This is an optimization exercise on Yosys and OpenROAD, whose aim is small area, not a production implementation.
Function was checked by simulation only, so behaviour that the tests miss may differ from the original.
Some runs may be left out. An edit can pass the tests and still lose a function that they never use.
Power figures rest on the tool's default switching activity, not on a simulated workload.

===== flow/run.sh =====
#!/bin/bash
# synth_recipe.tcl (not shown) runs the flow's synth.tcl, then flattens the netlist and writes it again
# the make line also repeats each setting of config.mk as NAME=value (left out here)
make -C /OpenROAD-flow-scripts/flow DESIGN_CONFIG=/design/flow/config.mk WORK_HOME=/design/flow/orfs CLKGATE_MAP_FILE= SYNTH_SCRIPT=/design/flow/synth_recipe.tcl finish

===== flow/config.mk =====
export PLATFORM = sky130hd
export DESIGN_NAME = SIGNAL_GENERATOR_ANALYZER
export DESIGN_NICKNAME = SIGNAL_GENERATOR_ANALYZER
export VERILOG_FILES = /design/flow/design.v
export SDC_FILE = /design/flow/constraint.sdc
export NUM_CORES = 4
export LEC_CHECK = 0
export CAP_MARGIN = 20
export CORE_MARGIN = 2
export CORE_UTILIZATION = 40
export SLEW_MARGIN = 20

===== flow/constraint.sdc =====
create_clock -name core_clock -period 10.0 [get_ports {CLK_100MHz}]
set_input_delay 2.0000 -clock core_clock [delete_from_list [all_inputs] [get_ports {CLK_100MHz}]]
set_output_delay 2.0000 -clock core_clock [all_outputs]
set_load 0.01 [all_outputs]

===== flow/design.v =====
module SIGNAL_GENERATOR_ANALYZER_ONE_WIRE
(
	input CLK_100MHz,
	input rst,
	input  	MUAFR_MISO_P,
	input  	MUAFR_MISO_N,
	input 	enable_generate,
	output logic [11: 0] test_cnt_1,
	output logic [11: 0] test_cnt_0
);
localparam ITERATION = 1004; 
logic [3: 0] prev_MUAFR_MISO_P;
logic [3: 0] prev_MUAFR_MISO_N;
always @(posedge CLK_100MHz)
begin
	if (rst)
	begin
		prev_MUAFR_MISO_P <= 4'h0;
		prev_MUAFR_MISO_N <= 4'h0;
	end else
	begin
	prev_MUAFR_MISO_P[3] <= prev_MUAFR_MISO_P[2];
	prev_MUAFR_MISO_P[2] <= prev_MUAFR_MISO_P[1];
	prev_MUAFR_MISO_P[1] <= prev_MUAFR_MISO_P[0];
	prev_MUAFR_MISO_P[0] <= MUAFR_MISO_P;
	prev_MUAFR_MISO_N[3] <= prev_MUAFR_MISO_N[2];
	prev_MUAFR_MISO_N[2] <= prev_MUAFR_MISO_N[1];
	prev_MUAFR_MISO_N[1] <= prev_MUAFR_MISO_N[0];
	prev_MUAFR_MISO_N[0] <= MUAFR_MISO_N;
	end
end
logic [15: 0] cnt_analyzer;
logic [11: 0] cnt_skew_P;
logic [11: 0] cnt_skew_N;
always @(posedge CLK_100MHz)
begin
	if (rst)
	begin
		cnt_skew_P <= 0;
		cnt_skew_N <= 0;
		cnt_analyzer <= 0;
		test_cnt_1 <= 0;
		test_cnt_0 <= 0;
	end else
	if (enable_generate == 0)
		begin
			if ((~prev_MUAFR_MISO_P[2] & MUAFR_MISO_P) | (prev_MUAFR_MISO_P[2] & ~MUAFR_MISO_P))
				cnt_skew_P <= cnt_skew_P + 1;
			if ((~prev_MUAFR_MISO_N[2] & MUAFR_MISO_N) | (prev_MUAFR_MISO_N[2] & ~MUAFR_MISO_N))
				cnt_skew_N <= cnt_skew_N + 1;
			if (cnt_analyzer == (ITERATION - 2))
			begin
				cnt_skew_N <= 0;
				cnt_skew_P <= 0;
				test_cnt_1 <= cnt_skew_P;
				test_cnt_0 <= cnt_skew_N;
			end
			if (cnt_analyzer == ITERATION)
				cnt_analyzer <= 0;
			else
				cnt_analyzer <= cnt_analyzer + 1;
		end else
		begin
			cnt_skew_P <= 0;
			cnt_skew_N <= 0;
			cnt_analyzer <= 0;
		end
end
endmodule
module SIGNAL_GENERATOR_ANALYZER
(
	input CLK_100MHz,
	input rst,
	output logic [15:0] MUAFR_MOSI_P,
	output [15:0] MUAFR_MOSI_N,
	input  logic [15:0] MUAFR_MISO_P,
	input  logic [15:0] MUAFR_MISO_N,
	input enable_generate,
	output logic [15:0] status_wire,
	output [15:0] status_gen
);
logic kz;
logic kz_P;
logic kz_N;
logic [15: 0] status_gen_P;
logic [15: 0] status_gen_N;
assign status_gen [15: 0] = status_gen_P [15: 0] & status_gen_N [15: 0];
assign kz = kz_N & kz_P;
localparam cnt_ETALON_GEN_min = 20;
localparam cnt_ETALON_GEN_max = 250;
assign MUAFR_MOSI_N [15: 0]  = ~ MUAFR_MOSI_P [15: 0];
localparam ITERATION = 102;
logic [2: 0] prev_flag_signal_P;
logic [7: 0] cnt_kz_signal_P;
logic [7: 0] cnt_kz_signal_N;
logic [15: 0] fail;
logic [3: 0] j;
logic flag_signal_P;
logic [9: 0] cnt_true_channel [15: 0];
logic [9: 0] cnt_status_true;
wire [8:0] test_cnt_1 [15: 0];
wire [8:0] test_cnt_0 [15: 0];
genvar i;
generate
	for (i = 0; i < 16; i = i + 1)
	begin : generator
		wire [11:0] full_cnt_1;
		wire [11:0] full_cnt_0;
		SIGNAL_GENERATOR_ANALYZER_ONE_WIRE signal_generator_analyzer_one_wire
		(
			.CLK_100MHz(CLK_100MHz),
			.rst(rst),
			.enable_generate(enable_generate),
			.MUAFR_MISO_P(MUAFR_MISO_P[i]),
			.MUAFR_MISO_N(MUAFR_MISO_N[i]),
			.test_cnt_1(full_cnt_1),
			.test_cnt_0(full_cnt_0)
		);
		assign test_cnt_1[i] = full_cnt_1[8:0];
		assign test_cnt_0[i] = full_cnt_0[8:0];
	always @(posedge CLK_100MHz)
	if (rst)
		status_gen_P [i] <= 0;
	else if (enable_generate == 0)
		if ((test_cnt_1 [i] > cnt_ETALON_GEN_min - 1) & (test_cnt_1 [i] < cnt_ETALON_GEN_max + 1))
			status_gen_P [i] <= 1;
		else
			status_gen_P [i] <= 0;
	always @(posedge CLK_100MHz)
	if (rst)
		status_gen_N [i] <= 0;
	else if (enable_generate == 0)
		if ((test_cnt_0 [i] > cnt_ETALON_GEN_min - 1) & (test_cnt_0 [i] < cnt_ETALON_GEN_max + 1))
			status_gen_N [i] <= 1;
		else
			status_gen_N [i] <= 0;
	end
endgenerate
integer k;
always @(posedge CLK_100MHz)
begin
	if (rst)
	begin
		MUAFR_MOSI_P <= 16'h0;
		prev_flag_signal_P <= 3'b0;
		cnt_kz_signal_P <= 0;
		cnt_kz_signal_N <= 0;
		kz_P <= 0;
		kz_N <= 0;
		fail <= 16'hFFFF;
		j <= 0;
		flag_signal_P <= 1;
		for (k = 0; k < 16; k = k + 1)
			cnt_true_channel [k] <= 0;
		cnt_status_true <= 0;
		status_wire <= 16'h0;
	end else
	if (enable_generate == 1)
	begin
		if (flag_signal_P == 1)		 
		begin
			if (prev_flag_signal_P [0] != flag_signal_P)
			begin
				MUAFR_MOSI_P [15: 0] <= 16'h0;
			end else
			begin
				MUAFR_MOSI_P [j] <= ((cnt_status_true  < (ITERATION - 6)) & (cnt_status_true >= 0)) ? 1 : 0;
			end
		end	else
		begin
			if (prev_flag_signal_P [0] != flag_signal_P)
			begin
				MUAFR_MOSI_P [15: 0] <= 16'hFFFF;
			end else
			begin
				MUAFR_MOSI_P [j] <= ((cnt_status_true  < (ITERATION - 6)) & (cnt_status_true >= 0)) ? 0 : 1;
			end
		end
		prev_flag_signal_P [2] <= prev_flag_signal_P [1];
		prev_flag_signal_P [1] <= prev_flag_signal_P [0];
		prev_flag_signal_P [0] <= flag_signal_P;
		if (cnt_status_true  == (ITERATION - 3))  
		begin
			j <= j + 1;
			cnt_status_true <= 0;
			if (j == 15)
				flag_signal_P <= flag_signal_P + 1;
			if (fail[j] == 0)
				status_wire [j] <= 1;
			else
				status_wire [j] <= 0;
		end else
			cnt_status_true <= cnt_status_true + 1;
		if ((cnt_status_true  == (ITERATION - 4)) & (flag_signal_P == 0))  
			if ((cnt_true_channel [j] > (ITERATION >> 1)) & (cnt_true_channel [j] < (ITERATION << 1)) & (kz == 1))
				fail[j] <= 0;
			else
				fail[j] <= 1;
		if ((cnt_status_true  > (ITERATION - 7)) & (flag_signal_P == 0))  
			if (cnt_kz_signal_P > (ITERATION - 15))
				kz_P <= 1;
			else
				kz_P <= 0;
		if ((cnt_status_true  > (ITERATION - 7)) & (flag_signal_P == 0))	 
			if (cnt_kz_signal_N > (ITERATION - 15))
				kz_N <= 1;
			else
				kz_N <= 0;
		if (cnt_status_true  == (ITERATION - 4))  
			cnt_true_channel [j] <= 0;
		else
			if ((MUAFR_MISO_P [j] == flag_signal_P) & (MUAFR_MISO_N [j] != flag_signal_P))
				cnt_true_channel [j] <= cnt_true_channel [j] + 1;
		if (cnt_status_true  == (ITERATION - 4))  
			cnt_kz_signal_P <= 0;
		else
			if (((MUAFR_MISO_P [0] == MUAFR_MISO_P [j]) + (MUAFR_MISO_P [1] == MUAFR_MISO_P [j]) + (MUAFR_MISO_P [2] == MUAFR_MISO_P [j]) + (MUAFR_MISO_P [3] == MUAFR_MISO_P [j]) + (MUAFR_MISO_P [4] == MUAFR_MISO_P [j]) + (MUAFR_MISO_P [5] == MUAFR_MISO_P [j]) + (MUAFR_MISO_P [6] == MUAFR_MISO_P [j]) + (MUAFR_MISO_P [7] == MUAFR_MISO_P [j]) + (MUAFR_MISO_P [8] == MUAFR_MISO_P [j]) + (MUAFR_MISO_P [9] == MUAFR_MISO_P [j]) + (MUAFR_MISO_P [10] == MUAFR_MISO_P [j]) + (MUAFR_MISO_P [11] == MUAFR_MISO_P [j]) + (MUAFR_MISO_P [12] == MUAFR_MISO_P [j]) + (MUAFR_MISO_P [13] == MUAFR_MISO_P [j])) == 1)
				cnt_kz_signal_P <= cnt_kz_signal_P + 1;
		if (cnt_status_true  == (ITERATION - 3)) 
			cnt_kz_signal_N <= 0;
		else
			if (((MUAFR_MISO_N [0] == MUAFR_MISO_N [j]) + (MUAFR_MISO_N [1] == MUAFR_MISO_N [j]) + (MUAFR_MISO_N [2] == MUAFR_MISO_N [j]) + (MUAFR_MISO_N [3] == MUAFR_MISO_N [j]) + (MUAFR_MISO_N [4] == MUAFR_MISO_N [j]) + (MUAFR_MISO_N [5] == MUAFR_MISO_N [j]) + (MUAFR_MISO_N [6] == MUAFR_MISO_N [j]) + (MUAFR_MISO_N [7] == MUAFR_MISO_N [j]) + (MUAFR_MISO_N [8] == MUAFR_MISO_N [j]) + (MUAFR_MISO_N [9] == MUAFR_MISO_N [j]) + (MUAFR_MISO_N [10] == MUAFR_MISO_N [j]) + (MUAFR_MISO_N [11] == MUAFR_MISO_N [j]) + (MUAFR_MISO_N [12] == MUAFR_MISO_N [j]) + (MUAFR_MISO_N [13] == MUAFR_MISO_N [j])) > 13)
				cnt_kz_signal_N <= cnt_kz_signal_N + 1;
		end else
		begin
			j <= 0;
			cnt_true_channel [j] <= 0;
			cnt_status_true <= 0;
			flag_signal_P <= 0;
			MUAFR_MOSI_P <= 16'h0;
		end
end
endmodule

==> results.cfg, run 1 <==
[floorplanning]
fp.dieH_um = 360.8
die_area_um2 = 130200
row_count = 130
initial_utilization_pct = 40.40
core_area_um2 = 126100

[setup_path]
crit_start = MUAFR_MISO_N[12]
worstReg2RegStart = j[2]
cpPeakStageDelay_ps = 800
path_class = input port to register
rr_endpoint = cnt_kz_signal_N[0]
worst_ep_arrival_time_ps = 8840
crit_end = cnt_kz_signal_N[0]
worstSetupEndpointType = register
crit_required_ps = 10690
cpMaxStageDelayCell = clkdlybuf4s50_1
cpMostUsedCell = fa_1
cp-start-kind = input port

[global_route]
grt_pass1_vias = 34935
grt_max_degree = 226

[timing]
fin_crit_sh_pct = 81.53
hold_viol = 0
slew_violations = 0
relSlewSlack_pct = 21.18
fin_tns_setup_ps = 0
rsz0062_at_grt = false

[clocking]
cts_buffer_depth = 3
hold_buffers = 0
ctsResizeCount = 0
post_cts_buffers = 0

[min_path]
hold_depth = 1
hold_class = register to register

[pwr]
p_switching_uw = 2397
p_leak_uw = 0.01990
intPower_uw = 8148
p_clk_share_pct = 47.6
sequentialPowerShare_pct = 47.5
ir_drop_mv = 0.1456

[finish]
diodes = 0
area_growth_pct = 14.34
fill_cells = 11799

[synth]
syn_nets = 5494
syn-cell-area_um2 = 50930
synth-seq-cells = 1206
synth_edf_count = 160
async_reset_ff_share_pct = 0
yosysWarnings = 2

[placed_design]
place_ws_ps = 1251
place_hpwl_mm = 75.06

[status]
status = timing/DRC/antenna clean

[drt]
routed_via_density = 5.103
vias = 36621
ant_nets = 0
drt-initial-drc-count = 2316
==> run 1: cell families after synthesis <==
family	synth area share, %
AO/OA/AOI/OAI	4.783
XOR/XNOR	9.183
adder cells (fa/ha/maj)	3.081
buffers and inverters	2.287
flip-flops	50.55
multiplexers	8.353
AND/OR/NAND/NOR	21.76
==> run 1: cell usage after synthesis, drive strengths merged, types with 22 or more instances <==
cell type / n / area share, %
a2111oi: 34 / 0.59
a21oi: 227 / 2.3
and2: 33 / 0.41
and3: 124 / 1.5
buf: 40 / 0.44
clkbuf: 153 / 1.1
dfxtp: 1046 / 41
edfxtp: 160 / 9.4
ha: 103 / 2.5
inv: 97 / 0.71
mux2i: 281 / 5.5
mux4: 59 / 2.6
nand2: 485 / 3.6
nand2b: 28 / 0.34
nand3: 177 / 1.7
nand4: 107 / 1.3
nor2: 1064 / 7.9
nor2b: 110 / 1.4
nor3: 180 / 1.8
nor4: 22 / 0.28
o21ai: 77 / 0.76
or3: 38 / 0.47
xnor2: 183 / 3.1
xor2: 351 / 6.0
==> run 1: layout make-up <==
cell class	instances	area share [%]
Sequential cell	1206	44.21
Multi-Input combinational cell	3847	41.49
Clock buffer	188	6.680
Tap cell	1650	3.545
Timing Repair Buffer	142	2.318
Clock inverter	45	1.115
Inverter	98	0.6317
==> run 1: stage by stage <==
stage	hold WS [ps]	area, um2	total power (uW)	std cells
2_1_floorplan	413.8	50930	5461	5344
4_1_cts	422.9	58190	10690	7175
3_3_place_gp	416.3	53590	5623	6940
3_5_place_dp	421.2	53660	5633	6942
6_report	418.2	58230	10540	7176
5_1_grt	451.0	58230	10950	7176
==> run 1: worst max-delay path: cells and delay by family <==
kind / cells / cell delay, ps
adders and majority gates: 5 / 2290
and+or+nand+nor: 4 / 1480
buffers and inverters: 2 / 850
AOI/OAI and AO/OA: 2 / 1060
xor gates and xnor gates: 1 / 270
muxes: 2 / 870
==> run 1: power by group through the flow <==
stage	clock (uW)	combinational, uW	sequential, uW
floorplan	0	364	5100
global placement	0	512	5110
detailed placement	0	521	5110
CTS	5160	525	5010
global route	5350	582	5010
finish	5020	520	5010
==> run 1: per-layer routing <==
metal	GRT usage (%)	part of all wire, %
met1	23.93	48
met2	26.98	44
met3	3.447	5.6
met4	4.898	2.0
met5	0	0
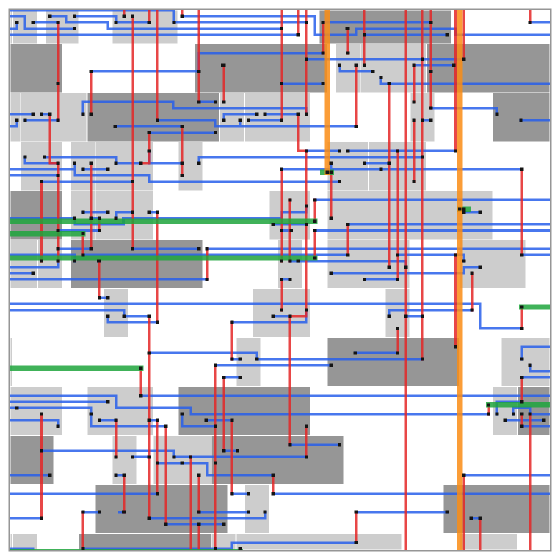
(run_1/closeup.png)
Region (165, 165) to (195, 195) um. Cells in grey, sequential cells in the stronger grey; small squares are vias.
M1: in blue. M3: in green. M4: in orange. M2: in red.
Sequential cells in the window: 10. Most frequent: nor2_1 (11), dfxtp_1 (10), mux2i_1 (6). 44 logic cells have their middle in the window. Netlist names of flops here include generator.signal_generator_analyzer_one_wire.cnt_skew_P (5), generator.signal_generator_analyzer_one_wire.cnt_skew_N (2), generator.signal_generator_analyzer_one_wire.test_cnt_1 (2).

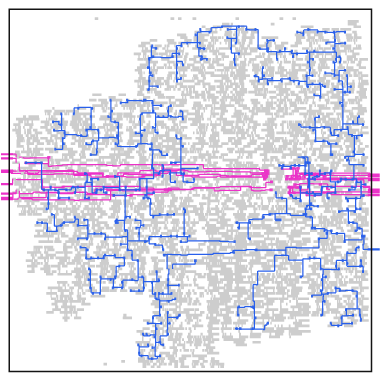
(run_1/port_trees.png)
Drawn at 1 px/um.
MUAFR_MISO_P: in magenta, direction input, end cells 53, buffers 19, wire 2,930 um. rst: in blue, direction input, end cells 477, buffers 4, wire 5,060 um.

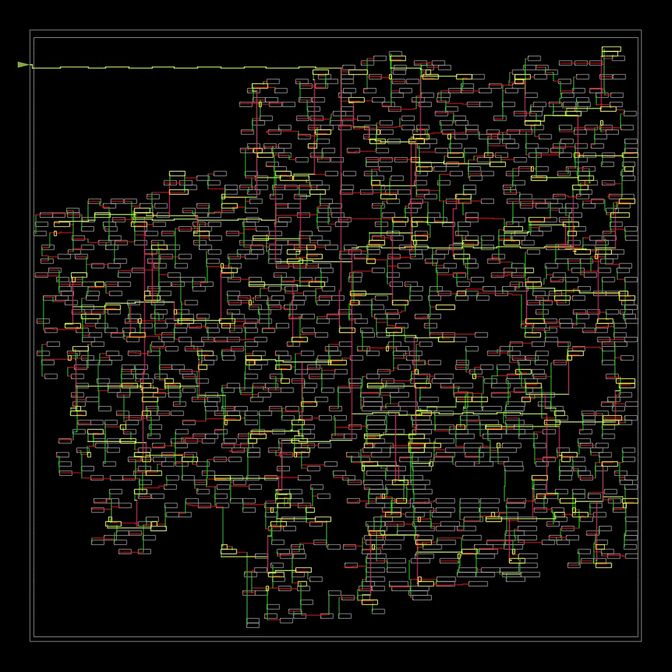
(run_1/clock_nets.png)
final sequential cell count: 1,206
skew final: 26.36 ps

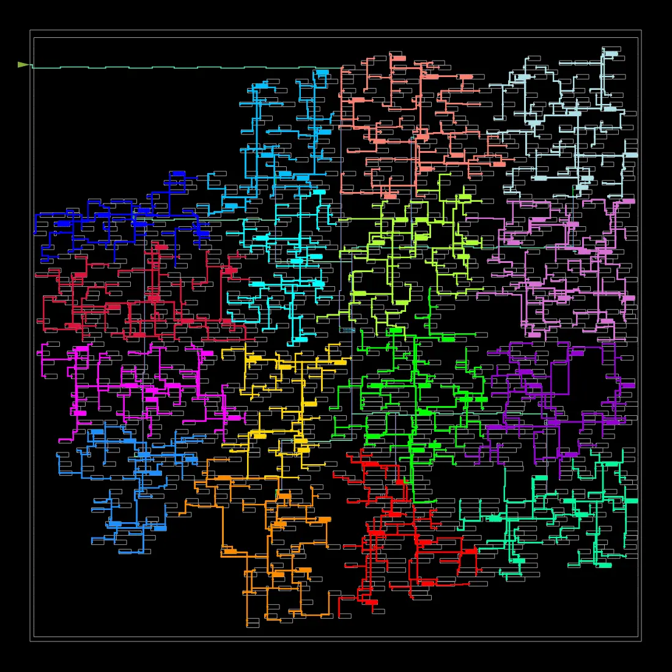
(run_1/cts.png)
clk sinks: 1,206
number of CTS-inserted buffers: 132
Root Buffer Master: clkbuf_16
H-tree Lvls: 4

--- run 2 (changed files replaced; the others as in run 1) ---
==> flow/design.v <==
module SIGNAL_GENERATOR_ANALYZER_ONE_WIRE
(
	input CLK_100MHz,
	input rst,
	input  	MUAFR_MISO_P,
	input  	MUAFR_MISO_N,
	input 	enable_generate,
	input 	hist_valid,	 
	input 	win_end,	 
	output logic status_gen
);
logic [2: 0] hist_P;
logic [2: 0] hist_N;
always @(posedge CLK_100MHz)
begin
	hist_P <= {hist_P[1: 0], MUAFR_MISO_P};
	hist_N <= {hist_N[1: 0], MUAFR_MISO_N};
end
wire inc_P = MUAFR_MISO_P ^ (hist_P[2] & hist_valid);
wire inc_N = MUAFR_MISO_N ^ (hist_N[2] & hist_valid);
logic [8: 0] cnt_P;
logic [8: 0] cnt_N;
wire clr = rst | enable_generate | win_end;
always @(posedge CLK_100MHz)
begin
	if (clr)
	begin
		cnt_P <= 9'd5;
		cnt_N <= 9'd5;
	end else
	begin
		cnt_P <= cnt_P + inc_P;
		cnt_N <= cnt_N + inc_N;
	end
end
wire ok_P = ~cnt_P[8] & (cnt_P[7: 0] >= 8'd25);
wire ok_N = ~cnt_N[8] & (cnt_N[7: 0] >= 8'd25);
logic verdict;
always @(posedge CLK_100MHz)
	if (rst)
		verdict <= 0;
	else if (~enable_generate & win_end)
		verdict <= ok_P & ok_N;
always @(posedge CLK_100MHz)
	if (rst)
		status_gen <= 0;
	else if (~enable_generate)
		status_gen <= verdict;
endmodule
module SIGNAL_GENERATOR_ANALYZER
(
	input CLK_100MHz,
	input rst,
	output logic [15:0] MUAFR_MOSI_P,
	output [15:0] MUAFR_MOSI_N,
	input  logic [15:0] MUAFR_MISO_P,
	input  logic [15:0] MUAFR_MISO_N,
	input enable_generate,
	output logic [15:0] status_wire,
	output [15:0] status_gen
);
wire en = enable_generate;
logic [2: 0] rst_hist;
always @(posedge CLK_100MHz)
	rst_hist <= {rst_hist[1: 0], rst};
wire hist_valid = ~|rst_hist;
logic [9: 0] win_cnt;
wire win_end  = (&win_cnt[9: 5]) & win_cnt[3] & ~win_cnt[2] & win_cnt[1] & ~win_cnt[0];	 
wire win_wrap = (&win_cnt[9: 5]) & win_cnt[3] & win_cnt[2];						 
always @(posedge CLK_100MHz)
	if (rst | en | win_wrap)
		win_cnt <= 0;
	else
		win_cnt <= win_cnt + 1'b1;
genvar i;
generate
	for (i = 0; i < 16; i = i + 1)
	begin : generator
		SIGNAL_GENERATOR_ANALYZER_ONE_WIRE signal_generator_analyzer_one_wire
		(
			.CLK_100MHz(CLK_100MHz),
			.rst(rst),
			.enable_generate(en),
			.MUAFR_MISO_P(MUAFR_MISO_P[i]),
			.MUAFR_MISO_N(MUAFR_MISO_N[i]),
			.hist_valid(hist_valid),
			.win_end(win_end),
			.status_gen(status_gen[i])
		);
	end
endgenerate
logic [6: 0] slot_cnt;		 
logic [3: 0] j;			 
logic flag;			 
logic prev_flag;		 
logic mosi_up;			 
logic mosi_cur;			 
wire slot_end = (slot_cnt == 7'd99);
always @(posedge CLK_100MHz)
	if (rst)
	begin
		slot_cnt <= 0;
		j <= 0;
		flag <= 1;
		prev_flag <= 0;
	end else if (~en)
	begin
		slot_cnt <= 0;
		j <= 0;
		flag <= 0;
	end else
	begin
		prev_flag <= flag;
		if (slot_end)
		begin
			slot_cnt <= 0;
			j <= j + 1'b1;
			if (j == 4'd15)
				flag <= ~flag;
		end else
			slot_cnt <= slot_cnt + 1'b1;
	end
always @(posedge CLK_100MHz)
	if (rst | ~en)
	begin
		mosi_up <= 0;
		mosi_cur <= 0;
	end else if (prev_flag != flag)
	begin
		mosi_up <= ~flag;
		mosi_cur <= ~flag;
	end else if (slot_end)
	begin
		if (j == 4'd15)
		begin
			mosi_up <= ~flag;
			mosi_cur <= ~flag;
		end else
			mosi_cur <= mosi_up;
	end else
		mosi_cur <= (slot_cnt < 7'd96) ? flag : ~flag;
integer k;
always @*
	for (k = 0; k < 16; k = k + 1)
		MUAFR_MOSI_P[k] = (k < j) ? ~flag : (k == j) ? mosi_cur : mosi_up;
assign MUAFR_MOSI_N = ~MUAFR_MOSI_P;
wire miso_p_j = MUAFR_MISO_P[j];
wire miso_n_j = MUAFR_MISO_N[j];
wire match = (miso_p_j == flag) & (miso_n_j != flag);
logic [6: 0] match_cnt;
logic [15: 0] left;
always @(posedge CLK_100MHz)
	if (rst | ~en | slot_end)
		match_cnt <= 0;
	else if (match)
		match_cnt <= match_cnt + 1'b1;
always @(posedge CLK_100MHz)
	if (rst)
		left <= 0;
	else if (~en)
		left[j] <= 0;
	else if (slot_end)
		left[j] <= match;
logic seen, multi;
always @*
begin
	seen = 0;
	multi = 0;
	for (k = 0; k < 14; k = k + 1)
	begin
		multi = multi | (seen & (MUAFR_MISO_P[k] == miso_p_j));
		seen = seen | (MUAFR_MISO_P[k] == miso_p_j);
	end
end
wire short_P = seen & ~multi;
wire short_N = miso_n_j ? (&MUAFR_MISO_N[13: 0]) : ~(|MUAFR_MISO_N[13: 0]);
logic [7: 0] cnt_kz_P;
logic [7: 0] cnt_kz_N;
always @(posedge CLK_100MHz)
	if (rst)
	begin
		cnt_kz_P <= 0;
		cnt_kz_N <= 0;
	end else if (en)
	begin
		if (slot_cnt == 7'd98)
			cnt_kz_P <= 0;
		else if (short_P)
			cnt_kz_P <= cnt_kz_P + 1'b1;
		if (slot_end)
			cnt_kz_N <= 0;
		else if (short_N)
			cnt_kz_N <= cnt_kz_N + 1'b1;
	end
logic verdict;
always @(posedge CLK_100MHz)
	if (slot_cnt == 7'd97)
		verdict <= (cnt_kz_P > 8'd87) & (cnt_kz_N > 8'd87);
	else if (slot_cnt == 7'd98)
		verdict <= verdict & ((match_cnt > 7'd51) | ((match_cnt == 7'd51) & left[j]));
always @(posedge CLK_100MHz)
	if (rst)
		status_wire <= 0;
	else if (en & slot_end & ~flag)
		status_wire[j] <= verdict;
endmodule
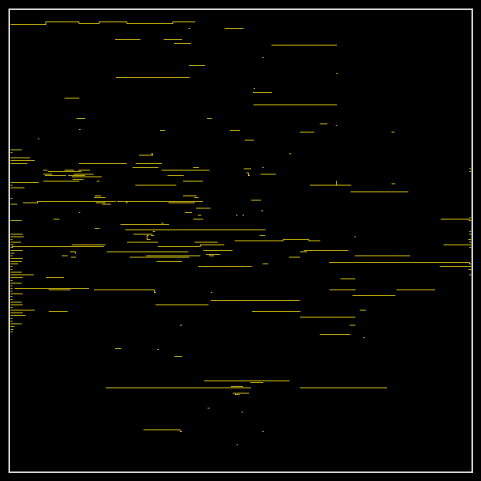
(run_2/m3.png)
Drawn at 2 px/um.
The longest straight run is 72.2 um. The layer carries 2,080 um of wire.

==> run 2 against run 1 <==
Final cell count down 58%. Combinational power down 65%. Die area down 59%. Clock power down about 60%. Largest cell class unchanged. Highest routed layer is now met5.
==> results.cfg, run 2 <==
[status]
status = timing/DRC/antenna clean

[synth]
yosysTopAreaCell = dfxtp_1
synth_top_area_share_pct = 48.59
synthTopCellsByCount = dfxtp_1, nor2_1, nand2_1, xor2_1, nand3_1
yosysMostFrequentCell = dfxtp_1
syn_nets = 2337
synth_edf_count = 1
async_reset_ff_share_pct = 0
synth_top_family_by_area = simple AND/OR/NAND/NOR gates
synth_xor_area_share_pct = 12.19

[drt]
routed_via_density = 5.019
vias = 15111

[floorplanning]
row_count = 83
initial_utilization_pct = 40.23
fp.dieH_um = 230.7
core_area_um2 = 51090
die_area_um2 = 53220

[setup_path]
critPathBufInv = 2
critical_path_depth = 6
path_class = register to output pin
worstReg2RegStart = win_cnt[5]
crit_start = j[1]
worstSetupEndpointType = output pin
cp-start-kind = register
cpMaxStageDelayCell = dfxtp_1

[finish]
area_growth_pct = 15.87
fin_cells = 3011

[clocking]
cts_buffer_depth = 3
ctsResizeCount = 0
hold_buffers = 0
post_cts_buffers = 0
root_buffer = clkbuf_16

[placed_design]
place_hpwl_mm = 30.30
placed_cells = 2916

[timing]
slew_violations = 0
hold_viol = 0
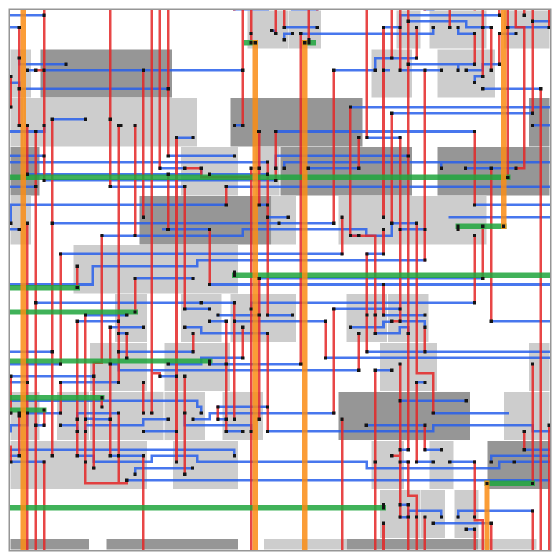
(run_2/closeup.png)
Region (100, 100) to (130, 130) um. Cells in grey, sequential cells in the stronger grey; small squares are vias.
M2: in red. M3: in green. M4: in orange. M1: in blue.
Most frequent: dfxtp_1 (6), nand2_1 (5), nor4_1 (5). Sequential cells in the window: 6. 42 logic cells have their middle in the window. Netlist names of flops here include generator.signal_generator_analyzer_one_wire.hist_N (3).

run 2: power breakdown:
part	leakage, uW	internal [uW]	switching [uW]
combinational	0.00350	73.6	107
sequential	0.00408	2040	27.3
clock	0.000891	1220	788
total	0.00847	3330	922
run 2: layout make-up:
class / count / area (um2)
Tap cell: 680 / 850.8
Clock inverter: 22 / 280.3
Multi-Input combinational cell: 1600 / 9996
Clock buffer: 73 / 1521
Sequential cell: 500 / 10020
Fill cell: 4860 / 27270
Inverter: 28 / 105.1
Timing Repair Buffer: 108 / 1046
run 2: metal layers:
layer | part of all wire (%) | vias up | GRT usage (%)
met5 | 0.031 | - | 0
met4 | 2.8 | 2 | 6.250
met3 | 4.6 | 69 | 2.878
met2 | 45 | 301 | 27.87
met1 | 47 | 7095 | 22.32
li1 | - | 7644 | -
run 2: per-stage QoR:
stage	cell area (um2)	hold slack [ps]	setup WS [ps]	util [%]
global route	23820	323.7	4243	46.62
finish	23820	318.2	4453	46.62
CTS	23820	319.8	4418	46.62
detailed placement	22020	312.1	4730	43.09
global placement	22020	309.9	4721	43.09
floorplan	20560	309.6	5814	-
run 2: cells by family (layout without fill, tap and decap cells):
family / count (synthesis) / count (layout)
AND/OR/NAND/NOR: 1029 / 1029
adder cells (fa/ha/maj): 80 / 80
buffers and inverters: 125 / 231
multiplexers: 49 / 49
AO/OA/AOI/OAI: 156 / 156
flip-flops: 500 / 500
XOR/XNOR: 286 / 286
run 2: how the worst min path moves through the flow:
stage                     startpoint       end  slack (ps)  cells after the start
after global routing        register  register         320                      0
after floorplan             register  register         310                      0
after CTS                   register  register         320                      0
after global placement      register  register         310                      0
after detailed placement    register  register         310                      0
final                       register  register         320                      0
## Run 3: what changed since run 2
--- a/flow/design.v
+++ b/flow/design.v
@@ -7,6 +7,7 @@
 	input 	enable_generate,
 	input 	hist_valid,	 
 	input 	win_end,	 
+	input 	pending,	 
 	output logic status_gen
 );
 logic [2: 0] hist_P;
@@ -21,31 +22,26 @@
 logic [8: 0] cnt_P;
 logic [8: 0] cnt_N;
 wire clr = rst | enable_generate | win_end;
+wire ok_P = ~cnt_P[8] & (cnt_P[7: 0] >= 8'd25);
+wire ok_N = ~cnt_N[8] & (cnt_N[7: 0] >= 8'd25);
+wire [8: 0] cnt_P_val = {cnt_P[8: 2], cnt_P[1] & ~pending, cnt_P[0]};
 always @(posedge CLK_100MHz)
 begin
 	if (clr)
-	begin
-		cnt_P <= 9'd5;
+		cnt_P <= {7'd1, (win_end & ~rst & ~enable_generate) ? ok_P & ok_N :
+				(enable_generate & ~rst & pending) ? cnt_P[1] : 1'b0, 1'b1};
+	else
+		cnt_P <= cnt_P_val + inc_P;
+	if (clr)
 		cnt_N <= 9'd5;
-	end else
-	begin
-		cnt_P <= cnt_P + inc_P;
+	else
 		cnt_N <= cnt_N + inc_N;
-	end
 end
-wire ok_P = ~cnt_P[8] & (cnt_P[7: 0] >= 8'd25);
-wire ok_N = ~cnt_N[8] & (cnt_N[7: 0] >= 8'd25);
-logic verdict;
-always @(posedge CLK_100MHz)
-	if (rst)
-		verdict <= 0;
-	else if (~enable_generate & win_end)
-		verdict <= ok_P & ok_N;
 always @(posedge CLK_100MHz)
 	if (rst)
 		status_gen <= 0;
-	else if (~enable_generate)
-		status_gen <= verdict;
+	else if (~enable_generate & pending)
+		status_gen <= cnt_P[1];
 endmodule
 module SIGNAL_GENERATOR_ANALYZER
 (
@@ -64,14 +60,36 @@
 always @(posedge CLK_100MHz)
 	rst_hist <= {rst_hist[1: 0], rst};
 wire hist_valid = ~|rst_hist;
-logic [9: 0] win_cnt;
-wire win_end  = (&win_cnt[9: 5]) & win_cnt[3] & ~win_cnt[2] & win_cnt[1] & ~win_cnt[0];	 
-wire win_wrap = (&win_cnt[9: 5]) & win_cnt[3] & win_cnt[2];						 
+logic mode_q;
+logic [6: 0] low_cnt;
+logic [2: 0] win_hi;
+always @(posedge CLK_100MHz)
+	if (rst)
+		mode_q <= 0;
+	else
+		mode_q <= en;
+wire win_end  = (&win_hi) & (&low_cnt[6: 5]) & low_cnt[3] & ~low_cnt[2] & low_cnt[1] & ~low_cnt[0];	 
+wire win_wrap = (&win_hi) & (&low_cnt[6: 5]) & low_cnt[3] & low_cnt[2];						 
+wire [6: 0] slot_cnt = mode_q ? low_cnt : 7'd0;
+wire slot_end = mode_q & (low_cnt == 7'd99);
+always @(posedge CLK_100MHz)
+	if (rst | (en & slot_end) | (~en & win_wrap))
+		low_cnt <= 0;
+	else if (mode_q != en)
+		low_cnt <= 1;
+	else
+		low_cnt <= low_cnt + 1'b1;
 always @(posedge CLK_100MHz)
 	if (rst | en | win_wrap)
-		win_cnt <= 0;
-	else
-		win_cnt <= win_cnt + 1'b1;
+		win_hi <= 0;
+	else if (&low_cnt)
+		win_hi <= win_hi + 1'b1;
+logic pending;
+always @(posedge CLK_100MHz)
+	if (rst)
+		pending <= 0;
+	else if (~en)
+		pending <= win_end;
 genvar i;
 generate
 	for (i = 0; i < 16; i = i + 1)
@@ -85,27 +103,24 @@
 			.MUAFR_MISO_N(MUAFR_MISO_N[i]),
 			.hist_valid(hist_valid),
 			.win_end(win_end),
+			.pending(pending),
 			.status_gen(status_gen[i])
 		);
 	end
 endgenerate
-logic [6: 0] slot_cnt;		 
 logic [3: 0] j;			 
 logic flag;			 
 logic prev_flag;		 
 logic mosi_up;			 
 logic mosi_cur;			 
-wire slot_end = (slot_cnt == 7'd99);
-always @(posedge CLK_100MHz)
-	if (rst)
-	begin
-		slot_cnt <= 0;
+always @(posedge CLK_100MHz)
+	if (rst)
+	begin
 		j <= 0;
 		flag <= 1;
 		prev_flag <= 0;
 	end else if (~en)
 	begin
-		slot_cnt <= 0;
 		j <= 0;
 		flag <= 0;
 	end else
@@ -113,12 +128,10 @@
 		prev_flag <= flag;
 		if (slot_end)
 		begin
-			slot_cnt <= 0;
 			j <= j + 1'b1;
 			if (j == 4'd15)
 				flag <= ~flag;
-		end else
-			slot_cnt <= slot_cnt + 1'b1;
+		end
 	end
 always @(posedge CLK_100MHz)
 	if (rst | ~en)
==> flow/flow/run.sh (new file) <==
#!/bin/bash
set -e
export BUFFER_PORTS_ARGS="-buffer_cell sky130_fd_sc_hd__buf_1"
export CTS_ARGS="-sink_clustering_enable -repair_clock_nets -dont_use_dummy_load"
bash standard.sh > standard.log 2>&1
==> flow/standard.sh (new file) <==
#!/bin/bash
# synth_recipe.tcl (not shown) runs the flow's synth.tcl, then flattens the netlist and writes it again
# the make line also repeats each setting of config.mk as NAME=value (left out here)
make -C /OpenROAD-flow-scripts/flow DESIGN_CONFIG=/design/flow/config.mk WORK_HOME=/design/flow/orfs CLKGATE_MAP_FILE= SYNTH_SCRIPT=/design/flow/synth_recipe.tcl "${@:-finish}"
removed: flow/run.sh
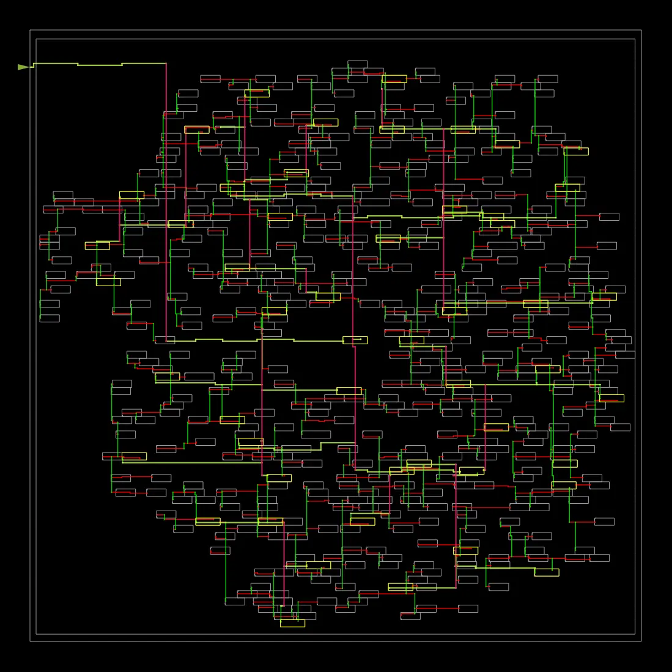
(run_3/clock_nets.png)
P_clk: 1570 uW
Clk Latency, worst-skew pair: 580 ps

==> run 3 against run 2 <==
Register-to-register slack better by 250 ps. Wire length fell by 1.0%. Critical path type unchanged. Synthesized cell count shrank 0.40%. Highest routed layer unchanged. Hold slack lost 26 ps. Critical endpoint is now MUAFR_MOSI_N[8]. Sequential share of layout area rose by 1.5 points. Still clean on timing, DRC and antenna.
==> results.cfg, run 3 <==
[drt]
routed_wl_mm = 44.36
wire_per_inst_um = 15.06
vias = 15102
routed_via_density = 5.128

[floorplanning]
core_area_um2 = 50070
fp.dieH_um = 229.2
die_area_um2 = 52510
initial_utilization_pct = 40.50
io_pins = 99
row_count = 82

[clocking]
root_buffer = clkbuf_16
cts_tree = yes
hold_buffers = 0
post_cts_buffers = 0
cts_buffer_depth = 3
ctsResizeCount = 0

[global_route]
grt_use_met1_pct = 22.87
grt_util_met3_pct = 3.399
gr-max-usage-layer = met2
grt_pass1_vias = 14382
met2_usage_pct = 27.27

[timing]
slew_violations = 0
hold_viol = 0
setup_viol = 0
clock_skew_ps = 40.85
holdWs_ps = 292.7

[status]
status = timing/DRC/antenna clean

[synth]
synth_cells = 2216
synth_top_area_share_pct = 45.61
synth_edf_count = 17
syn_nets = 2327
yosysTopAreaCell = dfxtp_1
async_reset_ff_share_pct = 0
synth-main-ff-cell = dfxtp_1
synthTopCellsByCount = dfxtp_1, nor2_1, nand2_1, nand3_1, xor2_1
yosysWarnings = 2
yosysMostFrequentCell = dfxtp_1

[min_path]
hold_depth = 0

[job]
maxCapViolCount = 0

[pwr]
intPower_uw = 2921
power.share.switching_pct = 21.75
p_switching_uw = 811.7
p_clk_share_pct = 42.0
power_frac_comb_pct = 4.6
sequentialPowerShare_pct = 53.3

[finish]
post-route-util_pct = 44.76
area_growth_pct = 10.52

[setup_path]
worstSetupEndpointType = output pin
cp-start-kind = register
path_class = register to output pin
cpMaxStageDelayCell = dfxtp_1

[placed_design]
place_hpwl_mm = 30.21
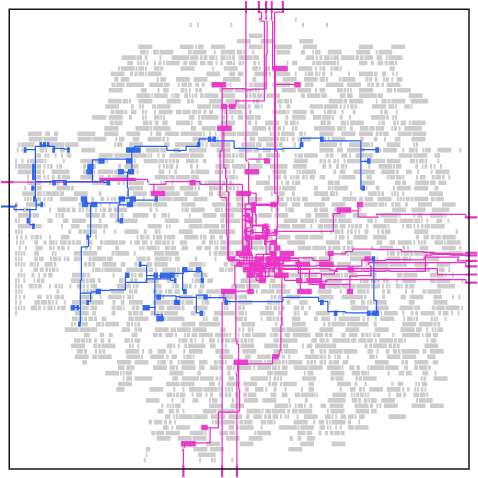
(run_3/port_trees.png)
Drawn at 2 px/um.
rst: in blue, direction input, end cells 69, buffers 2, wire 813 um. MUAFR_MISO_P: in magenta, direction input, end cells 69, buffers 16, wire 2,620 um.

## run 3: changes by cell type in the layout (fill, tap and decap cells not counted), moves of 22 or more
| cell | change |
|---|---|
| nor2_1 | -42 |
| or3_1 | +26 |
| buf_1 | +97 |
| clkdlybuf4s50_1 | -96 |
| nor4_1 | -32 |
| and2_1 | -22 |
| xor2_1 | -36 |
| dfxtp_1 | -37 |
## run 3: worst paths after layout
check | endpoint | startpoint | slack, ps
max | MUAFR_MOSI_N[8] | j[2] | 5240
min | register | register | 290
max reg2reg | cnt_kz_N[5] | j[2] | 6350
min reg2reg | register | register | 290
## run 3: layout make-up
type	count	area (um2)
clock buffers	51	1276
well taps	672	840.8
inverters	42	157.7
flip-flops and latches	479	9759
multi-input cells	1591	9898
repair buffers	110	479.2
fillers	4955	27660
## run 3: through the flow
step | cell area, um2 | setup WS, ps | std cells
after floorplan | 20280 | 6009 | 2216
after global placement | 21110 | 4985 | 2893
after detailed placement | 21110 | 4902 | 2893
after CTS | 22380 | 5228 | 2944
after global routing | 22410 | 5022 | 2945
final | 22410 | 5237 | 2945
## run 3: metal layers
| layer | up-vias | part of all wire, % |
|---|---|---|
| met2 | 289 | 44 |
| met3 | 67 | 5.1 |
| met5 | - | 0.086 |
| met1 | 7080 | 48 |
| li1 | 7660 | - |
| met4 | 6 | 2.1 |
## run 3: power by group through the flow
stage / clock network, uW / logic [uW] / registers (uW)
2_1_floorplan: 0 / 126 / 2020
3_3_place_gp: 0 / 169 / 2030
3_5_place_dp: 0 / 172 / 2030
4_1_cts: 1620 / 174 / 1990
5_1_grt: 1700 / 197 / 1990
6_report: 1570 / 173 / 1990
## run 3: kinds of logic after synthesis
kind of cell	Yosys count	share of synthesized area, %
AOI/OAI and AO/OA	273	9.163
DFF	479	48.13
and+or+nand+nor	961	21.82
muxes	30	2.184
adders and majority gates	78	4.788
xor gates and xnor gates	249	10.75
buffers and inverters	146	3.159
## run 3: worst max-delay path, delay by kind of cell (launching register included)
kind | cells | cell delay, ps
flops | 1 | 1040
buf+inv | 3 | 670
compound gates | 3 | 510
## Run 4: what changed since run 3
==> flow/flow/run.sh (replaced) <==
#!/bin/bash
set -e
export BUFFER_PORTS_ARGS="-buffer_cell sky130_fd_sc_hd__buf_1"
export CTS_ARGS="-sink_clustering_enable -repair_clock_nets -dont_use_dummy_load -buf_list sky130_fd_sc_hd__clkbuf_8 -sink_clustering_size 16 -sink_clustering_max_diameter 60"
bash standard.sh > standard.log 2>&1
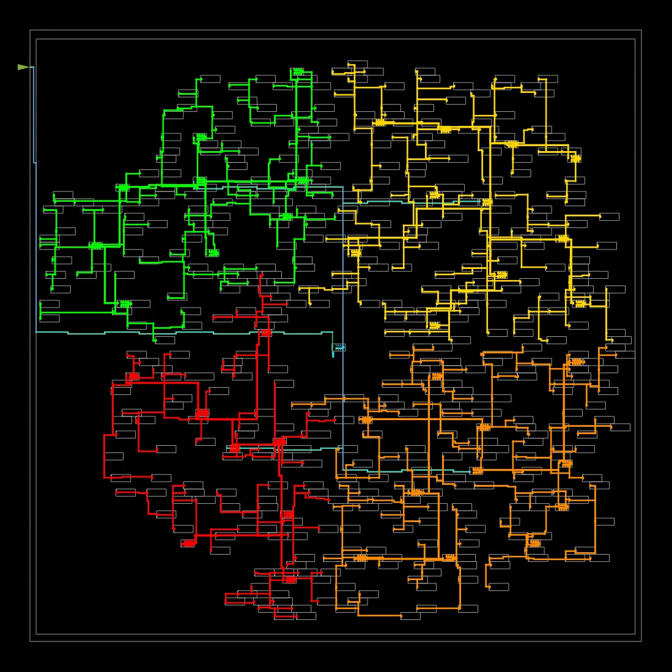
(run_4/cts.png)
clk sinks: 479
final sequential cell count: 479
number of CTS-inserted buffers: 40
Root Buffer Master: clkbuf_8

==> run 4 against run 3 <==
Still clean on timing, DRC and antenna. Wire length decreased by 0.30%. Clock-buffer cell count decreased by 11. Worst setup slack got worse by 53 ps. Hold slack improved by 2.0 ps. Via count decreased by 0.40%. Largest power group unchanged. Highest routed layer unchanged.
==> results.cfg, run 4 <==
[synth]
synth_cells = 2216
synth-main-ff-cell = dfxtp_1
synth.area.mux_share_pct = 2.184
synth-adder-area-share_pct = 4.788
synth_compound_area_share_pct = 9.163
synthTopCellsByCount = dfxtp_1, nor2_1, nand2_1, nand3_1, xor2_1
synth_top_family_by_area = simple AND/OR/NAND/NOR gates
yosysMostFrequentCell = dfxtp_1
syn_nets = 2327
yosys.area_share.simple_pct = 21.82
yosysWarnings = 2
async_reset_ff_share_pct = 0

[finish]
fin_cells = 2935
fill_cells = 5025

[clocking]
clock_latency_ps = 630
hold_buffers = 0
ctsResizeCount = 0
post_cts_buffers = 0
cts_tree = yes

[placed_design]
placed_cells = 2893
place_area_um2 = 21110
place_hpwl_mm = 30.21

[min_path]
hold_depth = 0

[timing]
slew_violations = 0
holdWs_ps = 294.6
hold_viol = 0

[floorplanning]
fp.dieH_um = 229.2
core_area_um2 = 50070
row_count = 82
io_pins = 99

[job]
maxCapViolCount = 0

[setup_path]
worstSetupEndpointType = output pin

[status]
status = timing/DRC/antenna clean

[drt]
routed_wl_mm = 44.23
vias = 15041
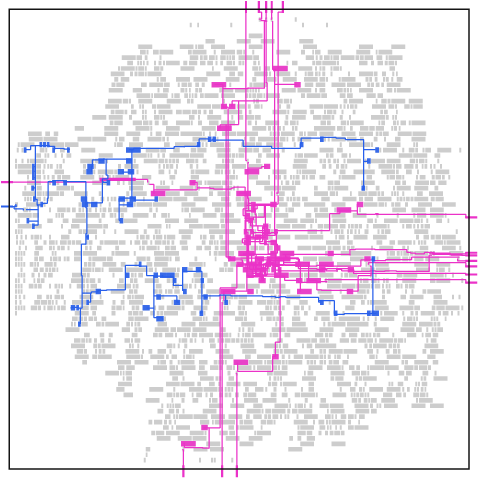
(run_4/port_trees.png)
Drawn at 2 px/um.
MUAFR_MISO_P: in magenta, direction input, end cells 69, buffers 16, wire 2,600 um. rst: in blue, direction input, end cells 69, buffers 2, wire 822 um.

-- run 4: stage by stage --
step	total power (uW)	utilization [%]	worst slack, ps
after floorplan	2149	-	6009
after global placement	2199	42.16	4985
after detailed placement	2204	42.16	4902
after CTS	3172	43.26	5186
after global routing	3270	43.32	4977
final	3121	43.32	5183
-- run 4: cell families after synthesis --
kind of cell,after synthesis
flip-flops,479
AO/OA/AOI/OAI,273
XOR/XNOR,249
buffers and inverters,146
multiplexers,30
adder cells (fa/ha/maj),78
AND/OR/NAND/NOR,961
-- run 4: layout make-up --
cell class	count	area (um2)	share of cell area (%)
Multi-Input combinational cell	1591	9898	45.64
Sequential cell	479	9759	45.00
Tap cell	672	840.8	3.877
Clock buffer	40	550.5	2.538
Timing Repair Buffer	110	479.2	2.210
Inverter	42	157.7	0.7269
Antenna cell	1	2.502	0.01154
-- run 4: worst max-delay path, stage by stage, from the launching register on --
cell,delay [ps]
dfxtp_1,1060
inv_1,490
a21oi_1,240
a31oi_1,60
a21oi_1,210
inv_1,60
buf_1,120
-- run 4: power breakdown --
part	leakage [uW]	switching [uW]	internal [uW]	total [uW]
clock network	0.000288	602	359	961
registers	0.00397	25.4	1960	1990
logic	0.00295	106	66.5	173
-- run 4: metal layers --
metal  share of wire (%)  vias to the layer above  track usage, %
met5               0.086                        -               0
met1                  49                     7055           23.00
met4                 2.5                        6           5.032
li1                    -                     7621               -
met2                  44                      287           26.76
met3                 4.8                       72           3.113
-- run 4: worst paths after layout --
path / startpoint / to / slack (ps)
min reg2reg: register / register / 290
min: register / register / 290
max reg2reg: j[2] / cnt_kz_N[5] / 6340
max: j[2] / MUAFR_MOSI_N[8] / 5180
## Run 5: what changed since run 4
==> flow/flow/run.sh (replaced) <==
#!/bin/bash
set -e
export BUFFER_PORTS_ARGS="-buffer_cell sky130_fd_sc_hd__buf_1"
export CTS_ARGS="-sink_clustering_enable -repair_clock_nets -dont_use_dummy_load -buf_list sky130_fd_sc_hd__clkbuf_8 -sink_clustering_size 20 -sink_clustering_max_diameter 60"
bash standard.sh > standard.log 2>&1
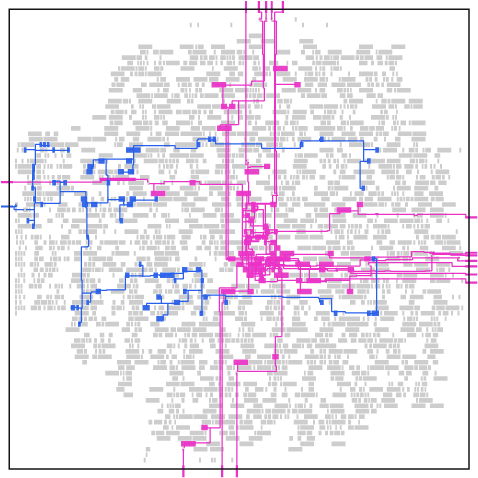
(run_5/port_trees.png)
Drawn at 2 px/um.
rst: in blue, direction input, end cells 69, buffers 2, wire 815 um. MUAFR_MISO_P: in magenta, direction input, end cells 69, buffers 16, wire 2,590 um.

==> run 5 against run 4 <==
First-iteration DRC count decreased by 2.6%. Combinational power about the same. Via count about the same. Utilization decreased by 0.072 points. Global-route usage about the same. Area after synthesis unchanged. Clock skew increased by 12 ps. Flip-flop and latch count unchanged. Synthesized cell count unchanged. Cell area decreased by 0.17%.
==> results.cfg, run 5 <==
[status]
status = timing/DRC/antenna clean

[timing]
relSlewSlack_pct = 26.19
final.setup.worst_slack_ps = 5192
hold_viol = 0

[floorplanning]
core_area_um2 = 50070
row_count = 82
io_pins = 99
fp.dieH_um = 229.2

[clocking]
post_cts_buffers = 0
hold_buffers = 0
cts_buffers = 37
cts_tree = yes
cts_sinks = 479
root_buffer = clkbuf_8
clock_latency_ps = 640

[setup_path]
path_cells = inv_1 -> a21oi_1 -> a31oi_1 -> a21oi_1 -> inv_1 -> buf_1
cpPeakStageDelay_ps = 1060
cpMaxStageDelayCell = dfxtp_1
worstSetupEndpointType = output pin

[synth]
async_reset_ff_share_pct = 0
synth-adder-area-share_pct = 4.788
synthTopCellsByArea = dfxtp_1, nor2_1, xor2_1, xnor2_1, ha_1
synth_edf_count = 17
syn_nets = 2327
synth.area.mux_share_pct = 2.184
synth_cells = 2216
yosysWarnings = 2
yosys.area_share.simple_pct = 21.82
synth-main-ff-cell = dfxtp_1
yosysMostFrequentCell = dfxtp_1
synthTopCellsByCount = dfxtp_1, nor2_1, nand2_1, nand3_1, xor2_1

[finish]
fin_cells = 2934

[placed_design]
finalWeightedCongestion = 0.8657
place_ws_ps = 4902
placed_cells = 2893
place_hpwl_mm = 30.21

[drt]
routed_wl_mm = 44.23
first_pass_iters = 5
vias = 15048
drc = 0

[job]
maxCapViolCount = 0

[min_path]
hold_class = register to register
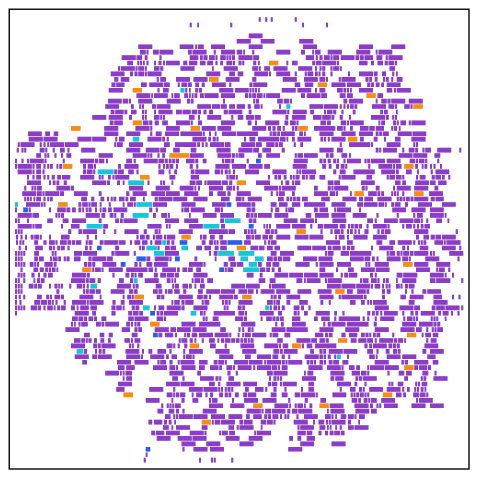
(run_5/sizing.png)
Drawn at 2 px/um.
x3 and x4: in blue, cells 14, share 0.62%, most used buf_4. x1 and smaller: in purple, cells 2,179, share 96%, most used dfxtp_1. x2: in cyan, cells 28, share 1.2%, most used mux4_2. x6 and larger: in orange, cells 38, share 1.7%, most used clkbuf_8.

==> run 5: cell counts after synthesis <==
Identical to the previous run, type by type.
==> run 5: final cells by class <==
cell class / count / area, um2
tap: 672 / 840.8
timing repair buffer: 110 / 479.2
multi-input combinational: 1591 / 9898
sequential: 479 / 9759
antenna: 3 / 7.507
clock buffer: 37 / 509.2
fill: 5034 / 28420
inverter: 42 / 157.7
==> run 5: routing by layer <==
| layer | routed length, um | track usage [%] | vias to the layer above |
|---|---|---|---|
| li1 | - | - | 7618 |
| met1 | 21610 | 22.92 | 7077 |
| met2 | 19410 | 26.61 | 277 |
| met3 | 2069 | 3.113 | 70 |
| met4 | 1105 | 5.256 | 6 |
| met5 | 38 | 0 | - |
==> run 5: path summary, 6_finish.rpt <==
check | from | to | slack, ps | depth (start not counted)
max | j[2] | MUAFR_MOSI_N[8] | 5190 | 6
min | register | register | 290 | 0
max reg2reg | j[2] | cnt_kz_N[5] | 6330 | 7
min reg2reg | register | register | 290 | 0
==> run 5: report_power, final <==
part / internal (uW) / switching (uW) / leakage (uW)
clock network: 334 / 596 / 0.000266
registers: 1960 / 25.3 / 0.00397
logic: 66.5 / 106 / 0.00295
total: 2360 / 727 / 0.00719
==> run 5: critical path, delay by kind of cell (launching register included) <==
family          cells  cell delay, ps
buf+inv             3             670
compound gates      3             510
flops               1            1060
==> run 5: cell families (layout without fill, tap and decap cells) <==
family                     count (synthesis)  after routing
xor gates and xnor gates                 249            249
muxes                                     30             30
adders and majority gates                 78             78
AOI/OAI and AO/OA                        273            273
buffers and inverters                    146            189
other                                      0              3
and+or+nand+nor                          961            961
DFF                                      479            479
==> run 5: per-stage QoR <==
stage	total power [uW]	hold WS, ps	area [um2]
after floorplan	2149	309.6	20280
after global placement	2199	309.8	21110
after detailed placement	2204	312.1	21110
after CTS	3136	294.0	21620
after global routing	3236	281.7	21650
final	3090	292.9	21650
## Run 6: what changed since run 5
==> flow/flow/run.sh (replaced) <==
#!/bin/bash
set -e
export BUFFER_PORTS_ARGS="-buffer_cell sky130_fd_sc_hd__buf_1"
export CTS_ARGS="-sink_clustering_enable -repair_clock_nets -dont_use_dummy_load -buf_list sky130_fd_sc_hd__clkbuf_4 -sink_clustering_size 10 -sink_clustering_max_diameter 40"
bash standard.sh > standard.log 2>&1
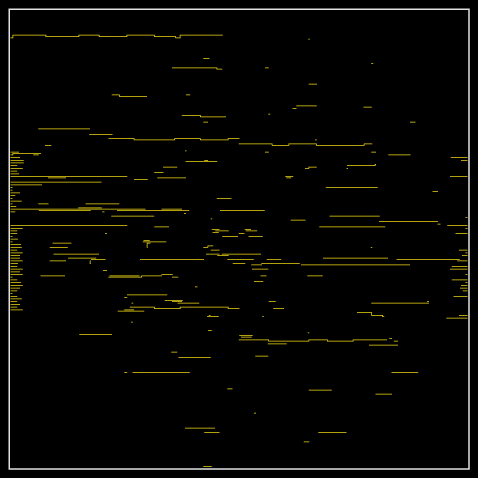
(run_6/m3.png)
Drawn at 2 px/um.
The longest straight run is 67.2 um. The layer holds 5.0% of the routed length. The wires run mostly horizontal.

==> run 6 against run 5 <==
Still clean on timing, DRC and antenna. Die area is the same. Via count grew 1.2%. Flip-flop and latch count is the same. Maximum frequency shrank 4.2%. Utilization grew 0.067 points. Cell area grew 0.16%. Combinational power is essentially flat. Worst setup slack lost 210 ps. Hold slack lost 13 ps. Clock power grew 2.5%. First-iteration DRC count shrank 7.7%. Synthesized cell count is the same. Highest routed layer unchanged.
==> results.cfg, run 6 <==
[pwr]
p_per_area_nw_per_um2 = 143.6
p_leak_uw = 0.007254
total_power_uw = 3113

[global_route]
grt_pass1_wl_mm = 72.97
antenna_found_initial = 7
grt_max_degree = 98
grt_overflow = 0

[timing]
fmax_ghz = 0.1992
slew_violations = 0
min_period_ps = 5020
hold_viol = 0
tightest_slew_ps = 1123
rsz0062_at_grt = false
relSlewSlack_pct = 25.05
fin_tns_setup_ps = 0

[job]
maxCapViolCount = 0

[synth]
async_reset_ff_share_pct = 0
synth_cells = 2216
yosysTopAreaCell = dfxtp_1
yosysMostFrequentCell = dfxtp_1
yosysWarnings = 2
syn_nets = 2327
synth-main-ff-cell = dfxtp_1
synth-seq-cells = 479
syn_area_per_cell_um2 = 9.151
synth_edf_count = 17
synthTopCellsByArea = dfxtp_1, nor2_1, xor2_1, xnor2_1, ha_1
ys_seq_area_share_pct = 48.13
synthTopCellsByCount = dfxtp_1, nor2_1, nand2_1, nand3_1, xor2_1

[floorplanning]
die_area_um2 = 52510
row_count = 82
io_pins = 99
core_area_um2 = 50070
die_w_um = 229.2
fp.dieH_um = 229.2

[drt]
first_pass_iters = 5
vias = 15224
drt-initial-drc-count = 775
drc = 0
routed_wl_mm = 44.51

[setup_path]
crit_required_ps = 8000
path_class = register to output pin
worstSetupEndpointType = output pin

[clocking]
cts_tree = yes
hold_buffers = 0
post_cts_buffers = 0
root_buffer = clkbuf_4
clock_latency_ps = 820
cts_sinks = 479

[finish]
final_cell_mix = dfxtp_1, nor2_1, nand2_1, nand3_1, xor2_1
layout_commonest_cell = dfxtp_1
nets = 2407
area_growth_pct = 6.941

[placed_design]
io_buffer_count = 98
finalWeightedCongestion = 0.8657
place_hpwl_mm = 30.21

[status]
status = timing/DRC/antenna clean

[min_path]
hold_class = register to register
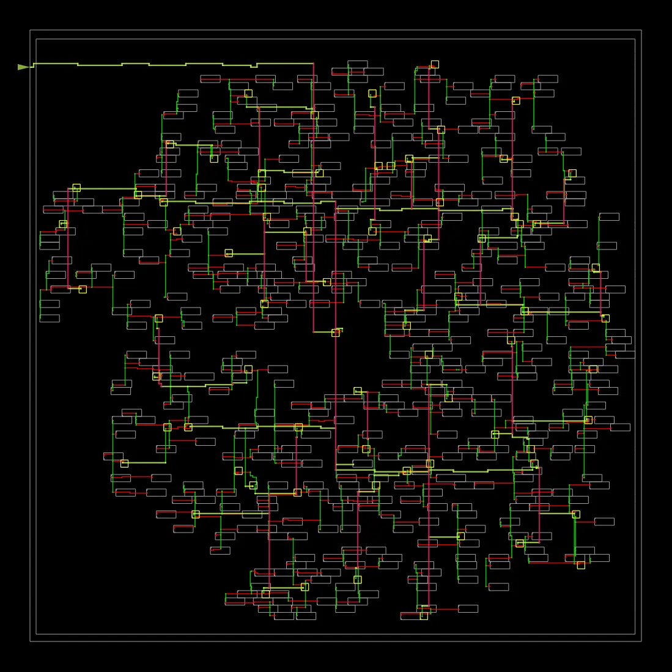
(run_6/clock_nets.png)
clkbuf count: 72
number of CTS-inserted buffers: 72
skew final: 99.96 ps

## run 6: layout make-up
class | instances | area (um2)
Tap cell | 672 | 840.8
Clock buffer | 72 | 540.5
Timing Repair Buffer | 110 | 479.2
Sequential cell | 479 | 9759
Fill cell | 5054 | 28380
Multi-Input combinational cell | 1591 | 9898
Antenna cell | 4 | 10.01
Inverter | 42 | 157.7
## run 6: path summary, 6_finish.rpt
kind	start	endpoint	slack, ps	cells past startpoint
worst max register to register	j[2]	cnt_kz_N[7]	6250	7
worst max-delay path	j[2]	MUAFR_MOSI_N[8]	4980	6
worst min-delay path	register	register	280	0
worst min register to register	register	register	280	0
## run 6: cells by family (layout without fill, tap and decap cells)
family / after synthesis / after routing / share of synthesized area (%)
AOI/OAI and AO/OA: 273 / 273 / 9.163
xor gates and xnor gates: 249 / 249 / 10.75
adders and majority gates: 78 / 78 / 4.788
buffers and inverters: 146 / 224 / 3.159
DFF: 479 / 479 / 48.13
muxes: 30 / 30 / 2.184
other: 0 / 4 / 0
and+or+nand+nor: 961 / 961 / 21.82
## run 6: critical path, cell delays in order (launching register included)
cell	delay, ps
dfxtp_1	1080
inv_1	500
a21oi_1	240
a31oi_1	60
a21oi_1	210
inv_1	60
buf_1	120
## run 6: report_power, final
group / total (uW) / internal (uW) / switching (uW)
Clock: 953 / 331 / 622
Sequential: 1990 / 1960 / 25.4
Combinational: 173 / 66.6 / 106
## run 6: per-stage QoR
step / cells / instance area (um2) / hold WS, ps / setup slack (ps) / utilization [%]
after floorplan: 2216 / 20280 / 309.6 / 6009 / -
after global placement: 2893 / 21110 / 309.8 / 4985 / 42.16
final: 2970 / 21690 / 280.3 / 4980 / 43.31
after detailed placement: 2893 / 21110 / 312.1 / 4902 / 42.16
after global routing: 2970 / 21690 / 282.0 / 4788 / 43.31
after CTS: 2965 / 21650 / 258.8 / 4980 / 43.24
## run 6: metal layers
| metal | vias to the layer above | share of wire, % | global-route usage, % |
|---|---|---|---|
| li1 | 7725 | - | - |
| met1 | 7091 | 48 | 22.67 |
| met2 | 313 | 44 | 27.20 |
| met3 | 87 | 5.0 | 3.586 |
| met4 | 8 | 2.3 | 5.702 |
| met5 | - | 0.12 | 0 |
## Run 7: what changed since run 6
==> flow/flow/run.sh (replaced) <==
#!/bin/bash
# The standard layout (standard.sh) with three changes to how the layout is made:
#  - ABC maps the logic with an area-oriented script (flow/abc_area.script),
#  - ports get sky130_fd_sc_hd__buf_1 buffers,
#  - CTS builds the tree from clkbuf_8 with clusters of at most 16 sinks and no dummy loads.
set -e
rm -rf scripts_mod
cp -r "$FLOW_HOME/scripts" scripts_mod
cp flow/abc_area.script scripts_mod/abc_area.script
export SCRIPTS_DIR="$PWD/scripts_mod"
export ABC_AREA=1
export BUFFER_PORTS_ARGS="-buffer_cell sky130_fd_sc_hd__buf_1"
export CTS_ARGS="-sink_clustering_enable -repair_clock_nets -dont_use_dummy_load -buf_list sky130_fd_sc_hd__clkbuf_8 -sink_clustering_size 16 -sink_clustering_max_diameter 60"
bash standard.sh > standard.log 2>&1
==> flow/flow/abc_area.script (new file) <==
strash
dc2
&get -n
&dch -f
&nf -R 1000 -p -a
&put
strash
dc2
&get -n
&dch -f
&nf -R 1000 -p -F 8 -A 4 -a
&put
--- a/flow/config.mk
+++ b/flow/config.mk
@@ -7,5 +7,5 @@
 export LEC_CHECK = 0
 export CAP_MARGIN = 20
 export CORE_MARGIN = 2
-export CORE_UTILIZATION = 40
+export CORE_UTILIZATION = 60
 export SLEW_MARGIN = 20
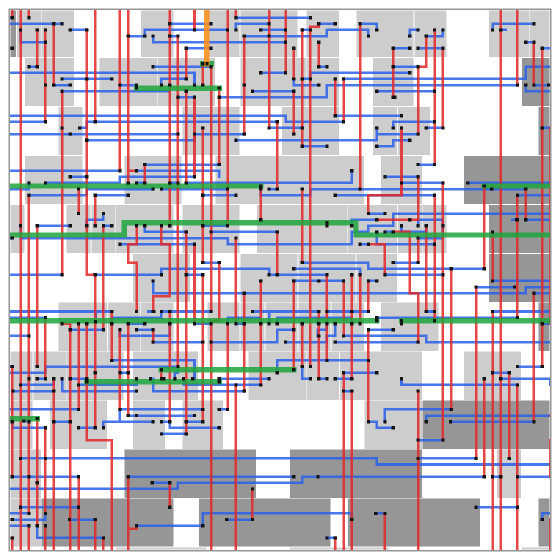
(run_7/closeup.png)
Region (76, 76) to (106, 106) um. Cells in grey, sequential cells in the stronger grey; small squares are vias.
M3: in green. M2: in red. M4: in orange. M1: in blue.
Most frequent: xor2_1 (10), a21oi_1 (9), dfxtp_1 (7). Netlist names of flops here include generator.signal_generator_analyzer_one_wire.hist_N (5). 68 logic cells have their middle in the window. Sequential cells in the window: 7.

==> run 7 against run 6 <==
Cell area down 5.3%. Utilization up 22 points. Area after synthesis down 5.8%. Die area down 37%. Hold slack better by 27 ps. Critical endpoint is now cnt_kz_P[7]. Sequential power about the same. Largest power group unchanged. Synthesized cell count down 10%. Combinational power down 4%. First-iteration DRC count up 25%. Clock-buffer cell count down 34. Still clean on timing, DRC and antenna.
==> results.cfg, run 7 <==
[synth]
syn_area_per_cell_um2 = 9.603
yosysTopAreaCell = dfxtp_1
synthTopCellsByCount = dfxtp_1, nor3_1, a21oi_1, nand2_1, and3_1
syn_nets = 2101
synth_edf_count = 17

[setup_path]
crit_required_ps = 10510
worstSetupEndpointType = register
crit_end = cnt_kz_P[7]

[clocking]
cts_sinks = 479
cts_buffers = 38
post_cts_buffers = 0
cts_tree = yes
clock_latency_ps = 580
hold_buffers = 0

[drt]
drc = 0

[global_route]
grt_pass1_wl_mm = 70.01
antenna_found_initial = 2

[timing]
fmax_ghz = 0.1553
fin_tns_setup_ps = 0
slew_violations = 0
tightest_slew_ps = 1055
final.setup.worst_slack_ps = 3559

[finish]
nets = 2236
area_growth_pct = 7.424

[placed_design]
io_buffer_count = 98

[status]
status = timing/DRC/antenna clean
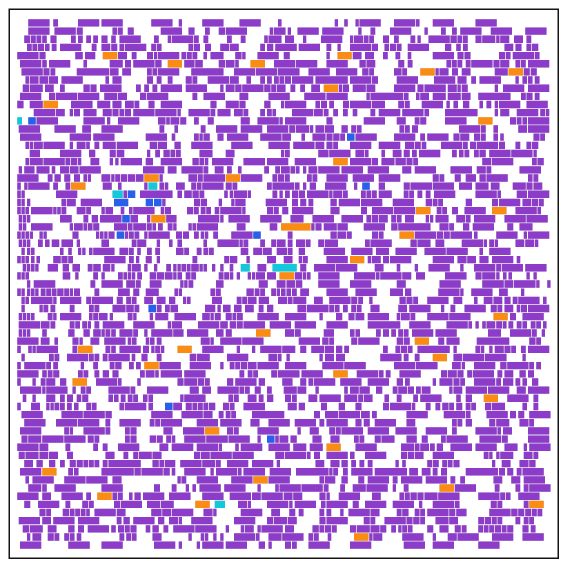
(run_7/sizing.png)
Drawn at 3 px/um.
x2: in cyan, cells 6, share 0.28%, most used nor3_2. x1 and smaller: in purple, cells 2,065, share 97%, most used dfxtp_1. x3 and x4: in blue, cells 13, share 0.61%, most used buf_4. x6 and larger: in orange, cells 39, share 1.8%, most used clkbuf_8.

[run 7: changes by cell type in the layout (fill, tap and decap cells not counted), sizes merged, moves of 72 or more]
cell | before | now
nand2 | 245 | 173
and3 | 10 | 135
nand3 | 143 | 39
nor2 | 314 | 67
a21oi | 75 | 222
xor2 | 127 | 15
nor3 | 54 | 244
[run 7: how the worst min path moves through the flow]
stage,from,cells after the start,end,slack [ps]
after floorplan,register,0,register,310
after global placement,register,0,register,310
after detailed placement,register,0,register,310
after CTS,register,0,register,310
after global routing,register,0,register,320
final,register,0,register,310
[run 7: kinds of logic after synthesis]
logic type / Yosys count / share of synthesized area, %
and+or+nand+nor: 848 / 23.71
xor gates and xnor gates: 91 / 4.171
DFF: 479 / 51.07
AOI/OAI and AO/OA: 443 / 14.23
adders and majority gates: 76 / 4.976
muxes: 12 / 0.7267
buffers and inverters: 41 / 1.120
[run 7: power breakdown]
part           switching [uW]  internal [uW]
Clock                     582            343
Sequential               27.6           1960
Combinational             103           63.9
Total                     712           2370
[run 7: cell type report]
| cell class | instances | area [um2] | area share, % |
|---|---|---|---|
| diodes | 1 | 2.502 | 0.01219 |
| well taps | 402 | 503.0 | 2.450 |
| flip-flops and latches | 479 | 9759 | 47.54 |
| repair buffers | 111 | 486.7 | 2.371 |
| clock buffers | 38 | 523.0 | 2.548 |
| multi-input cells | 1470 | 9161 | 44.62 |
| inverters | 25 | 93.84 | 0.4571 |
[run 7: worst max-delay path, stage by stage (launching register included)]
cell      delay (ps)
dfxtp_1          690
clkinv_1         450
nor2_1           730
o21ai_0          190
a21oi_1          160
a221oi_1          80
o21ai_2          740
xor2_1           350
nand4_1          160
nor2_1           200
nand3_1          110
or2_0            250
nor2_1           140
and2_0           200
and3_1           200
mux2i_1          220
xnor2_1           90
nor3_1           350
nand2b_1         230
nand4_1          120
nor2b_1          170
nand2_1          110
or3_1            310
a21oi_1          120
[run 7: through the flow]
step           instance area, um2  std cells  hold WS (ps)  total power (uW)
3_3_place_gp                19980       2486         310.1              2194
3_5_place_dp                20000       2487         312.1              2201
4_1_cts                     20530       2525         306.1              3108
6_report                    20530       2526         307.6              3081
2_1_floorplan               19110       1990         309.6              2136
5_1_grt                     20530       2526         318.6              3206
## Run 8: what changed since run 7
--- a/flow/config.mk
+++ b/flow/config.mk
@@ -7,5 +7,6 @@
 export LEC_CHECK = 0
 export CAP_MARGIN = 20
 export CORE_MARGIN = 2
-export CORE_UTILIZATION = 60
+export CORE_UTILIZATION = 75
+export PLACE_DENSITY = 0.85
 export SLEW_MARGIN = 20
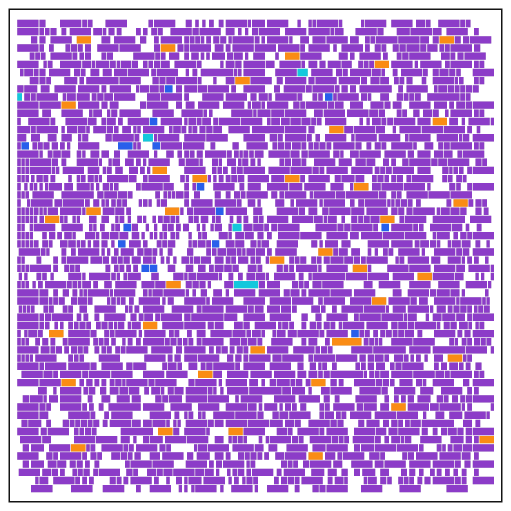
(run_8/sizing.png)
Drawn at 3 px/um.
x3 and x4: in blue, cells 15, share 0.71%, most used buf_4. x2: in cyan, cells 5, share 0.24%, most used nor3_2. x6 and larger: in orange, cells 38, share 1.8%, most used clkbuf_8. x1 and smaller: in purple, cells 2,066, share 97%, most used dfxtp_1.

==> run 8 against run 7 <==
Non-clock buffer count up 2. Utilization up 16 points. Register-to-register slack about the same. Final cell count down 2.8%. Die area down 20%. Combinational power up 2%. Global-route usage up 6.6 points. Sequential power about the same. Worst setup slack about the same. Sequential share of layout area up 0.21 points. Power down 0.25%. Clock-buffer cell count down 1. Critical endpoint unchanged. Largest cell class unchanged. Largest power group unchanged. Highest routed layer unchanged.
==> results.cfg, run 8 <==
[pwr]
p_per_area_nw_per_um2 = 150.4

[setup_path]
critPathBufInv = 1
cpPeakStageDelay_ps = 740
path_cells = clkinv_1 -> nor2_1 -> o21ai_0 -> a21oi_1 -> a221oi_1 -> o21ai_2 -> xor2_1 -> nand4_1 -> nor2_1 -> nand3_1 -> or2_0 -> nor2_1 -> and2_0 -> and3_1 -> mux2i_1 -> xnor2_1 -> nor3_1 -> nand2b_1 -> nand4_1 -> nor2b_1 -> nand2_1 -> or3_1 -> a21oi_1
cpMaxStageDelayCell = nor2_1
cp_max_fo = 17
cpMostUsedCell = nor2_1
cpLargestDelayFamily = simple AND/OR/NAND/NOR gates
crit_required_ps = 10490
path_class = register to register
worstSetupEndpointType = register

[synth]
synth-seq-cells = 479
synth_top_area_share_pct = 48.40
yosysTopAreaCell = dfxtp_1
syn_area_per_cell_um2 = 9.603
synthTopCellsByCount = dfxtp_1, nor3_1, a21oi_1, nand2_1, and3_1
ys_types = 54
synth_edf_count = 17
syn_nets = 2101

[status]
status = timing/DRC/antenna clean

[placed_design]
place_hpwl_mm = 29.56
placed_cells = 2416
io_buffer_count = 98

[floorplanning]
io_pins = 99
core_area_um2 = 25110
fp.dieH_um = 163.6
initial_utilization_pct = 76.11
row_count = 58
die_w_um = 163.6

[clocking]
cts_tree = yes
cts_sinks = 479
clkTransAtPathRegs_ps = 100
clock_latency_ps = 580
hold_buffers = 0
post_cts_buffers = 0

[finish]
nets = 2237
final_cell_mix = dfxtp_1, nor3_1, a21oi_1, nand2_1, and3_1
layout_commonest_cell = dfxtp_1
area_growth_pct = 6.947
fin_cells = 2455

[timing]
tightest_slew_ps = 1063
hold_viol = 0
fin_crit_sh_pct = 64.41
fmax_ghz = 0.1552
slew_violations = 0
fin_tns_setup_ps = 0

[global_route]
grt_pass1_wl_mm = 70.77
antenna_found_initial = 2

[drt]
drc = 0
vias = 16078
routed_wl_mm = 43.89

[min_path]
hold_class = register to register
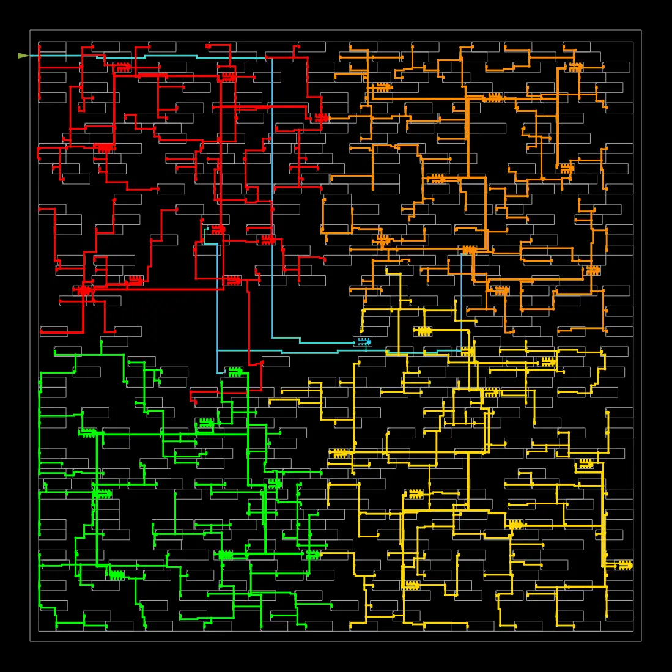
(run_8/cts.png)
number of CTS-inserted buffers: 37
H-tree Lvls: 2

run 8: cell counts after synthesis:
No cell type changed its count.
run 8: worst paths after layout:
| path | start | endpoint | slack (ps) | cells past startpoint |
|---|---|---|---|---|
| worst max-delay path | j[2] | cnt_kz_P[7] | 3560 | 23 |
| worst min-delay path | register | register | 290 | 0 |
| worst max register to register | j[2] | cnt_kz_P[7] | 3560 | 23 |
| worst min register to register | register | register | 290 | 0 |
run 8: final cells by class:
type	instances	area [um2]
Timing Repair Buffer	113	501.7
Inverter	25	93.84
Multi-Input combinational cell	1470	9159
Tap cell	330	412.9
Sequential cell	479	9759
Fill cell	1659	4671
Clock buffer	37	509.2
Antenna cell	1	2.502
run 8: metal layers:
layer / GRT usage, % / up-vias / share of wire, % / wire [um]
met4: 11.24 / 2 / 2.9 / 1287
met5: 0 / - / 0.030 / 13
met2: 54.01 / 601 / 47 / 20550
li1: - / 7751 / - / -
met1: 42.88 / 7618 / 43 / 18720
met3: 4.672 / 106 / 7.5 / 3313
run 8: worst reg2reg max path, cell delays in order (launching register included):
cell and delay (ps):
dfxtp_1 700, clkinv_1 460, nor2_1 740, o21ai_0 190, a21oi_1 160, a221oi_1 80
o21ai_2 740, xor2_1 320, nand4_1 170, nor2_1 200, nand3_1 130, or2_0 280
nor2_1 160, and2_0 200, and3_1 200, mux2i_1 220, xnor2_1 80, nor3_1 310
nand2b_1 220, nand4_1 130, nor2b_1 180, nand2_1 110, or3_1 310, a21oi_1 120
run 8: per-stage QoR:
stage	hold WS (ps)	cell area [um2]	util, %	setup WS (ps)	power (uW)
global placement	309.6	19900	79.25	3499	2190
global route	299.3	20440	81.39	2873	3175
detailed placement	312.1	19900	79.25	3243	2200
CTS	294.7	20410	81.28	3715	3076
floorplan	309.6	19110	-	2750	2136
finish	294.6	20440	81.40	3559	3073
run 8: cell families (layout without fill, tap and decap cells):
kind of cell,count (synthesis),in the layout,share of synthesized area [%]
fa+ha+maj,76,76,4.976
flops,479,479,51.07
other cells,0,1,0
simple gates,848,848,23.71
buf+inv,41,175,1.120
mux,12,12,0.7267
xor+xnor,91,91,4.171
compound gates,443,443,14.23
run 8: power by group:
group	total (uW)	internal (uW)	switching, uW
registers	1990	1960	28.5
clock network	912	334	578
logic	170	65.5	104
## Run 9: what changed since run 8
--- a/flow/config.mk
+++ b/flow/config.mk
@@ -7,6 +7,5 @@
 export LEC_CHECK = 0
 export CAP_MARGIN = 20
 export CORE_MARGIN = 2
-export CORE_UTILIZATION = 75
-export PLACE_DENSITY = 0.85
+export CORE_UTILIZATION = 40
 export SLEW_MARGIN = 20
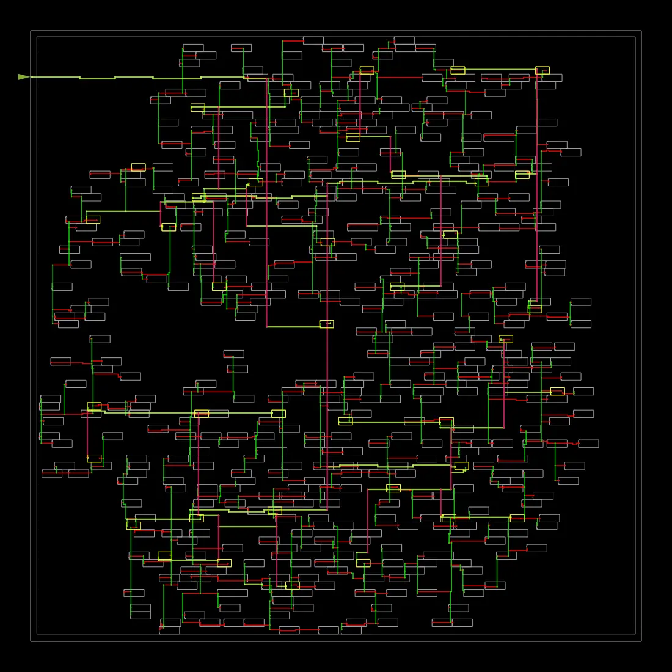
(run_9/clock_nets.png)
clkbuf count: 39
Clk Latency, worst-skew pair: 620 ps
skew final: 71.59 ps
number of CTS-inserted buffers: 39
P_clk: 949 uW

==> run 9 against run 8 <==
Utilization shrank 38 points. Hold slack worse by 2.5 ps. Global-route usage fell by 14 points. Final cell count grew 12%. Critical path depth is the same. Worst setup slack worse by 11 ps. Flip-flop and latch count unchanged. Combinational power about the same. First-iteration DRC count fell by 26%. Non-clock buffer count is the same. Sequential share of layout area down 0.89 points. Critical endpoint unchanged.
==> results.cfg, run 9 <==
[finish]
ff_latch_area_um2 = 9759
fin_cells = 2743
fill_cells = 4646
final_area_um2 = 20830
multi_input_area_um2 = 9161
post-route-util_pct = 43.90

[clocking]
cts_max_level = 2
cts_tree = yes
clkTransAtPathRegs_ps = 100
hold_buffers = 0

[pwr]
sequentialPowerShare_pct = 64.0
p_clk_share_pct = 30.5
p_switching_uw = 729.7
total_power_uw = 3109
power.share.switching_pct = 23.47
intPower_uw = 2379

[synth]
synth_edf_count = 17
ys_types = 54
synth_top_area_share_pct = 48.40
yosysTopAreaCell = dfxtp_1
syn_nets = 2101

[timing]
holdWs_ps = 292.0
hold_viol = 0
final.setup.worst_slack_ps = 3547
fin_tns_setup_ps = 0
slew_violations = 0
fmax_ghz = 0.1550

[placed_design]
place_area_um2 = 20260
io_buffer_count = 98
place_ws_ps = 3190
place_hpwl_mm = 30.29

[drt]
highest_layer = met5
drc = 0
wl_met3_mm = 2.142
wl_met2_mm = 20.11
vias = 15330
routed_wl_mm = 44.99

[floorplanning]
initial_utilization_pct = 40.28
die_w_um = 222.6
io_pins = 99
fp.dieH_um = 222.6
core_area_um2 = 47450

[global_route]
grt_pass1_wl_mm = 73.13
antenna_found_initial = 3

[setup_path]
worstReg2RegStart = j[2]
rrSetupSlack_ps = 3550
worstSetupEndpointType = register
path_class = register to register
crit_required_ps = 10530
ff2ff_path_depth = 23

[min_path]
hold_class = register to register
hold_depth = 0

[status]
status = timing/DRC/antenna clean
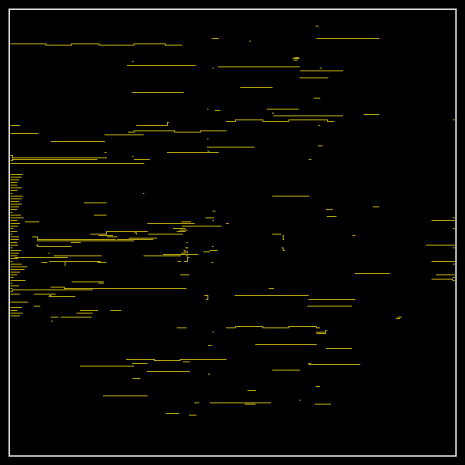
(run_9/m3.png)
Drawn at 2 px/um.
The wires run mostly horizontal. 141 nets have wire on it. The layer carries 2,140 um of wire.

==> run 9: power groups by stage <==
stage	Sequential, uW	Clock [uW]	Combinational (uW)
finish	1990	949	168
CTS	1990	997	169
global route	2000	1070	192
detailed placement	2030	0	167
global placement	2030	0	165
floorplan	2030	0	110
==> run 9: metal layers <==
layer,up-vias,global-route usage [%]
li1,7725,-
met1,7219,24.60
met2,305,28.77
met3,79,3.346
met4,2,5.802
met5,-,0
==> run 9: worst max-delay path, stage by stage, from the launching register on <==
cell	delay, ps
dfxtp_1	690
clkinv_1	470
nor2_1	790
o21ai_0	190
a21oi_1	170
a221oi_1	70
o21ai_2	740
xor2_1	310
nand4_1	160
nor2_1	190
nand3_1	110
or2_0	250
nor2_1	130
and2_0	190
and3_1	210
mux2i_1	220
xnor2_1	80
nor3_1	320
nand2b_1	220
nand4_1	120
nor2b_1	170
nand2_1	110
or3_1	330
a21oi_1	150
==> run 9: cell families after synthesis <==
| group | Yosys count | synth area share, % |
|---|---|---|
| simple gates | 848 | 23.71 |
| flops | 479 | 51.07 |
| compound gates | 443 | 14.23 |
| xor+xnor | 91 | 4.171 |
| fa+ha+maj | 76 | 4.976 |
| buf+inv | 41 | 1.120 |
| mux | 12 | 0.7267 |
==> run 9: cell type report <==
cell class | instances | area share (%)
repair buffers | 113 | 2.409
diodes | 2 | 0.02403
well taps | 615 | 3.695
clock buffers | 39 | 2.577
inverters | 25 | 0.4506
multi-input cells | 1470 | 43.99
flip-flops and latches | 479 | 46.86
==> run 9: how the worst max path moves through the flow <==
stage | depth (start not counted) | startpoint | slack (ps) | endpoint
2_1_floorplan | 2 | enable_generate | 2750 | register
3_5_place_dp | 22 | MUAFR_MISO_P[13] | 3190 | cnt_kz_P[7]
3_3_place_gp | 21 | MUAFR_MISO_P[9] | 3360 | cnt_kz_P[7]
4_1_cts | 23 | j[2] | 3640 | cnt_kz_P[7]
5_1_grt | 23 | j[2] | 2950 | cnt_kz_P[7]
6_report | 23 | j[2] | 3550 | cnt_kz_P[7]
## Run 10: what changed since run 9
==> flow/flow/abc_area.script (replaced) <==
strash
&get -n
&b
&syn4
&put
strash
dc2
&get -n
&dch -f
&nf -R 1000 -p -a
&put
strash
dc2
&get -n
&dch -f
&nf -R 1000 -p -a
&put
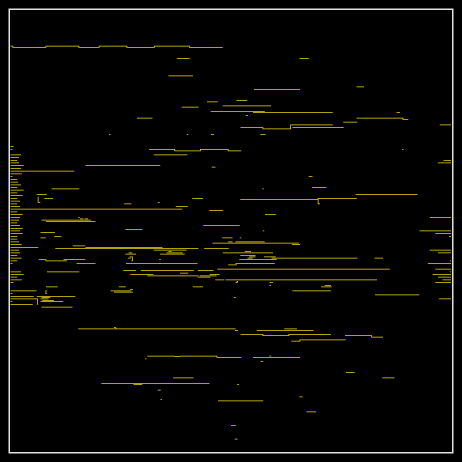
(run_10/m3.png)
Drawn at 2 px/um.
The wires run mostly horizontal. The longest straight run is 86.0 um. The layer holds 5.6% of the routed length. The layer carries 2,480 um of wire. 161 nets have wire on it.

==> run 10 against run 9 <==
Non-clock buffer count decreased by 2. Still clean on timing, DRC and antenna. Final cell count decreased by 2.7%. Sequential power about the same. Area after synthesis decreased by 1.4%. Clock-buffer cell count unchanged. Cell area decreased by 1.5%. Utilization increased by 0.16 points. Sequential share of layout area increased by 0.73 points. Largest cell class unchanged. Clock power decreased by 0.4%. Hold slack improved by 9.0 ps.
==> results.cfg, run 10 <==
[clocking]
cts_tree = yes
root_buffer = clkbuf_8
hold_buffers = 0
cts_buffer_depth = 3
cts_buffers = 39
clock_latency_ps = 630
cts_max_level = 2
clkTransAtPathRegs_ps = 90
cts_sinks = 479

[finish]
area_growth_pct = 8.888
diodes = 0
fill_cells = 4529
final_cell_mix = dfxtp_1, nor3_1, a21oi_1, nand2_1, and3_1
fin_cells = 2669
nets = 2175
layout_commonest_cell = dfxtp_1

[floorplanning]
io_pins = 99
initial_utilization_pct = 40.46
die_w_um = 221
fp.dieH_um = 221
core_area_um2 = 46560

[setup_path]
path_class = input port to register
worstSetupEndpointType = register
cp_max_fo = 11
crit_required_ps = 10560

[synth]
synth-main-ff-cell = dfxtp_1
ys_types = 51
yosysMostFrequentCell = dfxtp_1
syn_nets = 2039
async_reset_ff_share_pct = 0
synthTopCellsByArea = dfxtp_1, nor3_1, ha_1, and3_1, a21oi_1
synth_cells = 1928
synth_edf_count = 17
synth_top_area_share_pct = 49.10
yosysTopAreaCell = dfxtp_1
syn_area_per_cell_um2 = 9.769

[drt]
vias = 15034
routed_wl_mm = 43.98
routed_via_density = 5.633
drc = 0

[pwr]
total_power_uw = 3127
p_leak_uw = 0.007657
ir_drop_mv = 0.1106

[placed_design]
io_buffer_count = 98
finalWeightedCongestion = 0.8186
placed_cells = 2630
place_hpwl_mm = 29.85

[global_route]
grtUsageTotal_pct = 17.58
grt_max_degree = 97
antenna_found_initial = 1
grt_pass1_wl_mm = 71.05

[timing]
setup_viol = 0
fmax_ghz = 0.1962
rsz0062_at_grt = false
hold_viol = 0
fin_tns_setup_ps = 0
slew_violations = 0
clock_skew_ps = 72.33

[min_path]
hold_class = register to register

[status]
status = timing/DRC/antenna clean
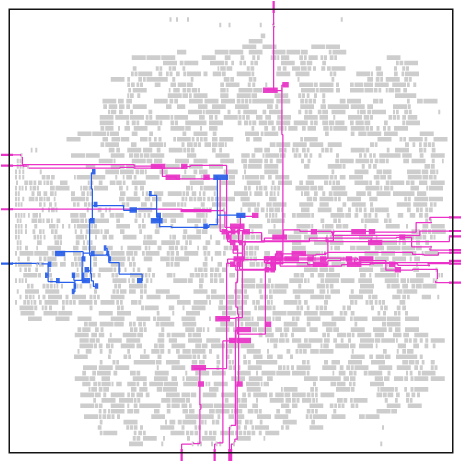
(run_10/port_trees.png)
Drawn at 2 px/um.
rst: in blue, direction input, end cells 30, buffers 2, wire 328 um. MUAFR_MISO_P: in magenta, direction input, end cells 55, buffers 16, wire 2,100 um.

[run 10: final cells by class]
| class | instances | area (um2) | area share, % |
|---|---|---|---|
| multi-input cells | 1409 | 8897 | 43.38 |
| repair buffers | 111 | 465.4 | 2.269 |
| inverters | 24 | 90.09 | 0.4392 |
| well taps | 607 | 759.5 | 3.703 |
| flip-flops and latches | 479 | 9761 | 47.59 |
| clock buffers | 39 | 536.8 | 2.617 |
[run 10: cell families after synthesis]
family	after synthesis	synth area share [%]
fa+ha+maj	76	5.048
mux	6	0.3454
flops	479	51.81
xor+xnor	70	3.255
simple gates	774	22.55
buf+inv	40	1.116
compound gates	483	15.88
[run 10: power by group]
| part | total (uW) | switching, uW | internal, uW |
|---|---|---|---|
| Clock | 945 | 594 | 351 |
| Combinational | 192 | 121 | 71.0 |
| Sequential | 1990 | 28.2 | 1960 |
[run 10: layer usage]
layer  up-vias  part of all wire (%)  GRT usage [%]  wire, um
met5         -                 0.030              0        13
met4         2                   2.7          5.521      1204
met3        76                   5.6          3.452      2475
met2       332                    44          28.07     19230
met1      7086                    48          23.95     21050
li1       7538                     -              -         -
[run 10: critical path, stage by stage]
cell and delay (ps):
buf_1 200, a22o_1 260, a221oi_1 300, nor3_1 70, or4_1 750, nor3_1 310
a31oi_1 60, or2_0 270, o31ai_1 260, o211ai_1 120, a21oi_1 150, o21ai_0 120
nor2_1 330, and2_0 240, a31oi_1 100, a21oi_1 110
[run 10: final timing paths]
kind,from,end,slack [ps],cells past startpoint
worst max-delay path,MUAFR_MISO_P[1],cnt_kz_P[4],4900,16
worst max register to register,j[0],cnt_kz_P[4],5580,18
worst min register to register,register,register,300,0
worst min-delay path,register,register,300,0
[run 10: through the flow]
stage | cell area, um2 | hold WS (ps) | worst slack (ps) | util (%)
2_1_floorplan | 18840 | 309.6 | 2745 | -
3_3_place_gp | 19970 | 309.7 | 4427 | 42.90
3_5_place_dp | 19970 | 312.1 | 4263 | 42.90
4_1_cts | 20510 | 293.5 | 4949 | 44.05
5_1_grt | 20510 | 294.9 | 4605 | 44.05
6_report | 20510 | 301.0 | 4902 | 44.05
## Run 11: what changed since run 10
--- a/flow/flow/run.sh
+++ b/flow/flow/run.sh
@@ -10,5 +10,5 @@
 export SCRIPTS_DIR="$PWD/scripts_mod"
 export ABC_AREA=1
 export BUFFER_PORTS_ARGS="-buffer_cell sky130_fd_sc_hd__buf_1"
-export CTS_ARGS="-sink_clustering_enable -repair_clock_nets -dont_use_dummy_load -buf_list sky130_fd_sc_hd__clkbuf_8 -sink_clustering_size 16 -sink_clustering_max_diameter 60"
+export CTS_ARGS="-sink_clustering_enable -repair_clock_nets -dont_use_dummy_load -buf_list sky130_fd_sc_hd__clkbuf_16 -sink_clustering_size 28 -sink_clustering_max_diameter 80"
 bash standard.sh > standard.log 2>&1
==> flow/flow/abc_area.script (replaced) <==
strash
dc2
&get -n
&dch -f
&nf -R 1000 -p -a
&put
strash
dc2
&get -n
&dch -f
&nf -R 1000 -p -F 8 -A 4 -a
&put
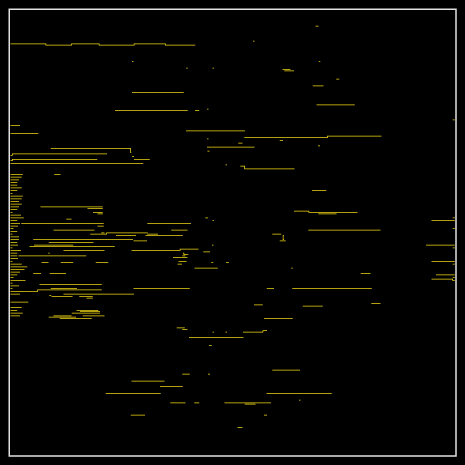
(run_11/m3.png)
Drawn at 2 px/um.
The longest straight run is 66.0 um. The layer carries 1,950 um of wire.

==> run 11 against run 10 <==
Maximum frequency is 21% lower. Synthesized cell count is 3.2% higher. Hold slack worse by 4.5 ps. Combinational power is 13% lower. Clock skew is 27 ps lower. Sequential share of layout area is 0.99 points lower. Highest routed layer unchanged. Sequential power hardly changed. Critical path depth is 7 higher. Register-to-register slack worse by 2100 ps. Still clean. Die area is 1.4% higher. Largest power group unchanged. Wire length is 1.3% higher.
==> results.cfg, run 11 <==
[setup_path]
critical_path_depth = 23
cpMaxStageDelayCell = nor2_1
path_class = register to register
cp_max_fo = 17
worstReg2RegStart = j[2]
worstSetupEndpointType = register
crit_end = cnt_kz_P[7]
crit_required_ps = 10500
rrSetupSlack_ps = 3520
cpLargestDelayFamily = simple AND/OR/NAND/NOR gates
path_cells = clkinv_1 -> nor2_1 -> o21ai_0 -> a21oi_1 -> a221oi_1 -> o21ai_2 -> xor2_1 -> nand4_1 -> nor2_1 -> nand3_1 -> or2_0 -> nor2_1 -> and2_0 -> and3_1 -> mux2i_1 -> xnor2_1 -> nor3_1 -> nand2b_1 -> nand4_1 -> nor2b_1 -> nand2_1 -> or3_1 -> a21oi_1

[placed_design]
place_area_um2 = 20260
io_buffer_count = 98

[clocking]
clock_latency_ps = 580
cts_max_level = 1
cts_sinks = 479
cts_tree = yes
hold_buffers = 0
cts_buffer_depth = 3

[synth]
async_reset_ff_share_pct = 0
yosysTopAreaCell = dfxtp_1
ys_types = 54
synthTopCellsByArea = dfxtp_1, nor3_1, a21oi_1, ha_1, and3_1
synth_cells = 1990
syn_area_per_cell_um2 = 9.603
synth_top_area_share_pct = 48.40

[min_path]
hold_class = register to register

[pwr]
intPower_uw = 2490
p_leak_uw = 0.007641
ir_drop_mv = 0.07504
sequentialPowerShare_pct = 62.0
power_frac_comb_pct = 5.2
power.share.switching_pct = 22.39
power-top-group = registers

[timing]
hold_viol = 0
slew_violations = 0
setup_viol = 0
clock_skew_ps = 45.74
fin_tns_setup_ps = 0
holdWs_ps = 296.5

[finish]
final_cell_mix = dfxtp_1, nor3_1, a21oi_1, nand2_1, and3_1
final_area_um2 = 20940
ff_latch_area_um2 = 9759
nets = 2226

[floorplanning]
die_w_um = 222.6

[drt]
routed_wl_mm = 44.54
vias = 15233

[status]
status = timing/DRC/antenna clean

[global_route]
grt_max_degree = 98
grt_pass1_wl_mm = 72.48
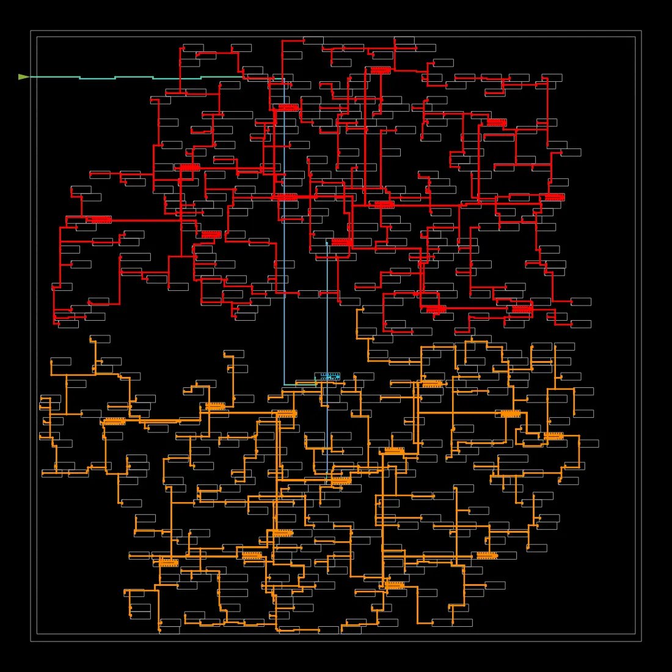
(run_11/cts.png)
Root Buffer Master: clkbuf_16
number of CTS-inserted buffers: 26

==> run 11: cell types whose count changed after synthesis, sizes merged, moves of 6 or more <==
cell | previous run | this run
a21oi | 174 | 222
a22o | 25 | 3
a22oi | 16 | 10
nand2 | 143 | 173
nand3 | 14 | 39
nand4 | 10 | 16
nor2 | 47 | 67
nor3 | 231 | 244
o21ai | 98 | 35
xnor2 | 67 | 76
xor2 | 3 | 15
==> run 11: kinds of logic after synthesis <==
kind of cell | share of synthesized area, %
multiplexers | 0.7267
XOR/XNOR | 4.171
AO/OA/AOI/OAI | 14.23
AND/OR/NAND/NOR | 23.71
flip-flops | 51.07
buffers and inverters | 1.120
adder cells (fa/ha/maj) | 4.976
==> run 11: layout make-up <==
type | count | share of cell area (%)
Inverter | 25 | 0.4481
Timing Repair Buffer | 113 | 2.396
Sequential cell | 479 | 46.60
Clock buffer | 26 | 3.107
Tap cell | 615 | 3.674
Antenna cell | 2 | 0.02390
Multi-Input combinational cell | 1470 | 43.75
==> run 11: how the worst min path moves through the flow <==
| stage | from | slack, ps | end | cells after the start |
|---|---|---|---|---|
| 3_5_place_dp | register | 310 | register | 0 |
| 4_1_cts | register | 300 | register | 0 |
| 2_1_floorplan | register | 310 | register | 0 |
| 6_report | register | 300 | register | 0 |
| 3_3_place_gp | register | 310 | register | 0 |
| 5_1_grt | register | 300 | register | 0 |
==> run 11: per-layer routing <==
metal	vias up	global-route usage, %	share of wire [%]
li1	7714	-	-
met1	7178	24.50	48
met2	283	28.84	45
met3	56	2.182	4.4
met4	2	4.893	2.1
met5	-	0	0.029
==> run 11: worst reg2reg max path: stages, from the launching register on <==
cell and delay (ps):
dfxtp_1 700, clkinv_1 470, nor2_1 790, o21ai_0 190, a21oi_1 170, a221oi_1 80, o21ai_2 740, xor2_1 320
nand4_1 160, nor2_1 190, nand3_1 110, or2_0 250, nor2_1 130, and2_0 200, and3_1 220, mux2i_1 220
xnor2_1 80, nor3_1 330, nand2b_1 220, nand4_1 120, nor2b_1 170, nand2_1 110, or3_1 330, a21oi_1 140
==> run 11: metrics by stage <==
step | util, % | cells
3_5_place_dp | 42.70 | 2701
2_1_floorplan | - | 1990
3_3_place_gp | 42.70 | 2701
4_1_cts | 44.07 | 2727
5_1_grt | 44.13 | 2729
6_report | 44.14 | 2730
## Run 12: what changed since run 11
--- a/flow/design.v
+++ b/flow/design.v
@@ -1,4 +1,7 @@
 module SIGNAL_GENERATOR_ANALYZER_ONE_WIRE
+#(
+	parameter SHARE = 0
+)
 (
 	input CLK_100MHz,
 	input rst,
@@ -8,6 +11,10 @@
 	input 	hist_valid,	 
 	input 	win_end,	 
 	input 	pending,	 
+	input 	mode_q,		 
+	input 	match,		 
+	input 	slot_end,	 
+	output	[6: 0] match_cnt,	 
 	output logic status_gen
 );
 logic [2: 0] hist_P;
@@ -32,11 +39,28 @@
 				(enable_generate & ~rst & pending) ? cnt_P[1] : 1'b0, 1'b1};
 	else
 		cnt_P <= cnt_P_val + inc_P;
-	if (clr)
-		cnt_N <= 9'd5;
-	else
-		cnt_N <= cnt_N + inc_N;
 end
+generate
+	if (SHARE)
+	begin : shared
+		wire [8: 0] base = (mode_q == enable_generate) ? cnt_N : 9'd5;
+		wire step = enable_generate ? match : inc_N;
+		wire cnt_clr = rst | (enable_generate & mode_q & slot_end) | (~enable_generate & ~mode_q & win_end);
+		always @(posedge CLK_100MHz)
+			if (cnt_clr)
+				cnt_N <= 9'd5;
+			else
+				cnt_N <= base + step;
+	end else
+	begin : alone
+		always @(posedge CLK_100MHz)
+			if (clr)
+				cnt_N <= 9'd5;
+			else
+				cnt_N <= cnt_N + inc_N;
+	end
+endgenerate
+assign match_cnt = cnt_N[6: 0];
 always @(posedge CLK_100MHz)
 	if (rst)
 		status_gen <= 0;
@@ -56,6 +80,9 @@
 	output [15:0] status_gen
 );
 wire en = enable_generate;
+wire match;			 
+wire slot_end;			 
+wire [6: 0] match_cnt_ch [15: 0];
 logic [2: 0] rst_hist;
 always @(posedge CLK_100MHz)
 	rst_hist <= {rst_hist[1: 0], rst};
@@ -71,7 +98,7 @@
 wire win_end  = (&win_hi) & (&low_cnt[6: 5]) & low_cnt[3] & ~low_cnt[2] & low_cnt[1] & ~low_cnt[0];	 
 wire win_wrap = (&win_hi) & (&low_cnt[6: 5]) & low_cnt[3] & low_cnt[2];						 
 wire [6: 0] slot_cnt = mode_q ? low_cnt : 7'd0;
-wire slot_end = mode_q & (low_cnt == 7'd99);
+assign slot_end = mode_q & (low_cnt == 7'd99);
 always @(posedge CLK_100MHz)
 	if (rst | (en & slot_end) | (~en & win_wrap))
 		low_cnt <= 0;
@@ -94,7 +121,7 @@
 generate
 	for (i = 0; i < 16; i = i + 1)
 	begin : generator
-		SIGNAL_GENERATOR_ANALYZER_ONE_WIRE signal_generator_analyzer_one_wire
+		SIGNAL_GENERATOR_ANALYZER_ONE_WIRE #(.SHARE(i == 15)) signal_generator_analyzer_one_wire
 		(
 			.CLK_100MHz(CLK_100MHz),
 			.rst(rst),
@@ -104,6 +131,10 @@
 			.hist_valid(hist_valid),
 			.win_end(win_end),
 			.pending(pending),
+			.mode_q(mode_q),
+			.match(match),
+			.slot_end(slot_end),
+			.match_cnt(match_cnt_ch[i]),
 			.status_gen(status_gen[i])
 		);
 	end
@@ -159,14 +190,9 @@
 assign MUAFR_MOSI_N = ~MUAFR_MOSI_P;
 wire miso_p_j = MUAFR_MISO_P[j];
 wire miso_n_j = MUAFR_MISO_N[j];
-wire match = (miso_p_j == flag) & (miso_n_j != flag);
-logic [6: 0] match_cnt;
+assign match = (miso_p_j == flag) & (miso_n_j != flag);
+wire [6: 0] match_cnt = match_cnt_ch[15];
 logic [15: 0] left;
-always @(posedge CLK_100MHz)
-	if (rst | ~en | slot_end)
-		match_cnt <= 0;
-	else if (match)
-		match_cnt <= match_cnt + 1'b1;
 always @(posedge CLK_100MHz)
 	if (rst)
 		left <= 0;
@@ -210,7 +236,7 @@
 	if (slot_cnt == 7'd97)
 		verdict <= (cnt_kz_P > 8'd87) & (cnt_kz_N > 8'd87);
 	else if (slot_cnt == 7'd98)
-		verdict <= verdict & ((match_cnt > 7'd51) | ((match_cnt == 7'd51) & left[j]));
+		verdict <= verdict & ((match_cnt > 7'd56) | ((match_cnt == 7'd56) & left[j]));
 always @(posedge CLK_100MHz)
 	if (rst)
 		status_wire <= 0;
--- a/flow/flow/run.sh
+++ b/flow/flow/run.sh
@@ -10,5 +10,5 @@
 export SCRIPTS_DIR="$PWD/scripts_mod"
 export ABC_AREA=1
 export BUFFER_PORTS_ARGS="-buffer_cell sky130_fd_sc_hd__buf_1"
-export CTS_ARGS="-sink_clustering_enable -repair_clock_nets -dont_use_dummy_load -buf_list sky130_fd_sc_hd__clkbuf_16 -sink_clustering_size 28 -sink_clustering_max_diameter 80"
+export CTS_ARGS="-sink_clustering_enable -repair_clock_nets -dont_use_dummy_load -buf_list sky130_fd_sc_hd__clkbuf_8 -sink_clustering_size 16 -sink_clustering_max_diameter 60"
 bash standard.sh > standard.log 2>&1
==> flow/flow/abc_area.script (replaced) <==
strash
&get -n
&b
&syn4
&put
strash
dc2
&get -n
&dch -f
&nf -R 1000 -p -a
&put
strash
dc2
&get -n
&dch -f
&nf -R 1000 -p -a
&put
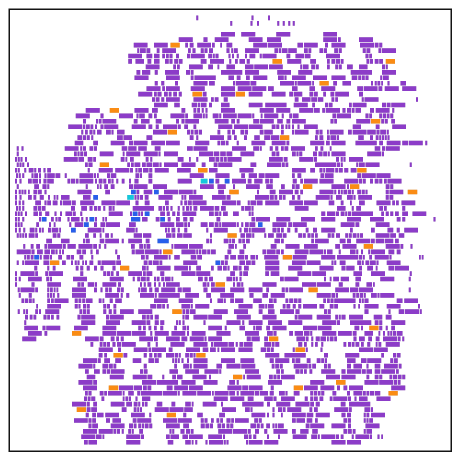
(run_12/sizing.png)
Drawn at 2 px/um.
x1 and smaller: in purple, cells 2,064, share 97%, most used dfxtp_1. x2: in cyan, cells 2, share 0.094%, most used nor3_2. x6 and larger: in orange, cells 39, share 1.8%, most used clkbuf_8. x3 and x4: in blue, cells 17, share 0.80%, most used buf_4.

==> run 12 against run 11 <==
Critical path type is now register to output pin. Largest power group unchanged. Sequential power about the same. Largest cell class unchanged. Non-clock buffer count unchanged. Clock skew up 8.7 ps. Worst setup slack better by 1500 ps.
==> results.cfg, run 12 <==
[timing]
clock_skew_ps = 54.45
fin_tns_setup_ps = 0
relSlewSlack_pct = 32.24
setup_viol = 0
tightest_slew_ps = 1016
fin_crit_sh_pct = 50.32
hold_viol = 0
slew_violations = 0

[setup_path]
crit_required_ps = 8000
path_cells = nand2_1 -> o21ai_0 -> o21ba_1 -> o21ai_0 -> clkinv_1 -> buf_1
worstSetupEndpointType = output pin
cp_max_fo = 22
rr_endpoint = cnt_kz_P[7]
worstReg2RegStart = j[0]
cpMaxStageDelayCell = dfxtp_1
path_class = register to output pin

[min_path]
hold_depth = 0
hold_class = register to register

[global_route]
grt_pass1_wl_mm = 70.09
grt_max_degree = 91

[clocking]
cts_buffers = 39
hold_buffers = 0
cts_buffer_depth = 3
cts_tree = yes
clock_latency_ps = 620
cts_sinks = 472
cts_max_level = 2

[synth]
async_reset_ff_share_pct = 0
yosysTopAreaCell = dfxtp_1
ys_types = 53
synth_cells = 1986
yosysMostFrequentCell = dfxtp_1
synth_top_area_share_pct = 48.72
synthTopCellsByArea = dfxtp_1, nor3_1, ha_1, a21oi_1, and3_1

[drt]
routed_wl_mm = 43.44
drt-met1-wl_mm = 20.46
wl_met3_mm = 2.495
vias = 14908
highest_layer = met4

[pwr]
power_frac_comb_pct = 5.6
intPower_uw = 2350
p_leak_uw = 0.007512
power.share.switching_pct = 23.43
sequentialPowerShare_pct = 63.9
p_switching_uw = 719.1
ir_drop_mv = 0.07885
p_clk_share_pct = 30.5

[finish]
top_regs = generator.signal_generator_analyzer_one_wire.cnt_N: 144 flops, generator.signal_generator_analyzer_one_wire.cnt_P: 144 flops
layout_commonest_cell = dfxtp_1
ff_latch_area_um2 = 9619
final_area_um2 = 20400
nets = 2236

[placed_design]
place_hpwl_mm = 29.40
io_buffer_count = 98

[status]
status = timing/DRC/antenna clean

[floorplanning]
die_w_um = 220.2
io_pins = 99
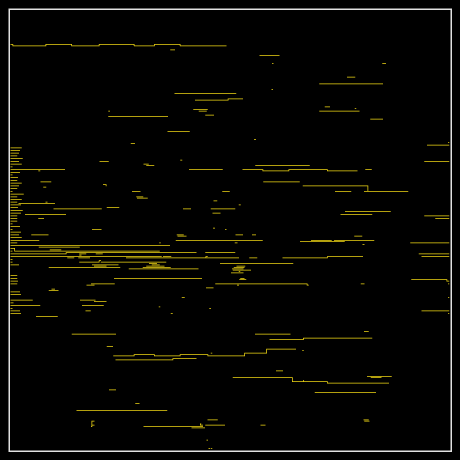
(run_12/m3.png)
Drawn at 2 px/um.
The wires run mostly horizontal. 156 nets have wire on it. The layer holds 5.8% of the routed length.

run 12: cell count changes after synthesis, moves of 15 or more:
cell,before,now
a22o_1,3,28
o41ai_1,21,6
and4_1,67,34
nor3_1,244,197
a21oi_1,222,158
nor2_1,67,134
and3_1,135,114
and2_0,25,41
o21ai_0,35,108
run 12: routing by layer:
metal / track usage [%] / vias to the layer above
met5: 0 / -
li1: - / 7533
met3: 3.973 / 73
met2: 28.91 / 328
met1: 23.62 / 6974
met4: 6.085 / 0
run 12: worst max path at each step:
stage / slack [ps] / cells after the start / startpoint / to
after global placement: 4510 / 14 / MUAFR_MISO_P[3] / cnt_kz_P[7]
after detailed placement: 4460 / 14 / MUAFR_MISO_P[3] / cnt_kz_P[7]
after global routing: 4730 / 14 / MUAFR_MISO_P[1] / cnt_kz_P[7]
final: 4970 / 6 / j[2] / MUAFR_MOSI_N[11]
after CTS: 4950 / 6 / j[2] / MUAFR_MOSI_N[11]
after floorplan: 2150 / 3 / enable_generate / register
run 12: worst max-delay path, delay by kind of cell (launching register included):
family,cells,cell delay [ps]
and+or+nand+nor,1,450
DFF,1,890
AOI/OAI and AO/OA,3,810
buffers and inverters,2,250
run 12: area by class of cell:
cell class	instances	area share [%]
Clock buffer	39	2.632
Antenna cell	6	0.07361
Tap cell	607	3.723
Inverter	28	0.5153
Sequential cell	472	47.16
Multi-Input combinational cell	1470	43.54
Timing Repair Buffer	113	2.356
run 12: stage by stage:
stage / hold WS, ps / setup WS [ps] / power [uW] / cells
finish: 318.6 / 4968 / 3069 / 2735
floorplan: 309.6 / 2152 / 2112 / 1986
global route: 322.8 / 4728 / 3217 / 2732
CTS: 323.3 / 4953 / 3121 / 2729
detailed placement: 312.1 / 4465 / 2176 / 2690
global placement: 309.8 / 4511 / 2172 / 2690
run 12: cell families (layout without fill, tap and decap cells):
group,count (synthesis),in the layout,share of synthesized area (%)
buf+inv,44,180,1.205
xor+xnor,89,89,4.169
simple gates,856,856,23.38
compound gates,442,442,14.29
other cells,0,6,0
flops,472,472,51.45
mux,6,6,0.3480
fa+ha+maj,77,77,5.153
run 12: power by group through the flow:
stage	Sequential, uW	Combinational [uW]	Clock (uW)
2_1_floorplan	2000	114	0
6_report	1960	171	936
3_5_place_dp	2010	171	0
4_1_cts	1960	173	986
3_3_place_gp	2000	168	0
5_1_grt	1970	196	1050
## Run 13: what changed since run 12
--- a/flow/design.v
+++ b/flow/design.v
@@ -89,7 +89,9 @@
 wire hist_valid = ~|rst_hist;
 logic mode_q;
 logic [6: 0] low_cnt;
-logic [2: 0] win_hi;
+logic [3: 0] hi_cnt;
+wire [2: 0] win_hi = mode_q ? 3'd0 : hi_cnt[2: 0];
+wire [3: 0] j = mode_q ? hi_cnt : 4'd0;		 
 always @(posedge CLK_100MHz)
 	if (rst)
 		mode_q <= 0;
@@ -107,10 +109,10 @@
 	else
 		low_cnt <= low_cnt + 1'b1;
 always @(posedge CLK_100MHz)
-	if (rst | en | win_wrap)
-		win_hi <= 0;
-	else if (&low_cnt)
-		win_hi <= win_hi + 1'b1;
+	if (rst | (mode_q != en) | (~en & win_wrap))
+		hi_cnt <= 0;
+	else if (en ? slot_end : &low_cnt)
+		hi_cnt <= hi_cnt + 1'b1;
 logic pending;
 always @(posedge CLK_100MHz)
 	if (rst)
@@ -139,7 +141,6 @@
 		);
 	end
 endgenerate
-logic [3: 0] j;			 
 logic flag;			 
 logic prev_flag;		 
 logic mosi_up;			 
@@ -147,22 +148,16 @@
 always @(posedge CLK_100MHz)
 	if (rst)
 	begin
-		j <= 0;
 		flag <= 1;
 		prev_flag <= 0;
 	end else if (~en)
 	begin
-		j <= 0;
 		flag <= 0;
 	end else
 	begin
 		prev_flag <= flag;
-		if (slot_end)
-		begin
-			j <= j + 1'b1;
-			if (j == 4'd15)
-				flag <= ~flag;
-		end
+		if (slot_end & (j == 4'd15))
+			flag <= ~flag;
 	end
 always @(posedge CLK_100MHz)
 	if (rst | ~en)
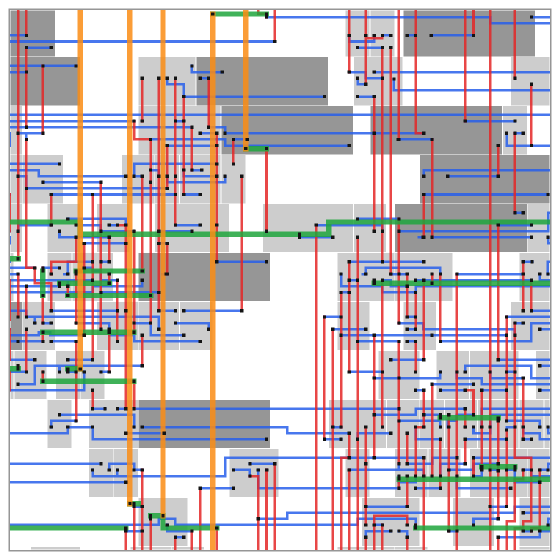
(run_13/closeup.png)
Region (95, 95) to (125, 125) um. Cells in grey, sequential cells in the stronger grey; small squares are vias.
M2: in red. M4: in orange. M3: in green. M1: in blue.
64 logic cells have their middle in the window. Most frequent: dfxtp_1 (9). Netlist names of flops here include cnt_kz_P (5), generator.signal_generator_analyzer_one_wire.hist_P (3). Sequential cells in the window: 9.

==> run 13 against run 12 <==
Still clean. Clock skew grew 22 ps. Clock power grew 1%. Maximum frequency shrank 3.0%. Sequential power is essentially flat. Final cell count grew 0.51%. Worst setup slack lost 160 ps. Critical path depth grew 2. Cell area is essentially flat. Non-clock buffer count shrank 2. Area after synthesis is essentially flat. Via count grew 1.1%. Largest cell class unchanged. Highest routed layer is now met5.
==> results.cfg, run 13 <==
[pwr]
p_clk_share_pct = 30.8
p_switching_uw = 724.7
p_leak_uw = 0.007356
power.share.switching_pct = 23.57
intPower_uw = 2350
power_frac_comb_pct = 5.6
ir_drop_mv = 0.1209

[setup_path]
path_class = register to output pin
worstSetupEndpointType = output pin
crit_required_ps = 8000

[drt]
vias = 15065

[status]
status = timing/DRC/antenna clean

[synth]
synth_cells = 2007
synth_top_area_share_pct = 48.39
ys_types = 59
synthTopCellsByArea = dfxtp_1, nor3_1, ha_1, a21oi_1, nand2_1

[timing]
relSlewSlack_pct = 30.83
clock_skew_ps = 76.48
fin_crit_sh_pct = 51.87
hold_viol = 0
setup_viol = 0
holdWs_ps = 296.7

[finish]
top_regs = generator.signal_generator_analyzer_one_wire.cnt_N: 144 flops, generator.signal_generator_analyzer_one_wire.cnt_P: 144 flops
final_area_um2 = 20380
nets = 2253

[min_path]
hold_class = register to register

[clocking]
clock_latency_ps = 640
cts_max_level = 2

[floorplanning]
die_w_um = 220.2
io_pins = 99

[placed_design]
io_buffer_count = 98
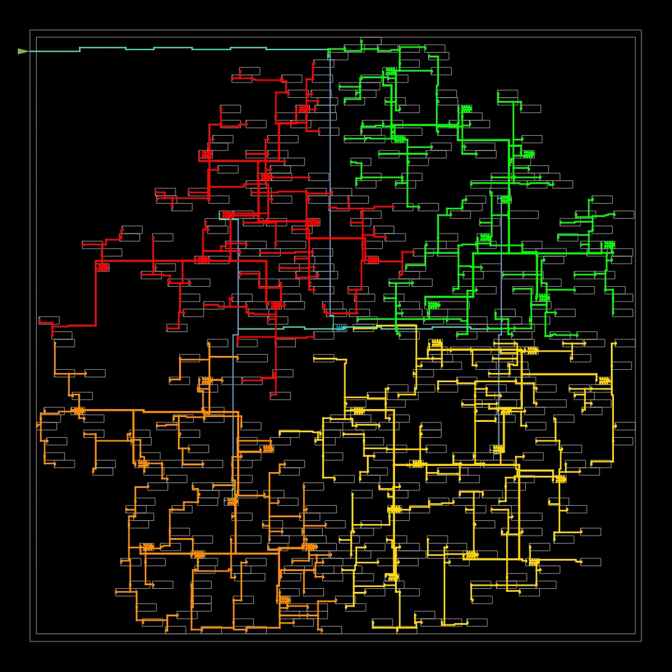
(run_13/cts.png)
final sequential cell count: 469
clk sinks: 469
number of CTS-inserted buffers: 40
Root Buffer Master: clkbuf_8

==> run 13: cell count changes in the layout (fill, tap and decap cells not counted), moves of 12 or more <==
cell / previous run / this run
a21oi_1: 157 / 145
and4_1: 34 / 22
a32o_1: 0 / 14
o31ai_1: 13 / 1
nor2_1: 134 / 171
nand3_1: 35 / 52
and3_1: 114 / 99
nor3_1: 195 / 208
==> run 13: area by class of cell <==
cell class                 count  area, um2
sequential                   469       9559
timing repair buffer         111      465.4
clock buffer                  40      550.5
inverter                      26      97.59
tap                          607      759.5
fill                        4493      25980
multi-input combinational   1496       8949
==> run 13: logic make-up after synthesis <==
logic type / synth area share, %
and+or+nand+nor: 23.75
buffers and inverters: 1.164
xor gates and xnor gates: 4.825
adders and majority gates: 4.952
DFF: 51.12
muxes: 0.2342
AOI/OAI and AO/OA: 13.95
==> run 13: power groups by stage <==
stage	logic [uW]	registers, uW	clock network, uW
finish	173	1950	948
global route	199	1960	1060
CTS	175	1950	991
detailed placement	174	2000	0
global placement	170	1990	0
floorplan	116	1990	0
==> run 13: path summary, 6_finish.rpt <==
kind | cells after the start | slack (ps) | from | to
worst min register to register | 0 | 300 | register | register
worst max register to register | 18 | 5410 | mode_q | cnt_kz_P[4]
worst max-delay path | 8 | 4810 | mode_q | MUAFR_MOSI_N[12]
worst min-delay path | 0 | 300 | register | register
==> run 13: worst max-delay path, cell delays in order (launching register included) <==
cell and delay [ps]:
dfxtp_1 640, and2_0 430, clkinv_1 240, ha_1 440
o21ai_0 380, nor2_1 80, nor2_1 160, clkinv_1 80
buf_1 130
==> run 13: metrics by stage <==
step,power [uW],setup WS [ps]
6_report,3075,4813
4_1_cts,3120,4831
5_1_grt,3218,4504
3_5_place_dp,2171,4773
3_3_place_gp,2165,4838
2_1_floorplan,2105,2228
==> run 13: metal layers <==
layer  part of all wire (%)  GRT usage (%)  wire length [um]  up-vias
met5                  0.055              0                24        -
met3                    5.3          3.107              2324       72
met4                    2.6          5.884              1131        4
met1                     47          24.65             20740     7084
met2                     45          29.74             19680      361
li1                       -              -                 -     7544
## Run 14: what changed since run 13
==> flow/run.sh (new file) <==
#!/bin/bash
# synth_recipe.tcl (not shown) runs the flow's synth.tcl, then flattens the netlist and writes it again
# the make line also repeats each setting of config.mk as NAME=value (left out here)
make -C /OpenROAD-flow-scripts/flow DESIGN_CONFIG=/design/flow/config.mk WORK_HOME=/design/flow/orfs CLKGATE_MAP_FILE= SYNTH_SCRIPT=/design/flow/synth_recipe.tcl finish
--- a/flow/config.mk
+++ b/flow/config.mk
@@ -8,4 +8,7 @@
 export CAP_MARGIN = 20
 export CORE_MARGIN = 2
 export CORE_UTILIZATION = 40
+export CTS_BUF_LIST = sky130_fd_sc_hd__clkbuf_8
+export CTS_CLUSTER_DIAMETER = 60
+export CTS_CLUSTER_SIZE = 16
 export SLEW_MARGIN = 20
removed: flow/flow/run.sh
removed: flow/flow/abc_area.script
removed: flow/standard.sh
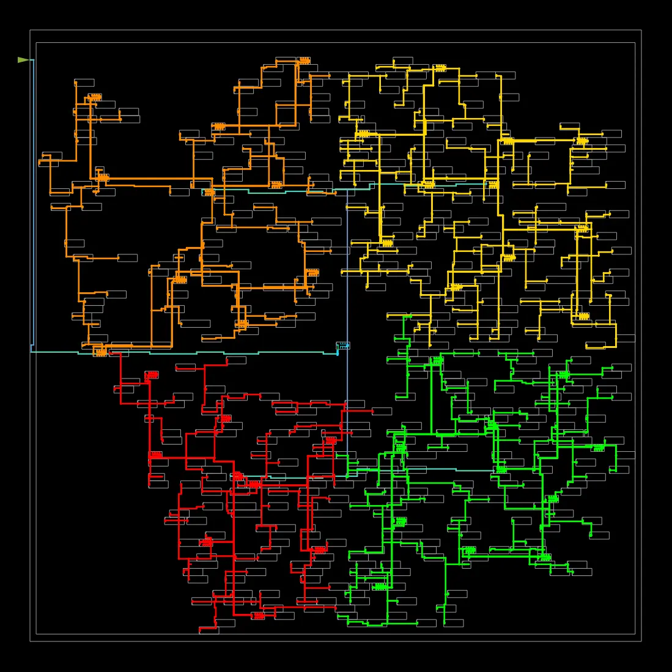
(run_14/cts.png)
number of CTS-inserted buffers: 42

==> run 14 against run 13 <==
Sequential power about the same. Wire length grew 5.4%. Largest power group unchanged. Power grew 8.5%. Via count rose by 0.15%. Worst setup slack got worse by 590 ps. Still clean. Non-clock buffer count rose by 5. Largest cell class is now multi-input combinational cells. Clock power up 27%. Flip-flop and latch count unchanged. Critical endpoint is now MUAFR_MOSI_N[14]. Area after synthesis up 7.1%. Synthesized cell count grew 11%.
==> results.cfg, run 14 <==
[min_path]
hold_class = register to register

[drt]
routed_via_density = 5.071
first_pass_iters = 5
routed_wl_mm = 46.28
vias = 15087
drc = 0

[floorplanning]
initial_utilization_pct = 40.73
io_pins = 99
die_w_um = 227.7

[pwr]
p_leak_uw = 0.007803
ir_drop_mv = 0.07784
total_power_uw = 3335

[clocking]
cts_sinks = 469
root_buffer = clkbuf_8
clock_latency_ps = 650
cts_max_level = 2

[timing]
slew_violations = 0
hold_viol = 0
clock_skew_ps = 52.25
final.setup.worst_slack_ps = 4221
fin_crit_sh_pct = 57.79
relSlewSlack_pct = 39.00
setup_viol = 0

[placed_design]
finalWeightedCongestion = 0.8430
place_ws_ps = 4399
placed_cells = 2898
io_buffer_count = 98

[setup_path]
cpLargestDelayFamily = buffers and inverters
cpPeakStageDelay_ps = 570
worstSetupEndpointType = output pin
cpMaxStageDelayCell = nand2_1
path_cells = nand2_1 -> clkinv_1 -> ha_1 -> or2_2 -> and2_1 -> o221a_2 -> inv_1 -> clkdlybuf4s50_1
crit_required_ps = 8000
critPathBufInv = 3
path_class = register to output pin

[synth]
synth_cells = 2227
synthTopCellsByArea = dfxtp_1, nor2_1, xor2_1, xnor2_1, ha_1
synth-main-ff-cell = dfxtp_1
synth_edf_count = 17
ys_types = 67
synth_top_area_share_pct = 45.19

[global_route]
grt_overflow = 0
antenna_found_initial = 4

[status]
status = timing/DRC/antenna clean

[finish]
nets = 2389
fin_cells = 2975
top_regs = generator.signal_generator_analyzer_one_wire.cnt_N: 144 flops, generator.signal_generator_analyzer_one_wire.cnt_P: 144 flops
post-route-util_pct = 45.56
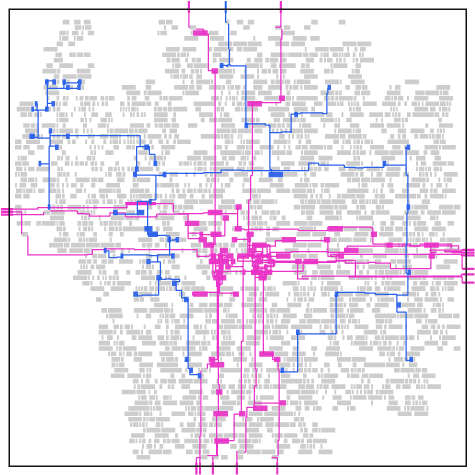
(run_14/port_trees.png)
Drawn at 2 px/um.
MUAFR_MISO_P: in magenta, direction input, end cells 73, buffers 16, wire 2,380 um. rst: in blue, direction input, end cells 55, buffers 2, wire 987 um.

[run 14: cells by family (layout without fill, tap and decap cells)]
| kind of cell | Yosys count | in the layout | share of synthesized area (%) |
|---|---|---|---|
| adders and majority gates | 78 | 78 | 4.824 |
| muxes | 25 | 25 | 1.350 |
| AOI/OAI and AO/OA | 259 | 259 | 8.780 |
| xor gates and xnor gates | 261 | 261 | 11.42 |
| and+or+nand+nor | 994 | 994 | 22.78 |
| buffers and inverters | 141 | 224 | 3.100 |
| other | 0 | 1 | 0 |
| DFF | 469 | 469 | 47.74 |
[run 14: area by class of cell]
cell class / instances / area [um2]
clock buffer: 44 / 605.6
antenna: 1 / 2.502
fill: 4718 / 26760
timing repair buffer: 116 / 1139
inverter: 34 / 127.6
clock inverter: 30 / 271.5
sequential: 469 / 9559
multi-input combinational: 1617 / 9859
tap: 664 / 830.8
[run 14: report_power, final]
part           leakage [uW]  internal (uW)  total (uW)  switching [uW]
clock network      0.000477            510        1200             689
logic               0.00344           77.9         189             111
registers           0.00389           1920        1950            25.5
[run 14: per-layer routing]
| metal | up-vias | track usage (%) | part of all wire, % |
|---|---|---|---|
| met5 | - | 0 | 0.050 |
| met4 | 4 | 5.551 | 2.4 |
| met3 | 69 | 3.359 | 4.6 |
| met2 | 285 | 28.55 | 45 |
| met1 | 7090 | 23.61 | 48 |
| li1 | 7639 | - | - |
[run 14: final timing paths]
check             startpoint                to  slack, ps  cells after the start
setup / recovery      mode_q  MUAFR_MOSI_N[14]       4220                      8
hold / removal      register          register        320                      0
setup reg to reg      mode_q          register       5940                     15
hold reg to reg     register          register        320                      0
[run 14: stage by stage]
| step | hold slack (ps) | instance area (um2) |
|---|---|---|
| global route | 324.5 | 22400 |
| floorplan | 309.6 | 20020 |
| CTS | 324.3 | 22350 |
| detailed placement | 312.1 | 21470 |
| global placement | 310.0 | 21470 |
| finish | 323.0 | 22400 |
[run 14: worst reg2reg max path: stages, from the launching register on]
cell	delay, ps
dfxtp_1	420
buf_4	290
nand2_1	470
a2111oi_0	610
a221o_1	190
o21ai_0	220
nor3_1	330
o21ai_0	210
o21ai_0	140
ha_1	210
ha_1	210
nand2_1	70
nor3_1	240
nand3_1	130
xor2_1	150
nor3_1	110

## separate check: timing with driven ports
In the flow no input, the clock included, has a driving cell. The finished layouts below were timed again as built, in two steps.
Step 1 assumes that a clkbuf_16 drives the clock port and a buf_2 every other input.
Step 2 adds t to the input delays and takes it off the output delays; t is the mean of the earliest and latest rising clock arrival at the registers after step 1. Input paths then give back, and output paths get back, about the clock's delay inside the block.
Slacks: ideal / step 1 / step 2; pairs: ideal / step 1.
run | t (ns) | setup slack, ns | worst setup path at the end | worst data-port slew with drivers (ns)
run 1 | 0.808 | 1.847 / 1.895 / 1.086 | input to register | 0.09
run 2 | 0.635 | 4.453 / 4.394 / 4.706 | input to register | 0.09
run 3 | 0.623 | 5.237 / 5.178 / 5.163 | input to register | 0.10
run 4 | 0.656 | 5.183 / 5.127 / 5.175 | input to register | 0.11
run 5 | 0.656 | 5.192 / 5.136 / 5.170 | input to register | 0.09
run 6 | 0.817 | 4.980 / 4.929 / 5.155 | input to register | 0.10
run 7 | 0.613 | 3.559 / 3.559 / 3.141 | input to register | 0.07
run 8 | 0.599 | 3.559 / 3.559 / 3.130 | input to register | 0.09
run 9 | 0.638 | 3.547 / 3.547 / 3.195 | input to register | 0.11
run 10 | 0.637 | 4.902 / 4.927 / 4.290 | input to register | 0.10
run 11 | 0.612 | 3.515 / 3.515 / 3.157 | input to register | 0.10
run 12 | 0.641 | 4.968 / 4.919 / 4.442 | input to register | 0.11
run 13 | 0.651 | 4.813 / 4.766 / 4.635 | input to register | 0.08
run 14 | 0.677 | 4.221 / 4.168 / 4.354 | input to register | 0.11
After both steps setup and hold are still met in every run listed. For run 1, which loses most, drivers alone change the setup slack by +0.048 ns; drivers and shift together by -0.761 ns.
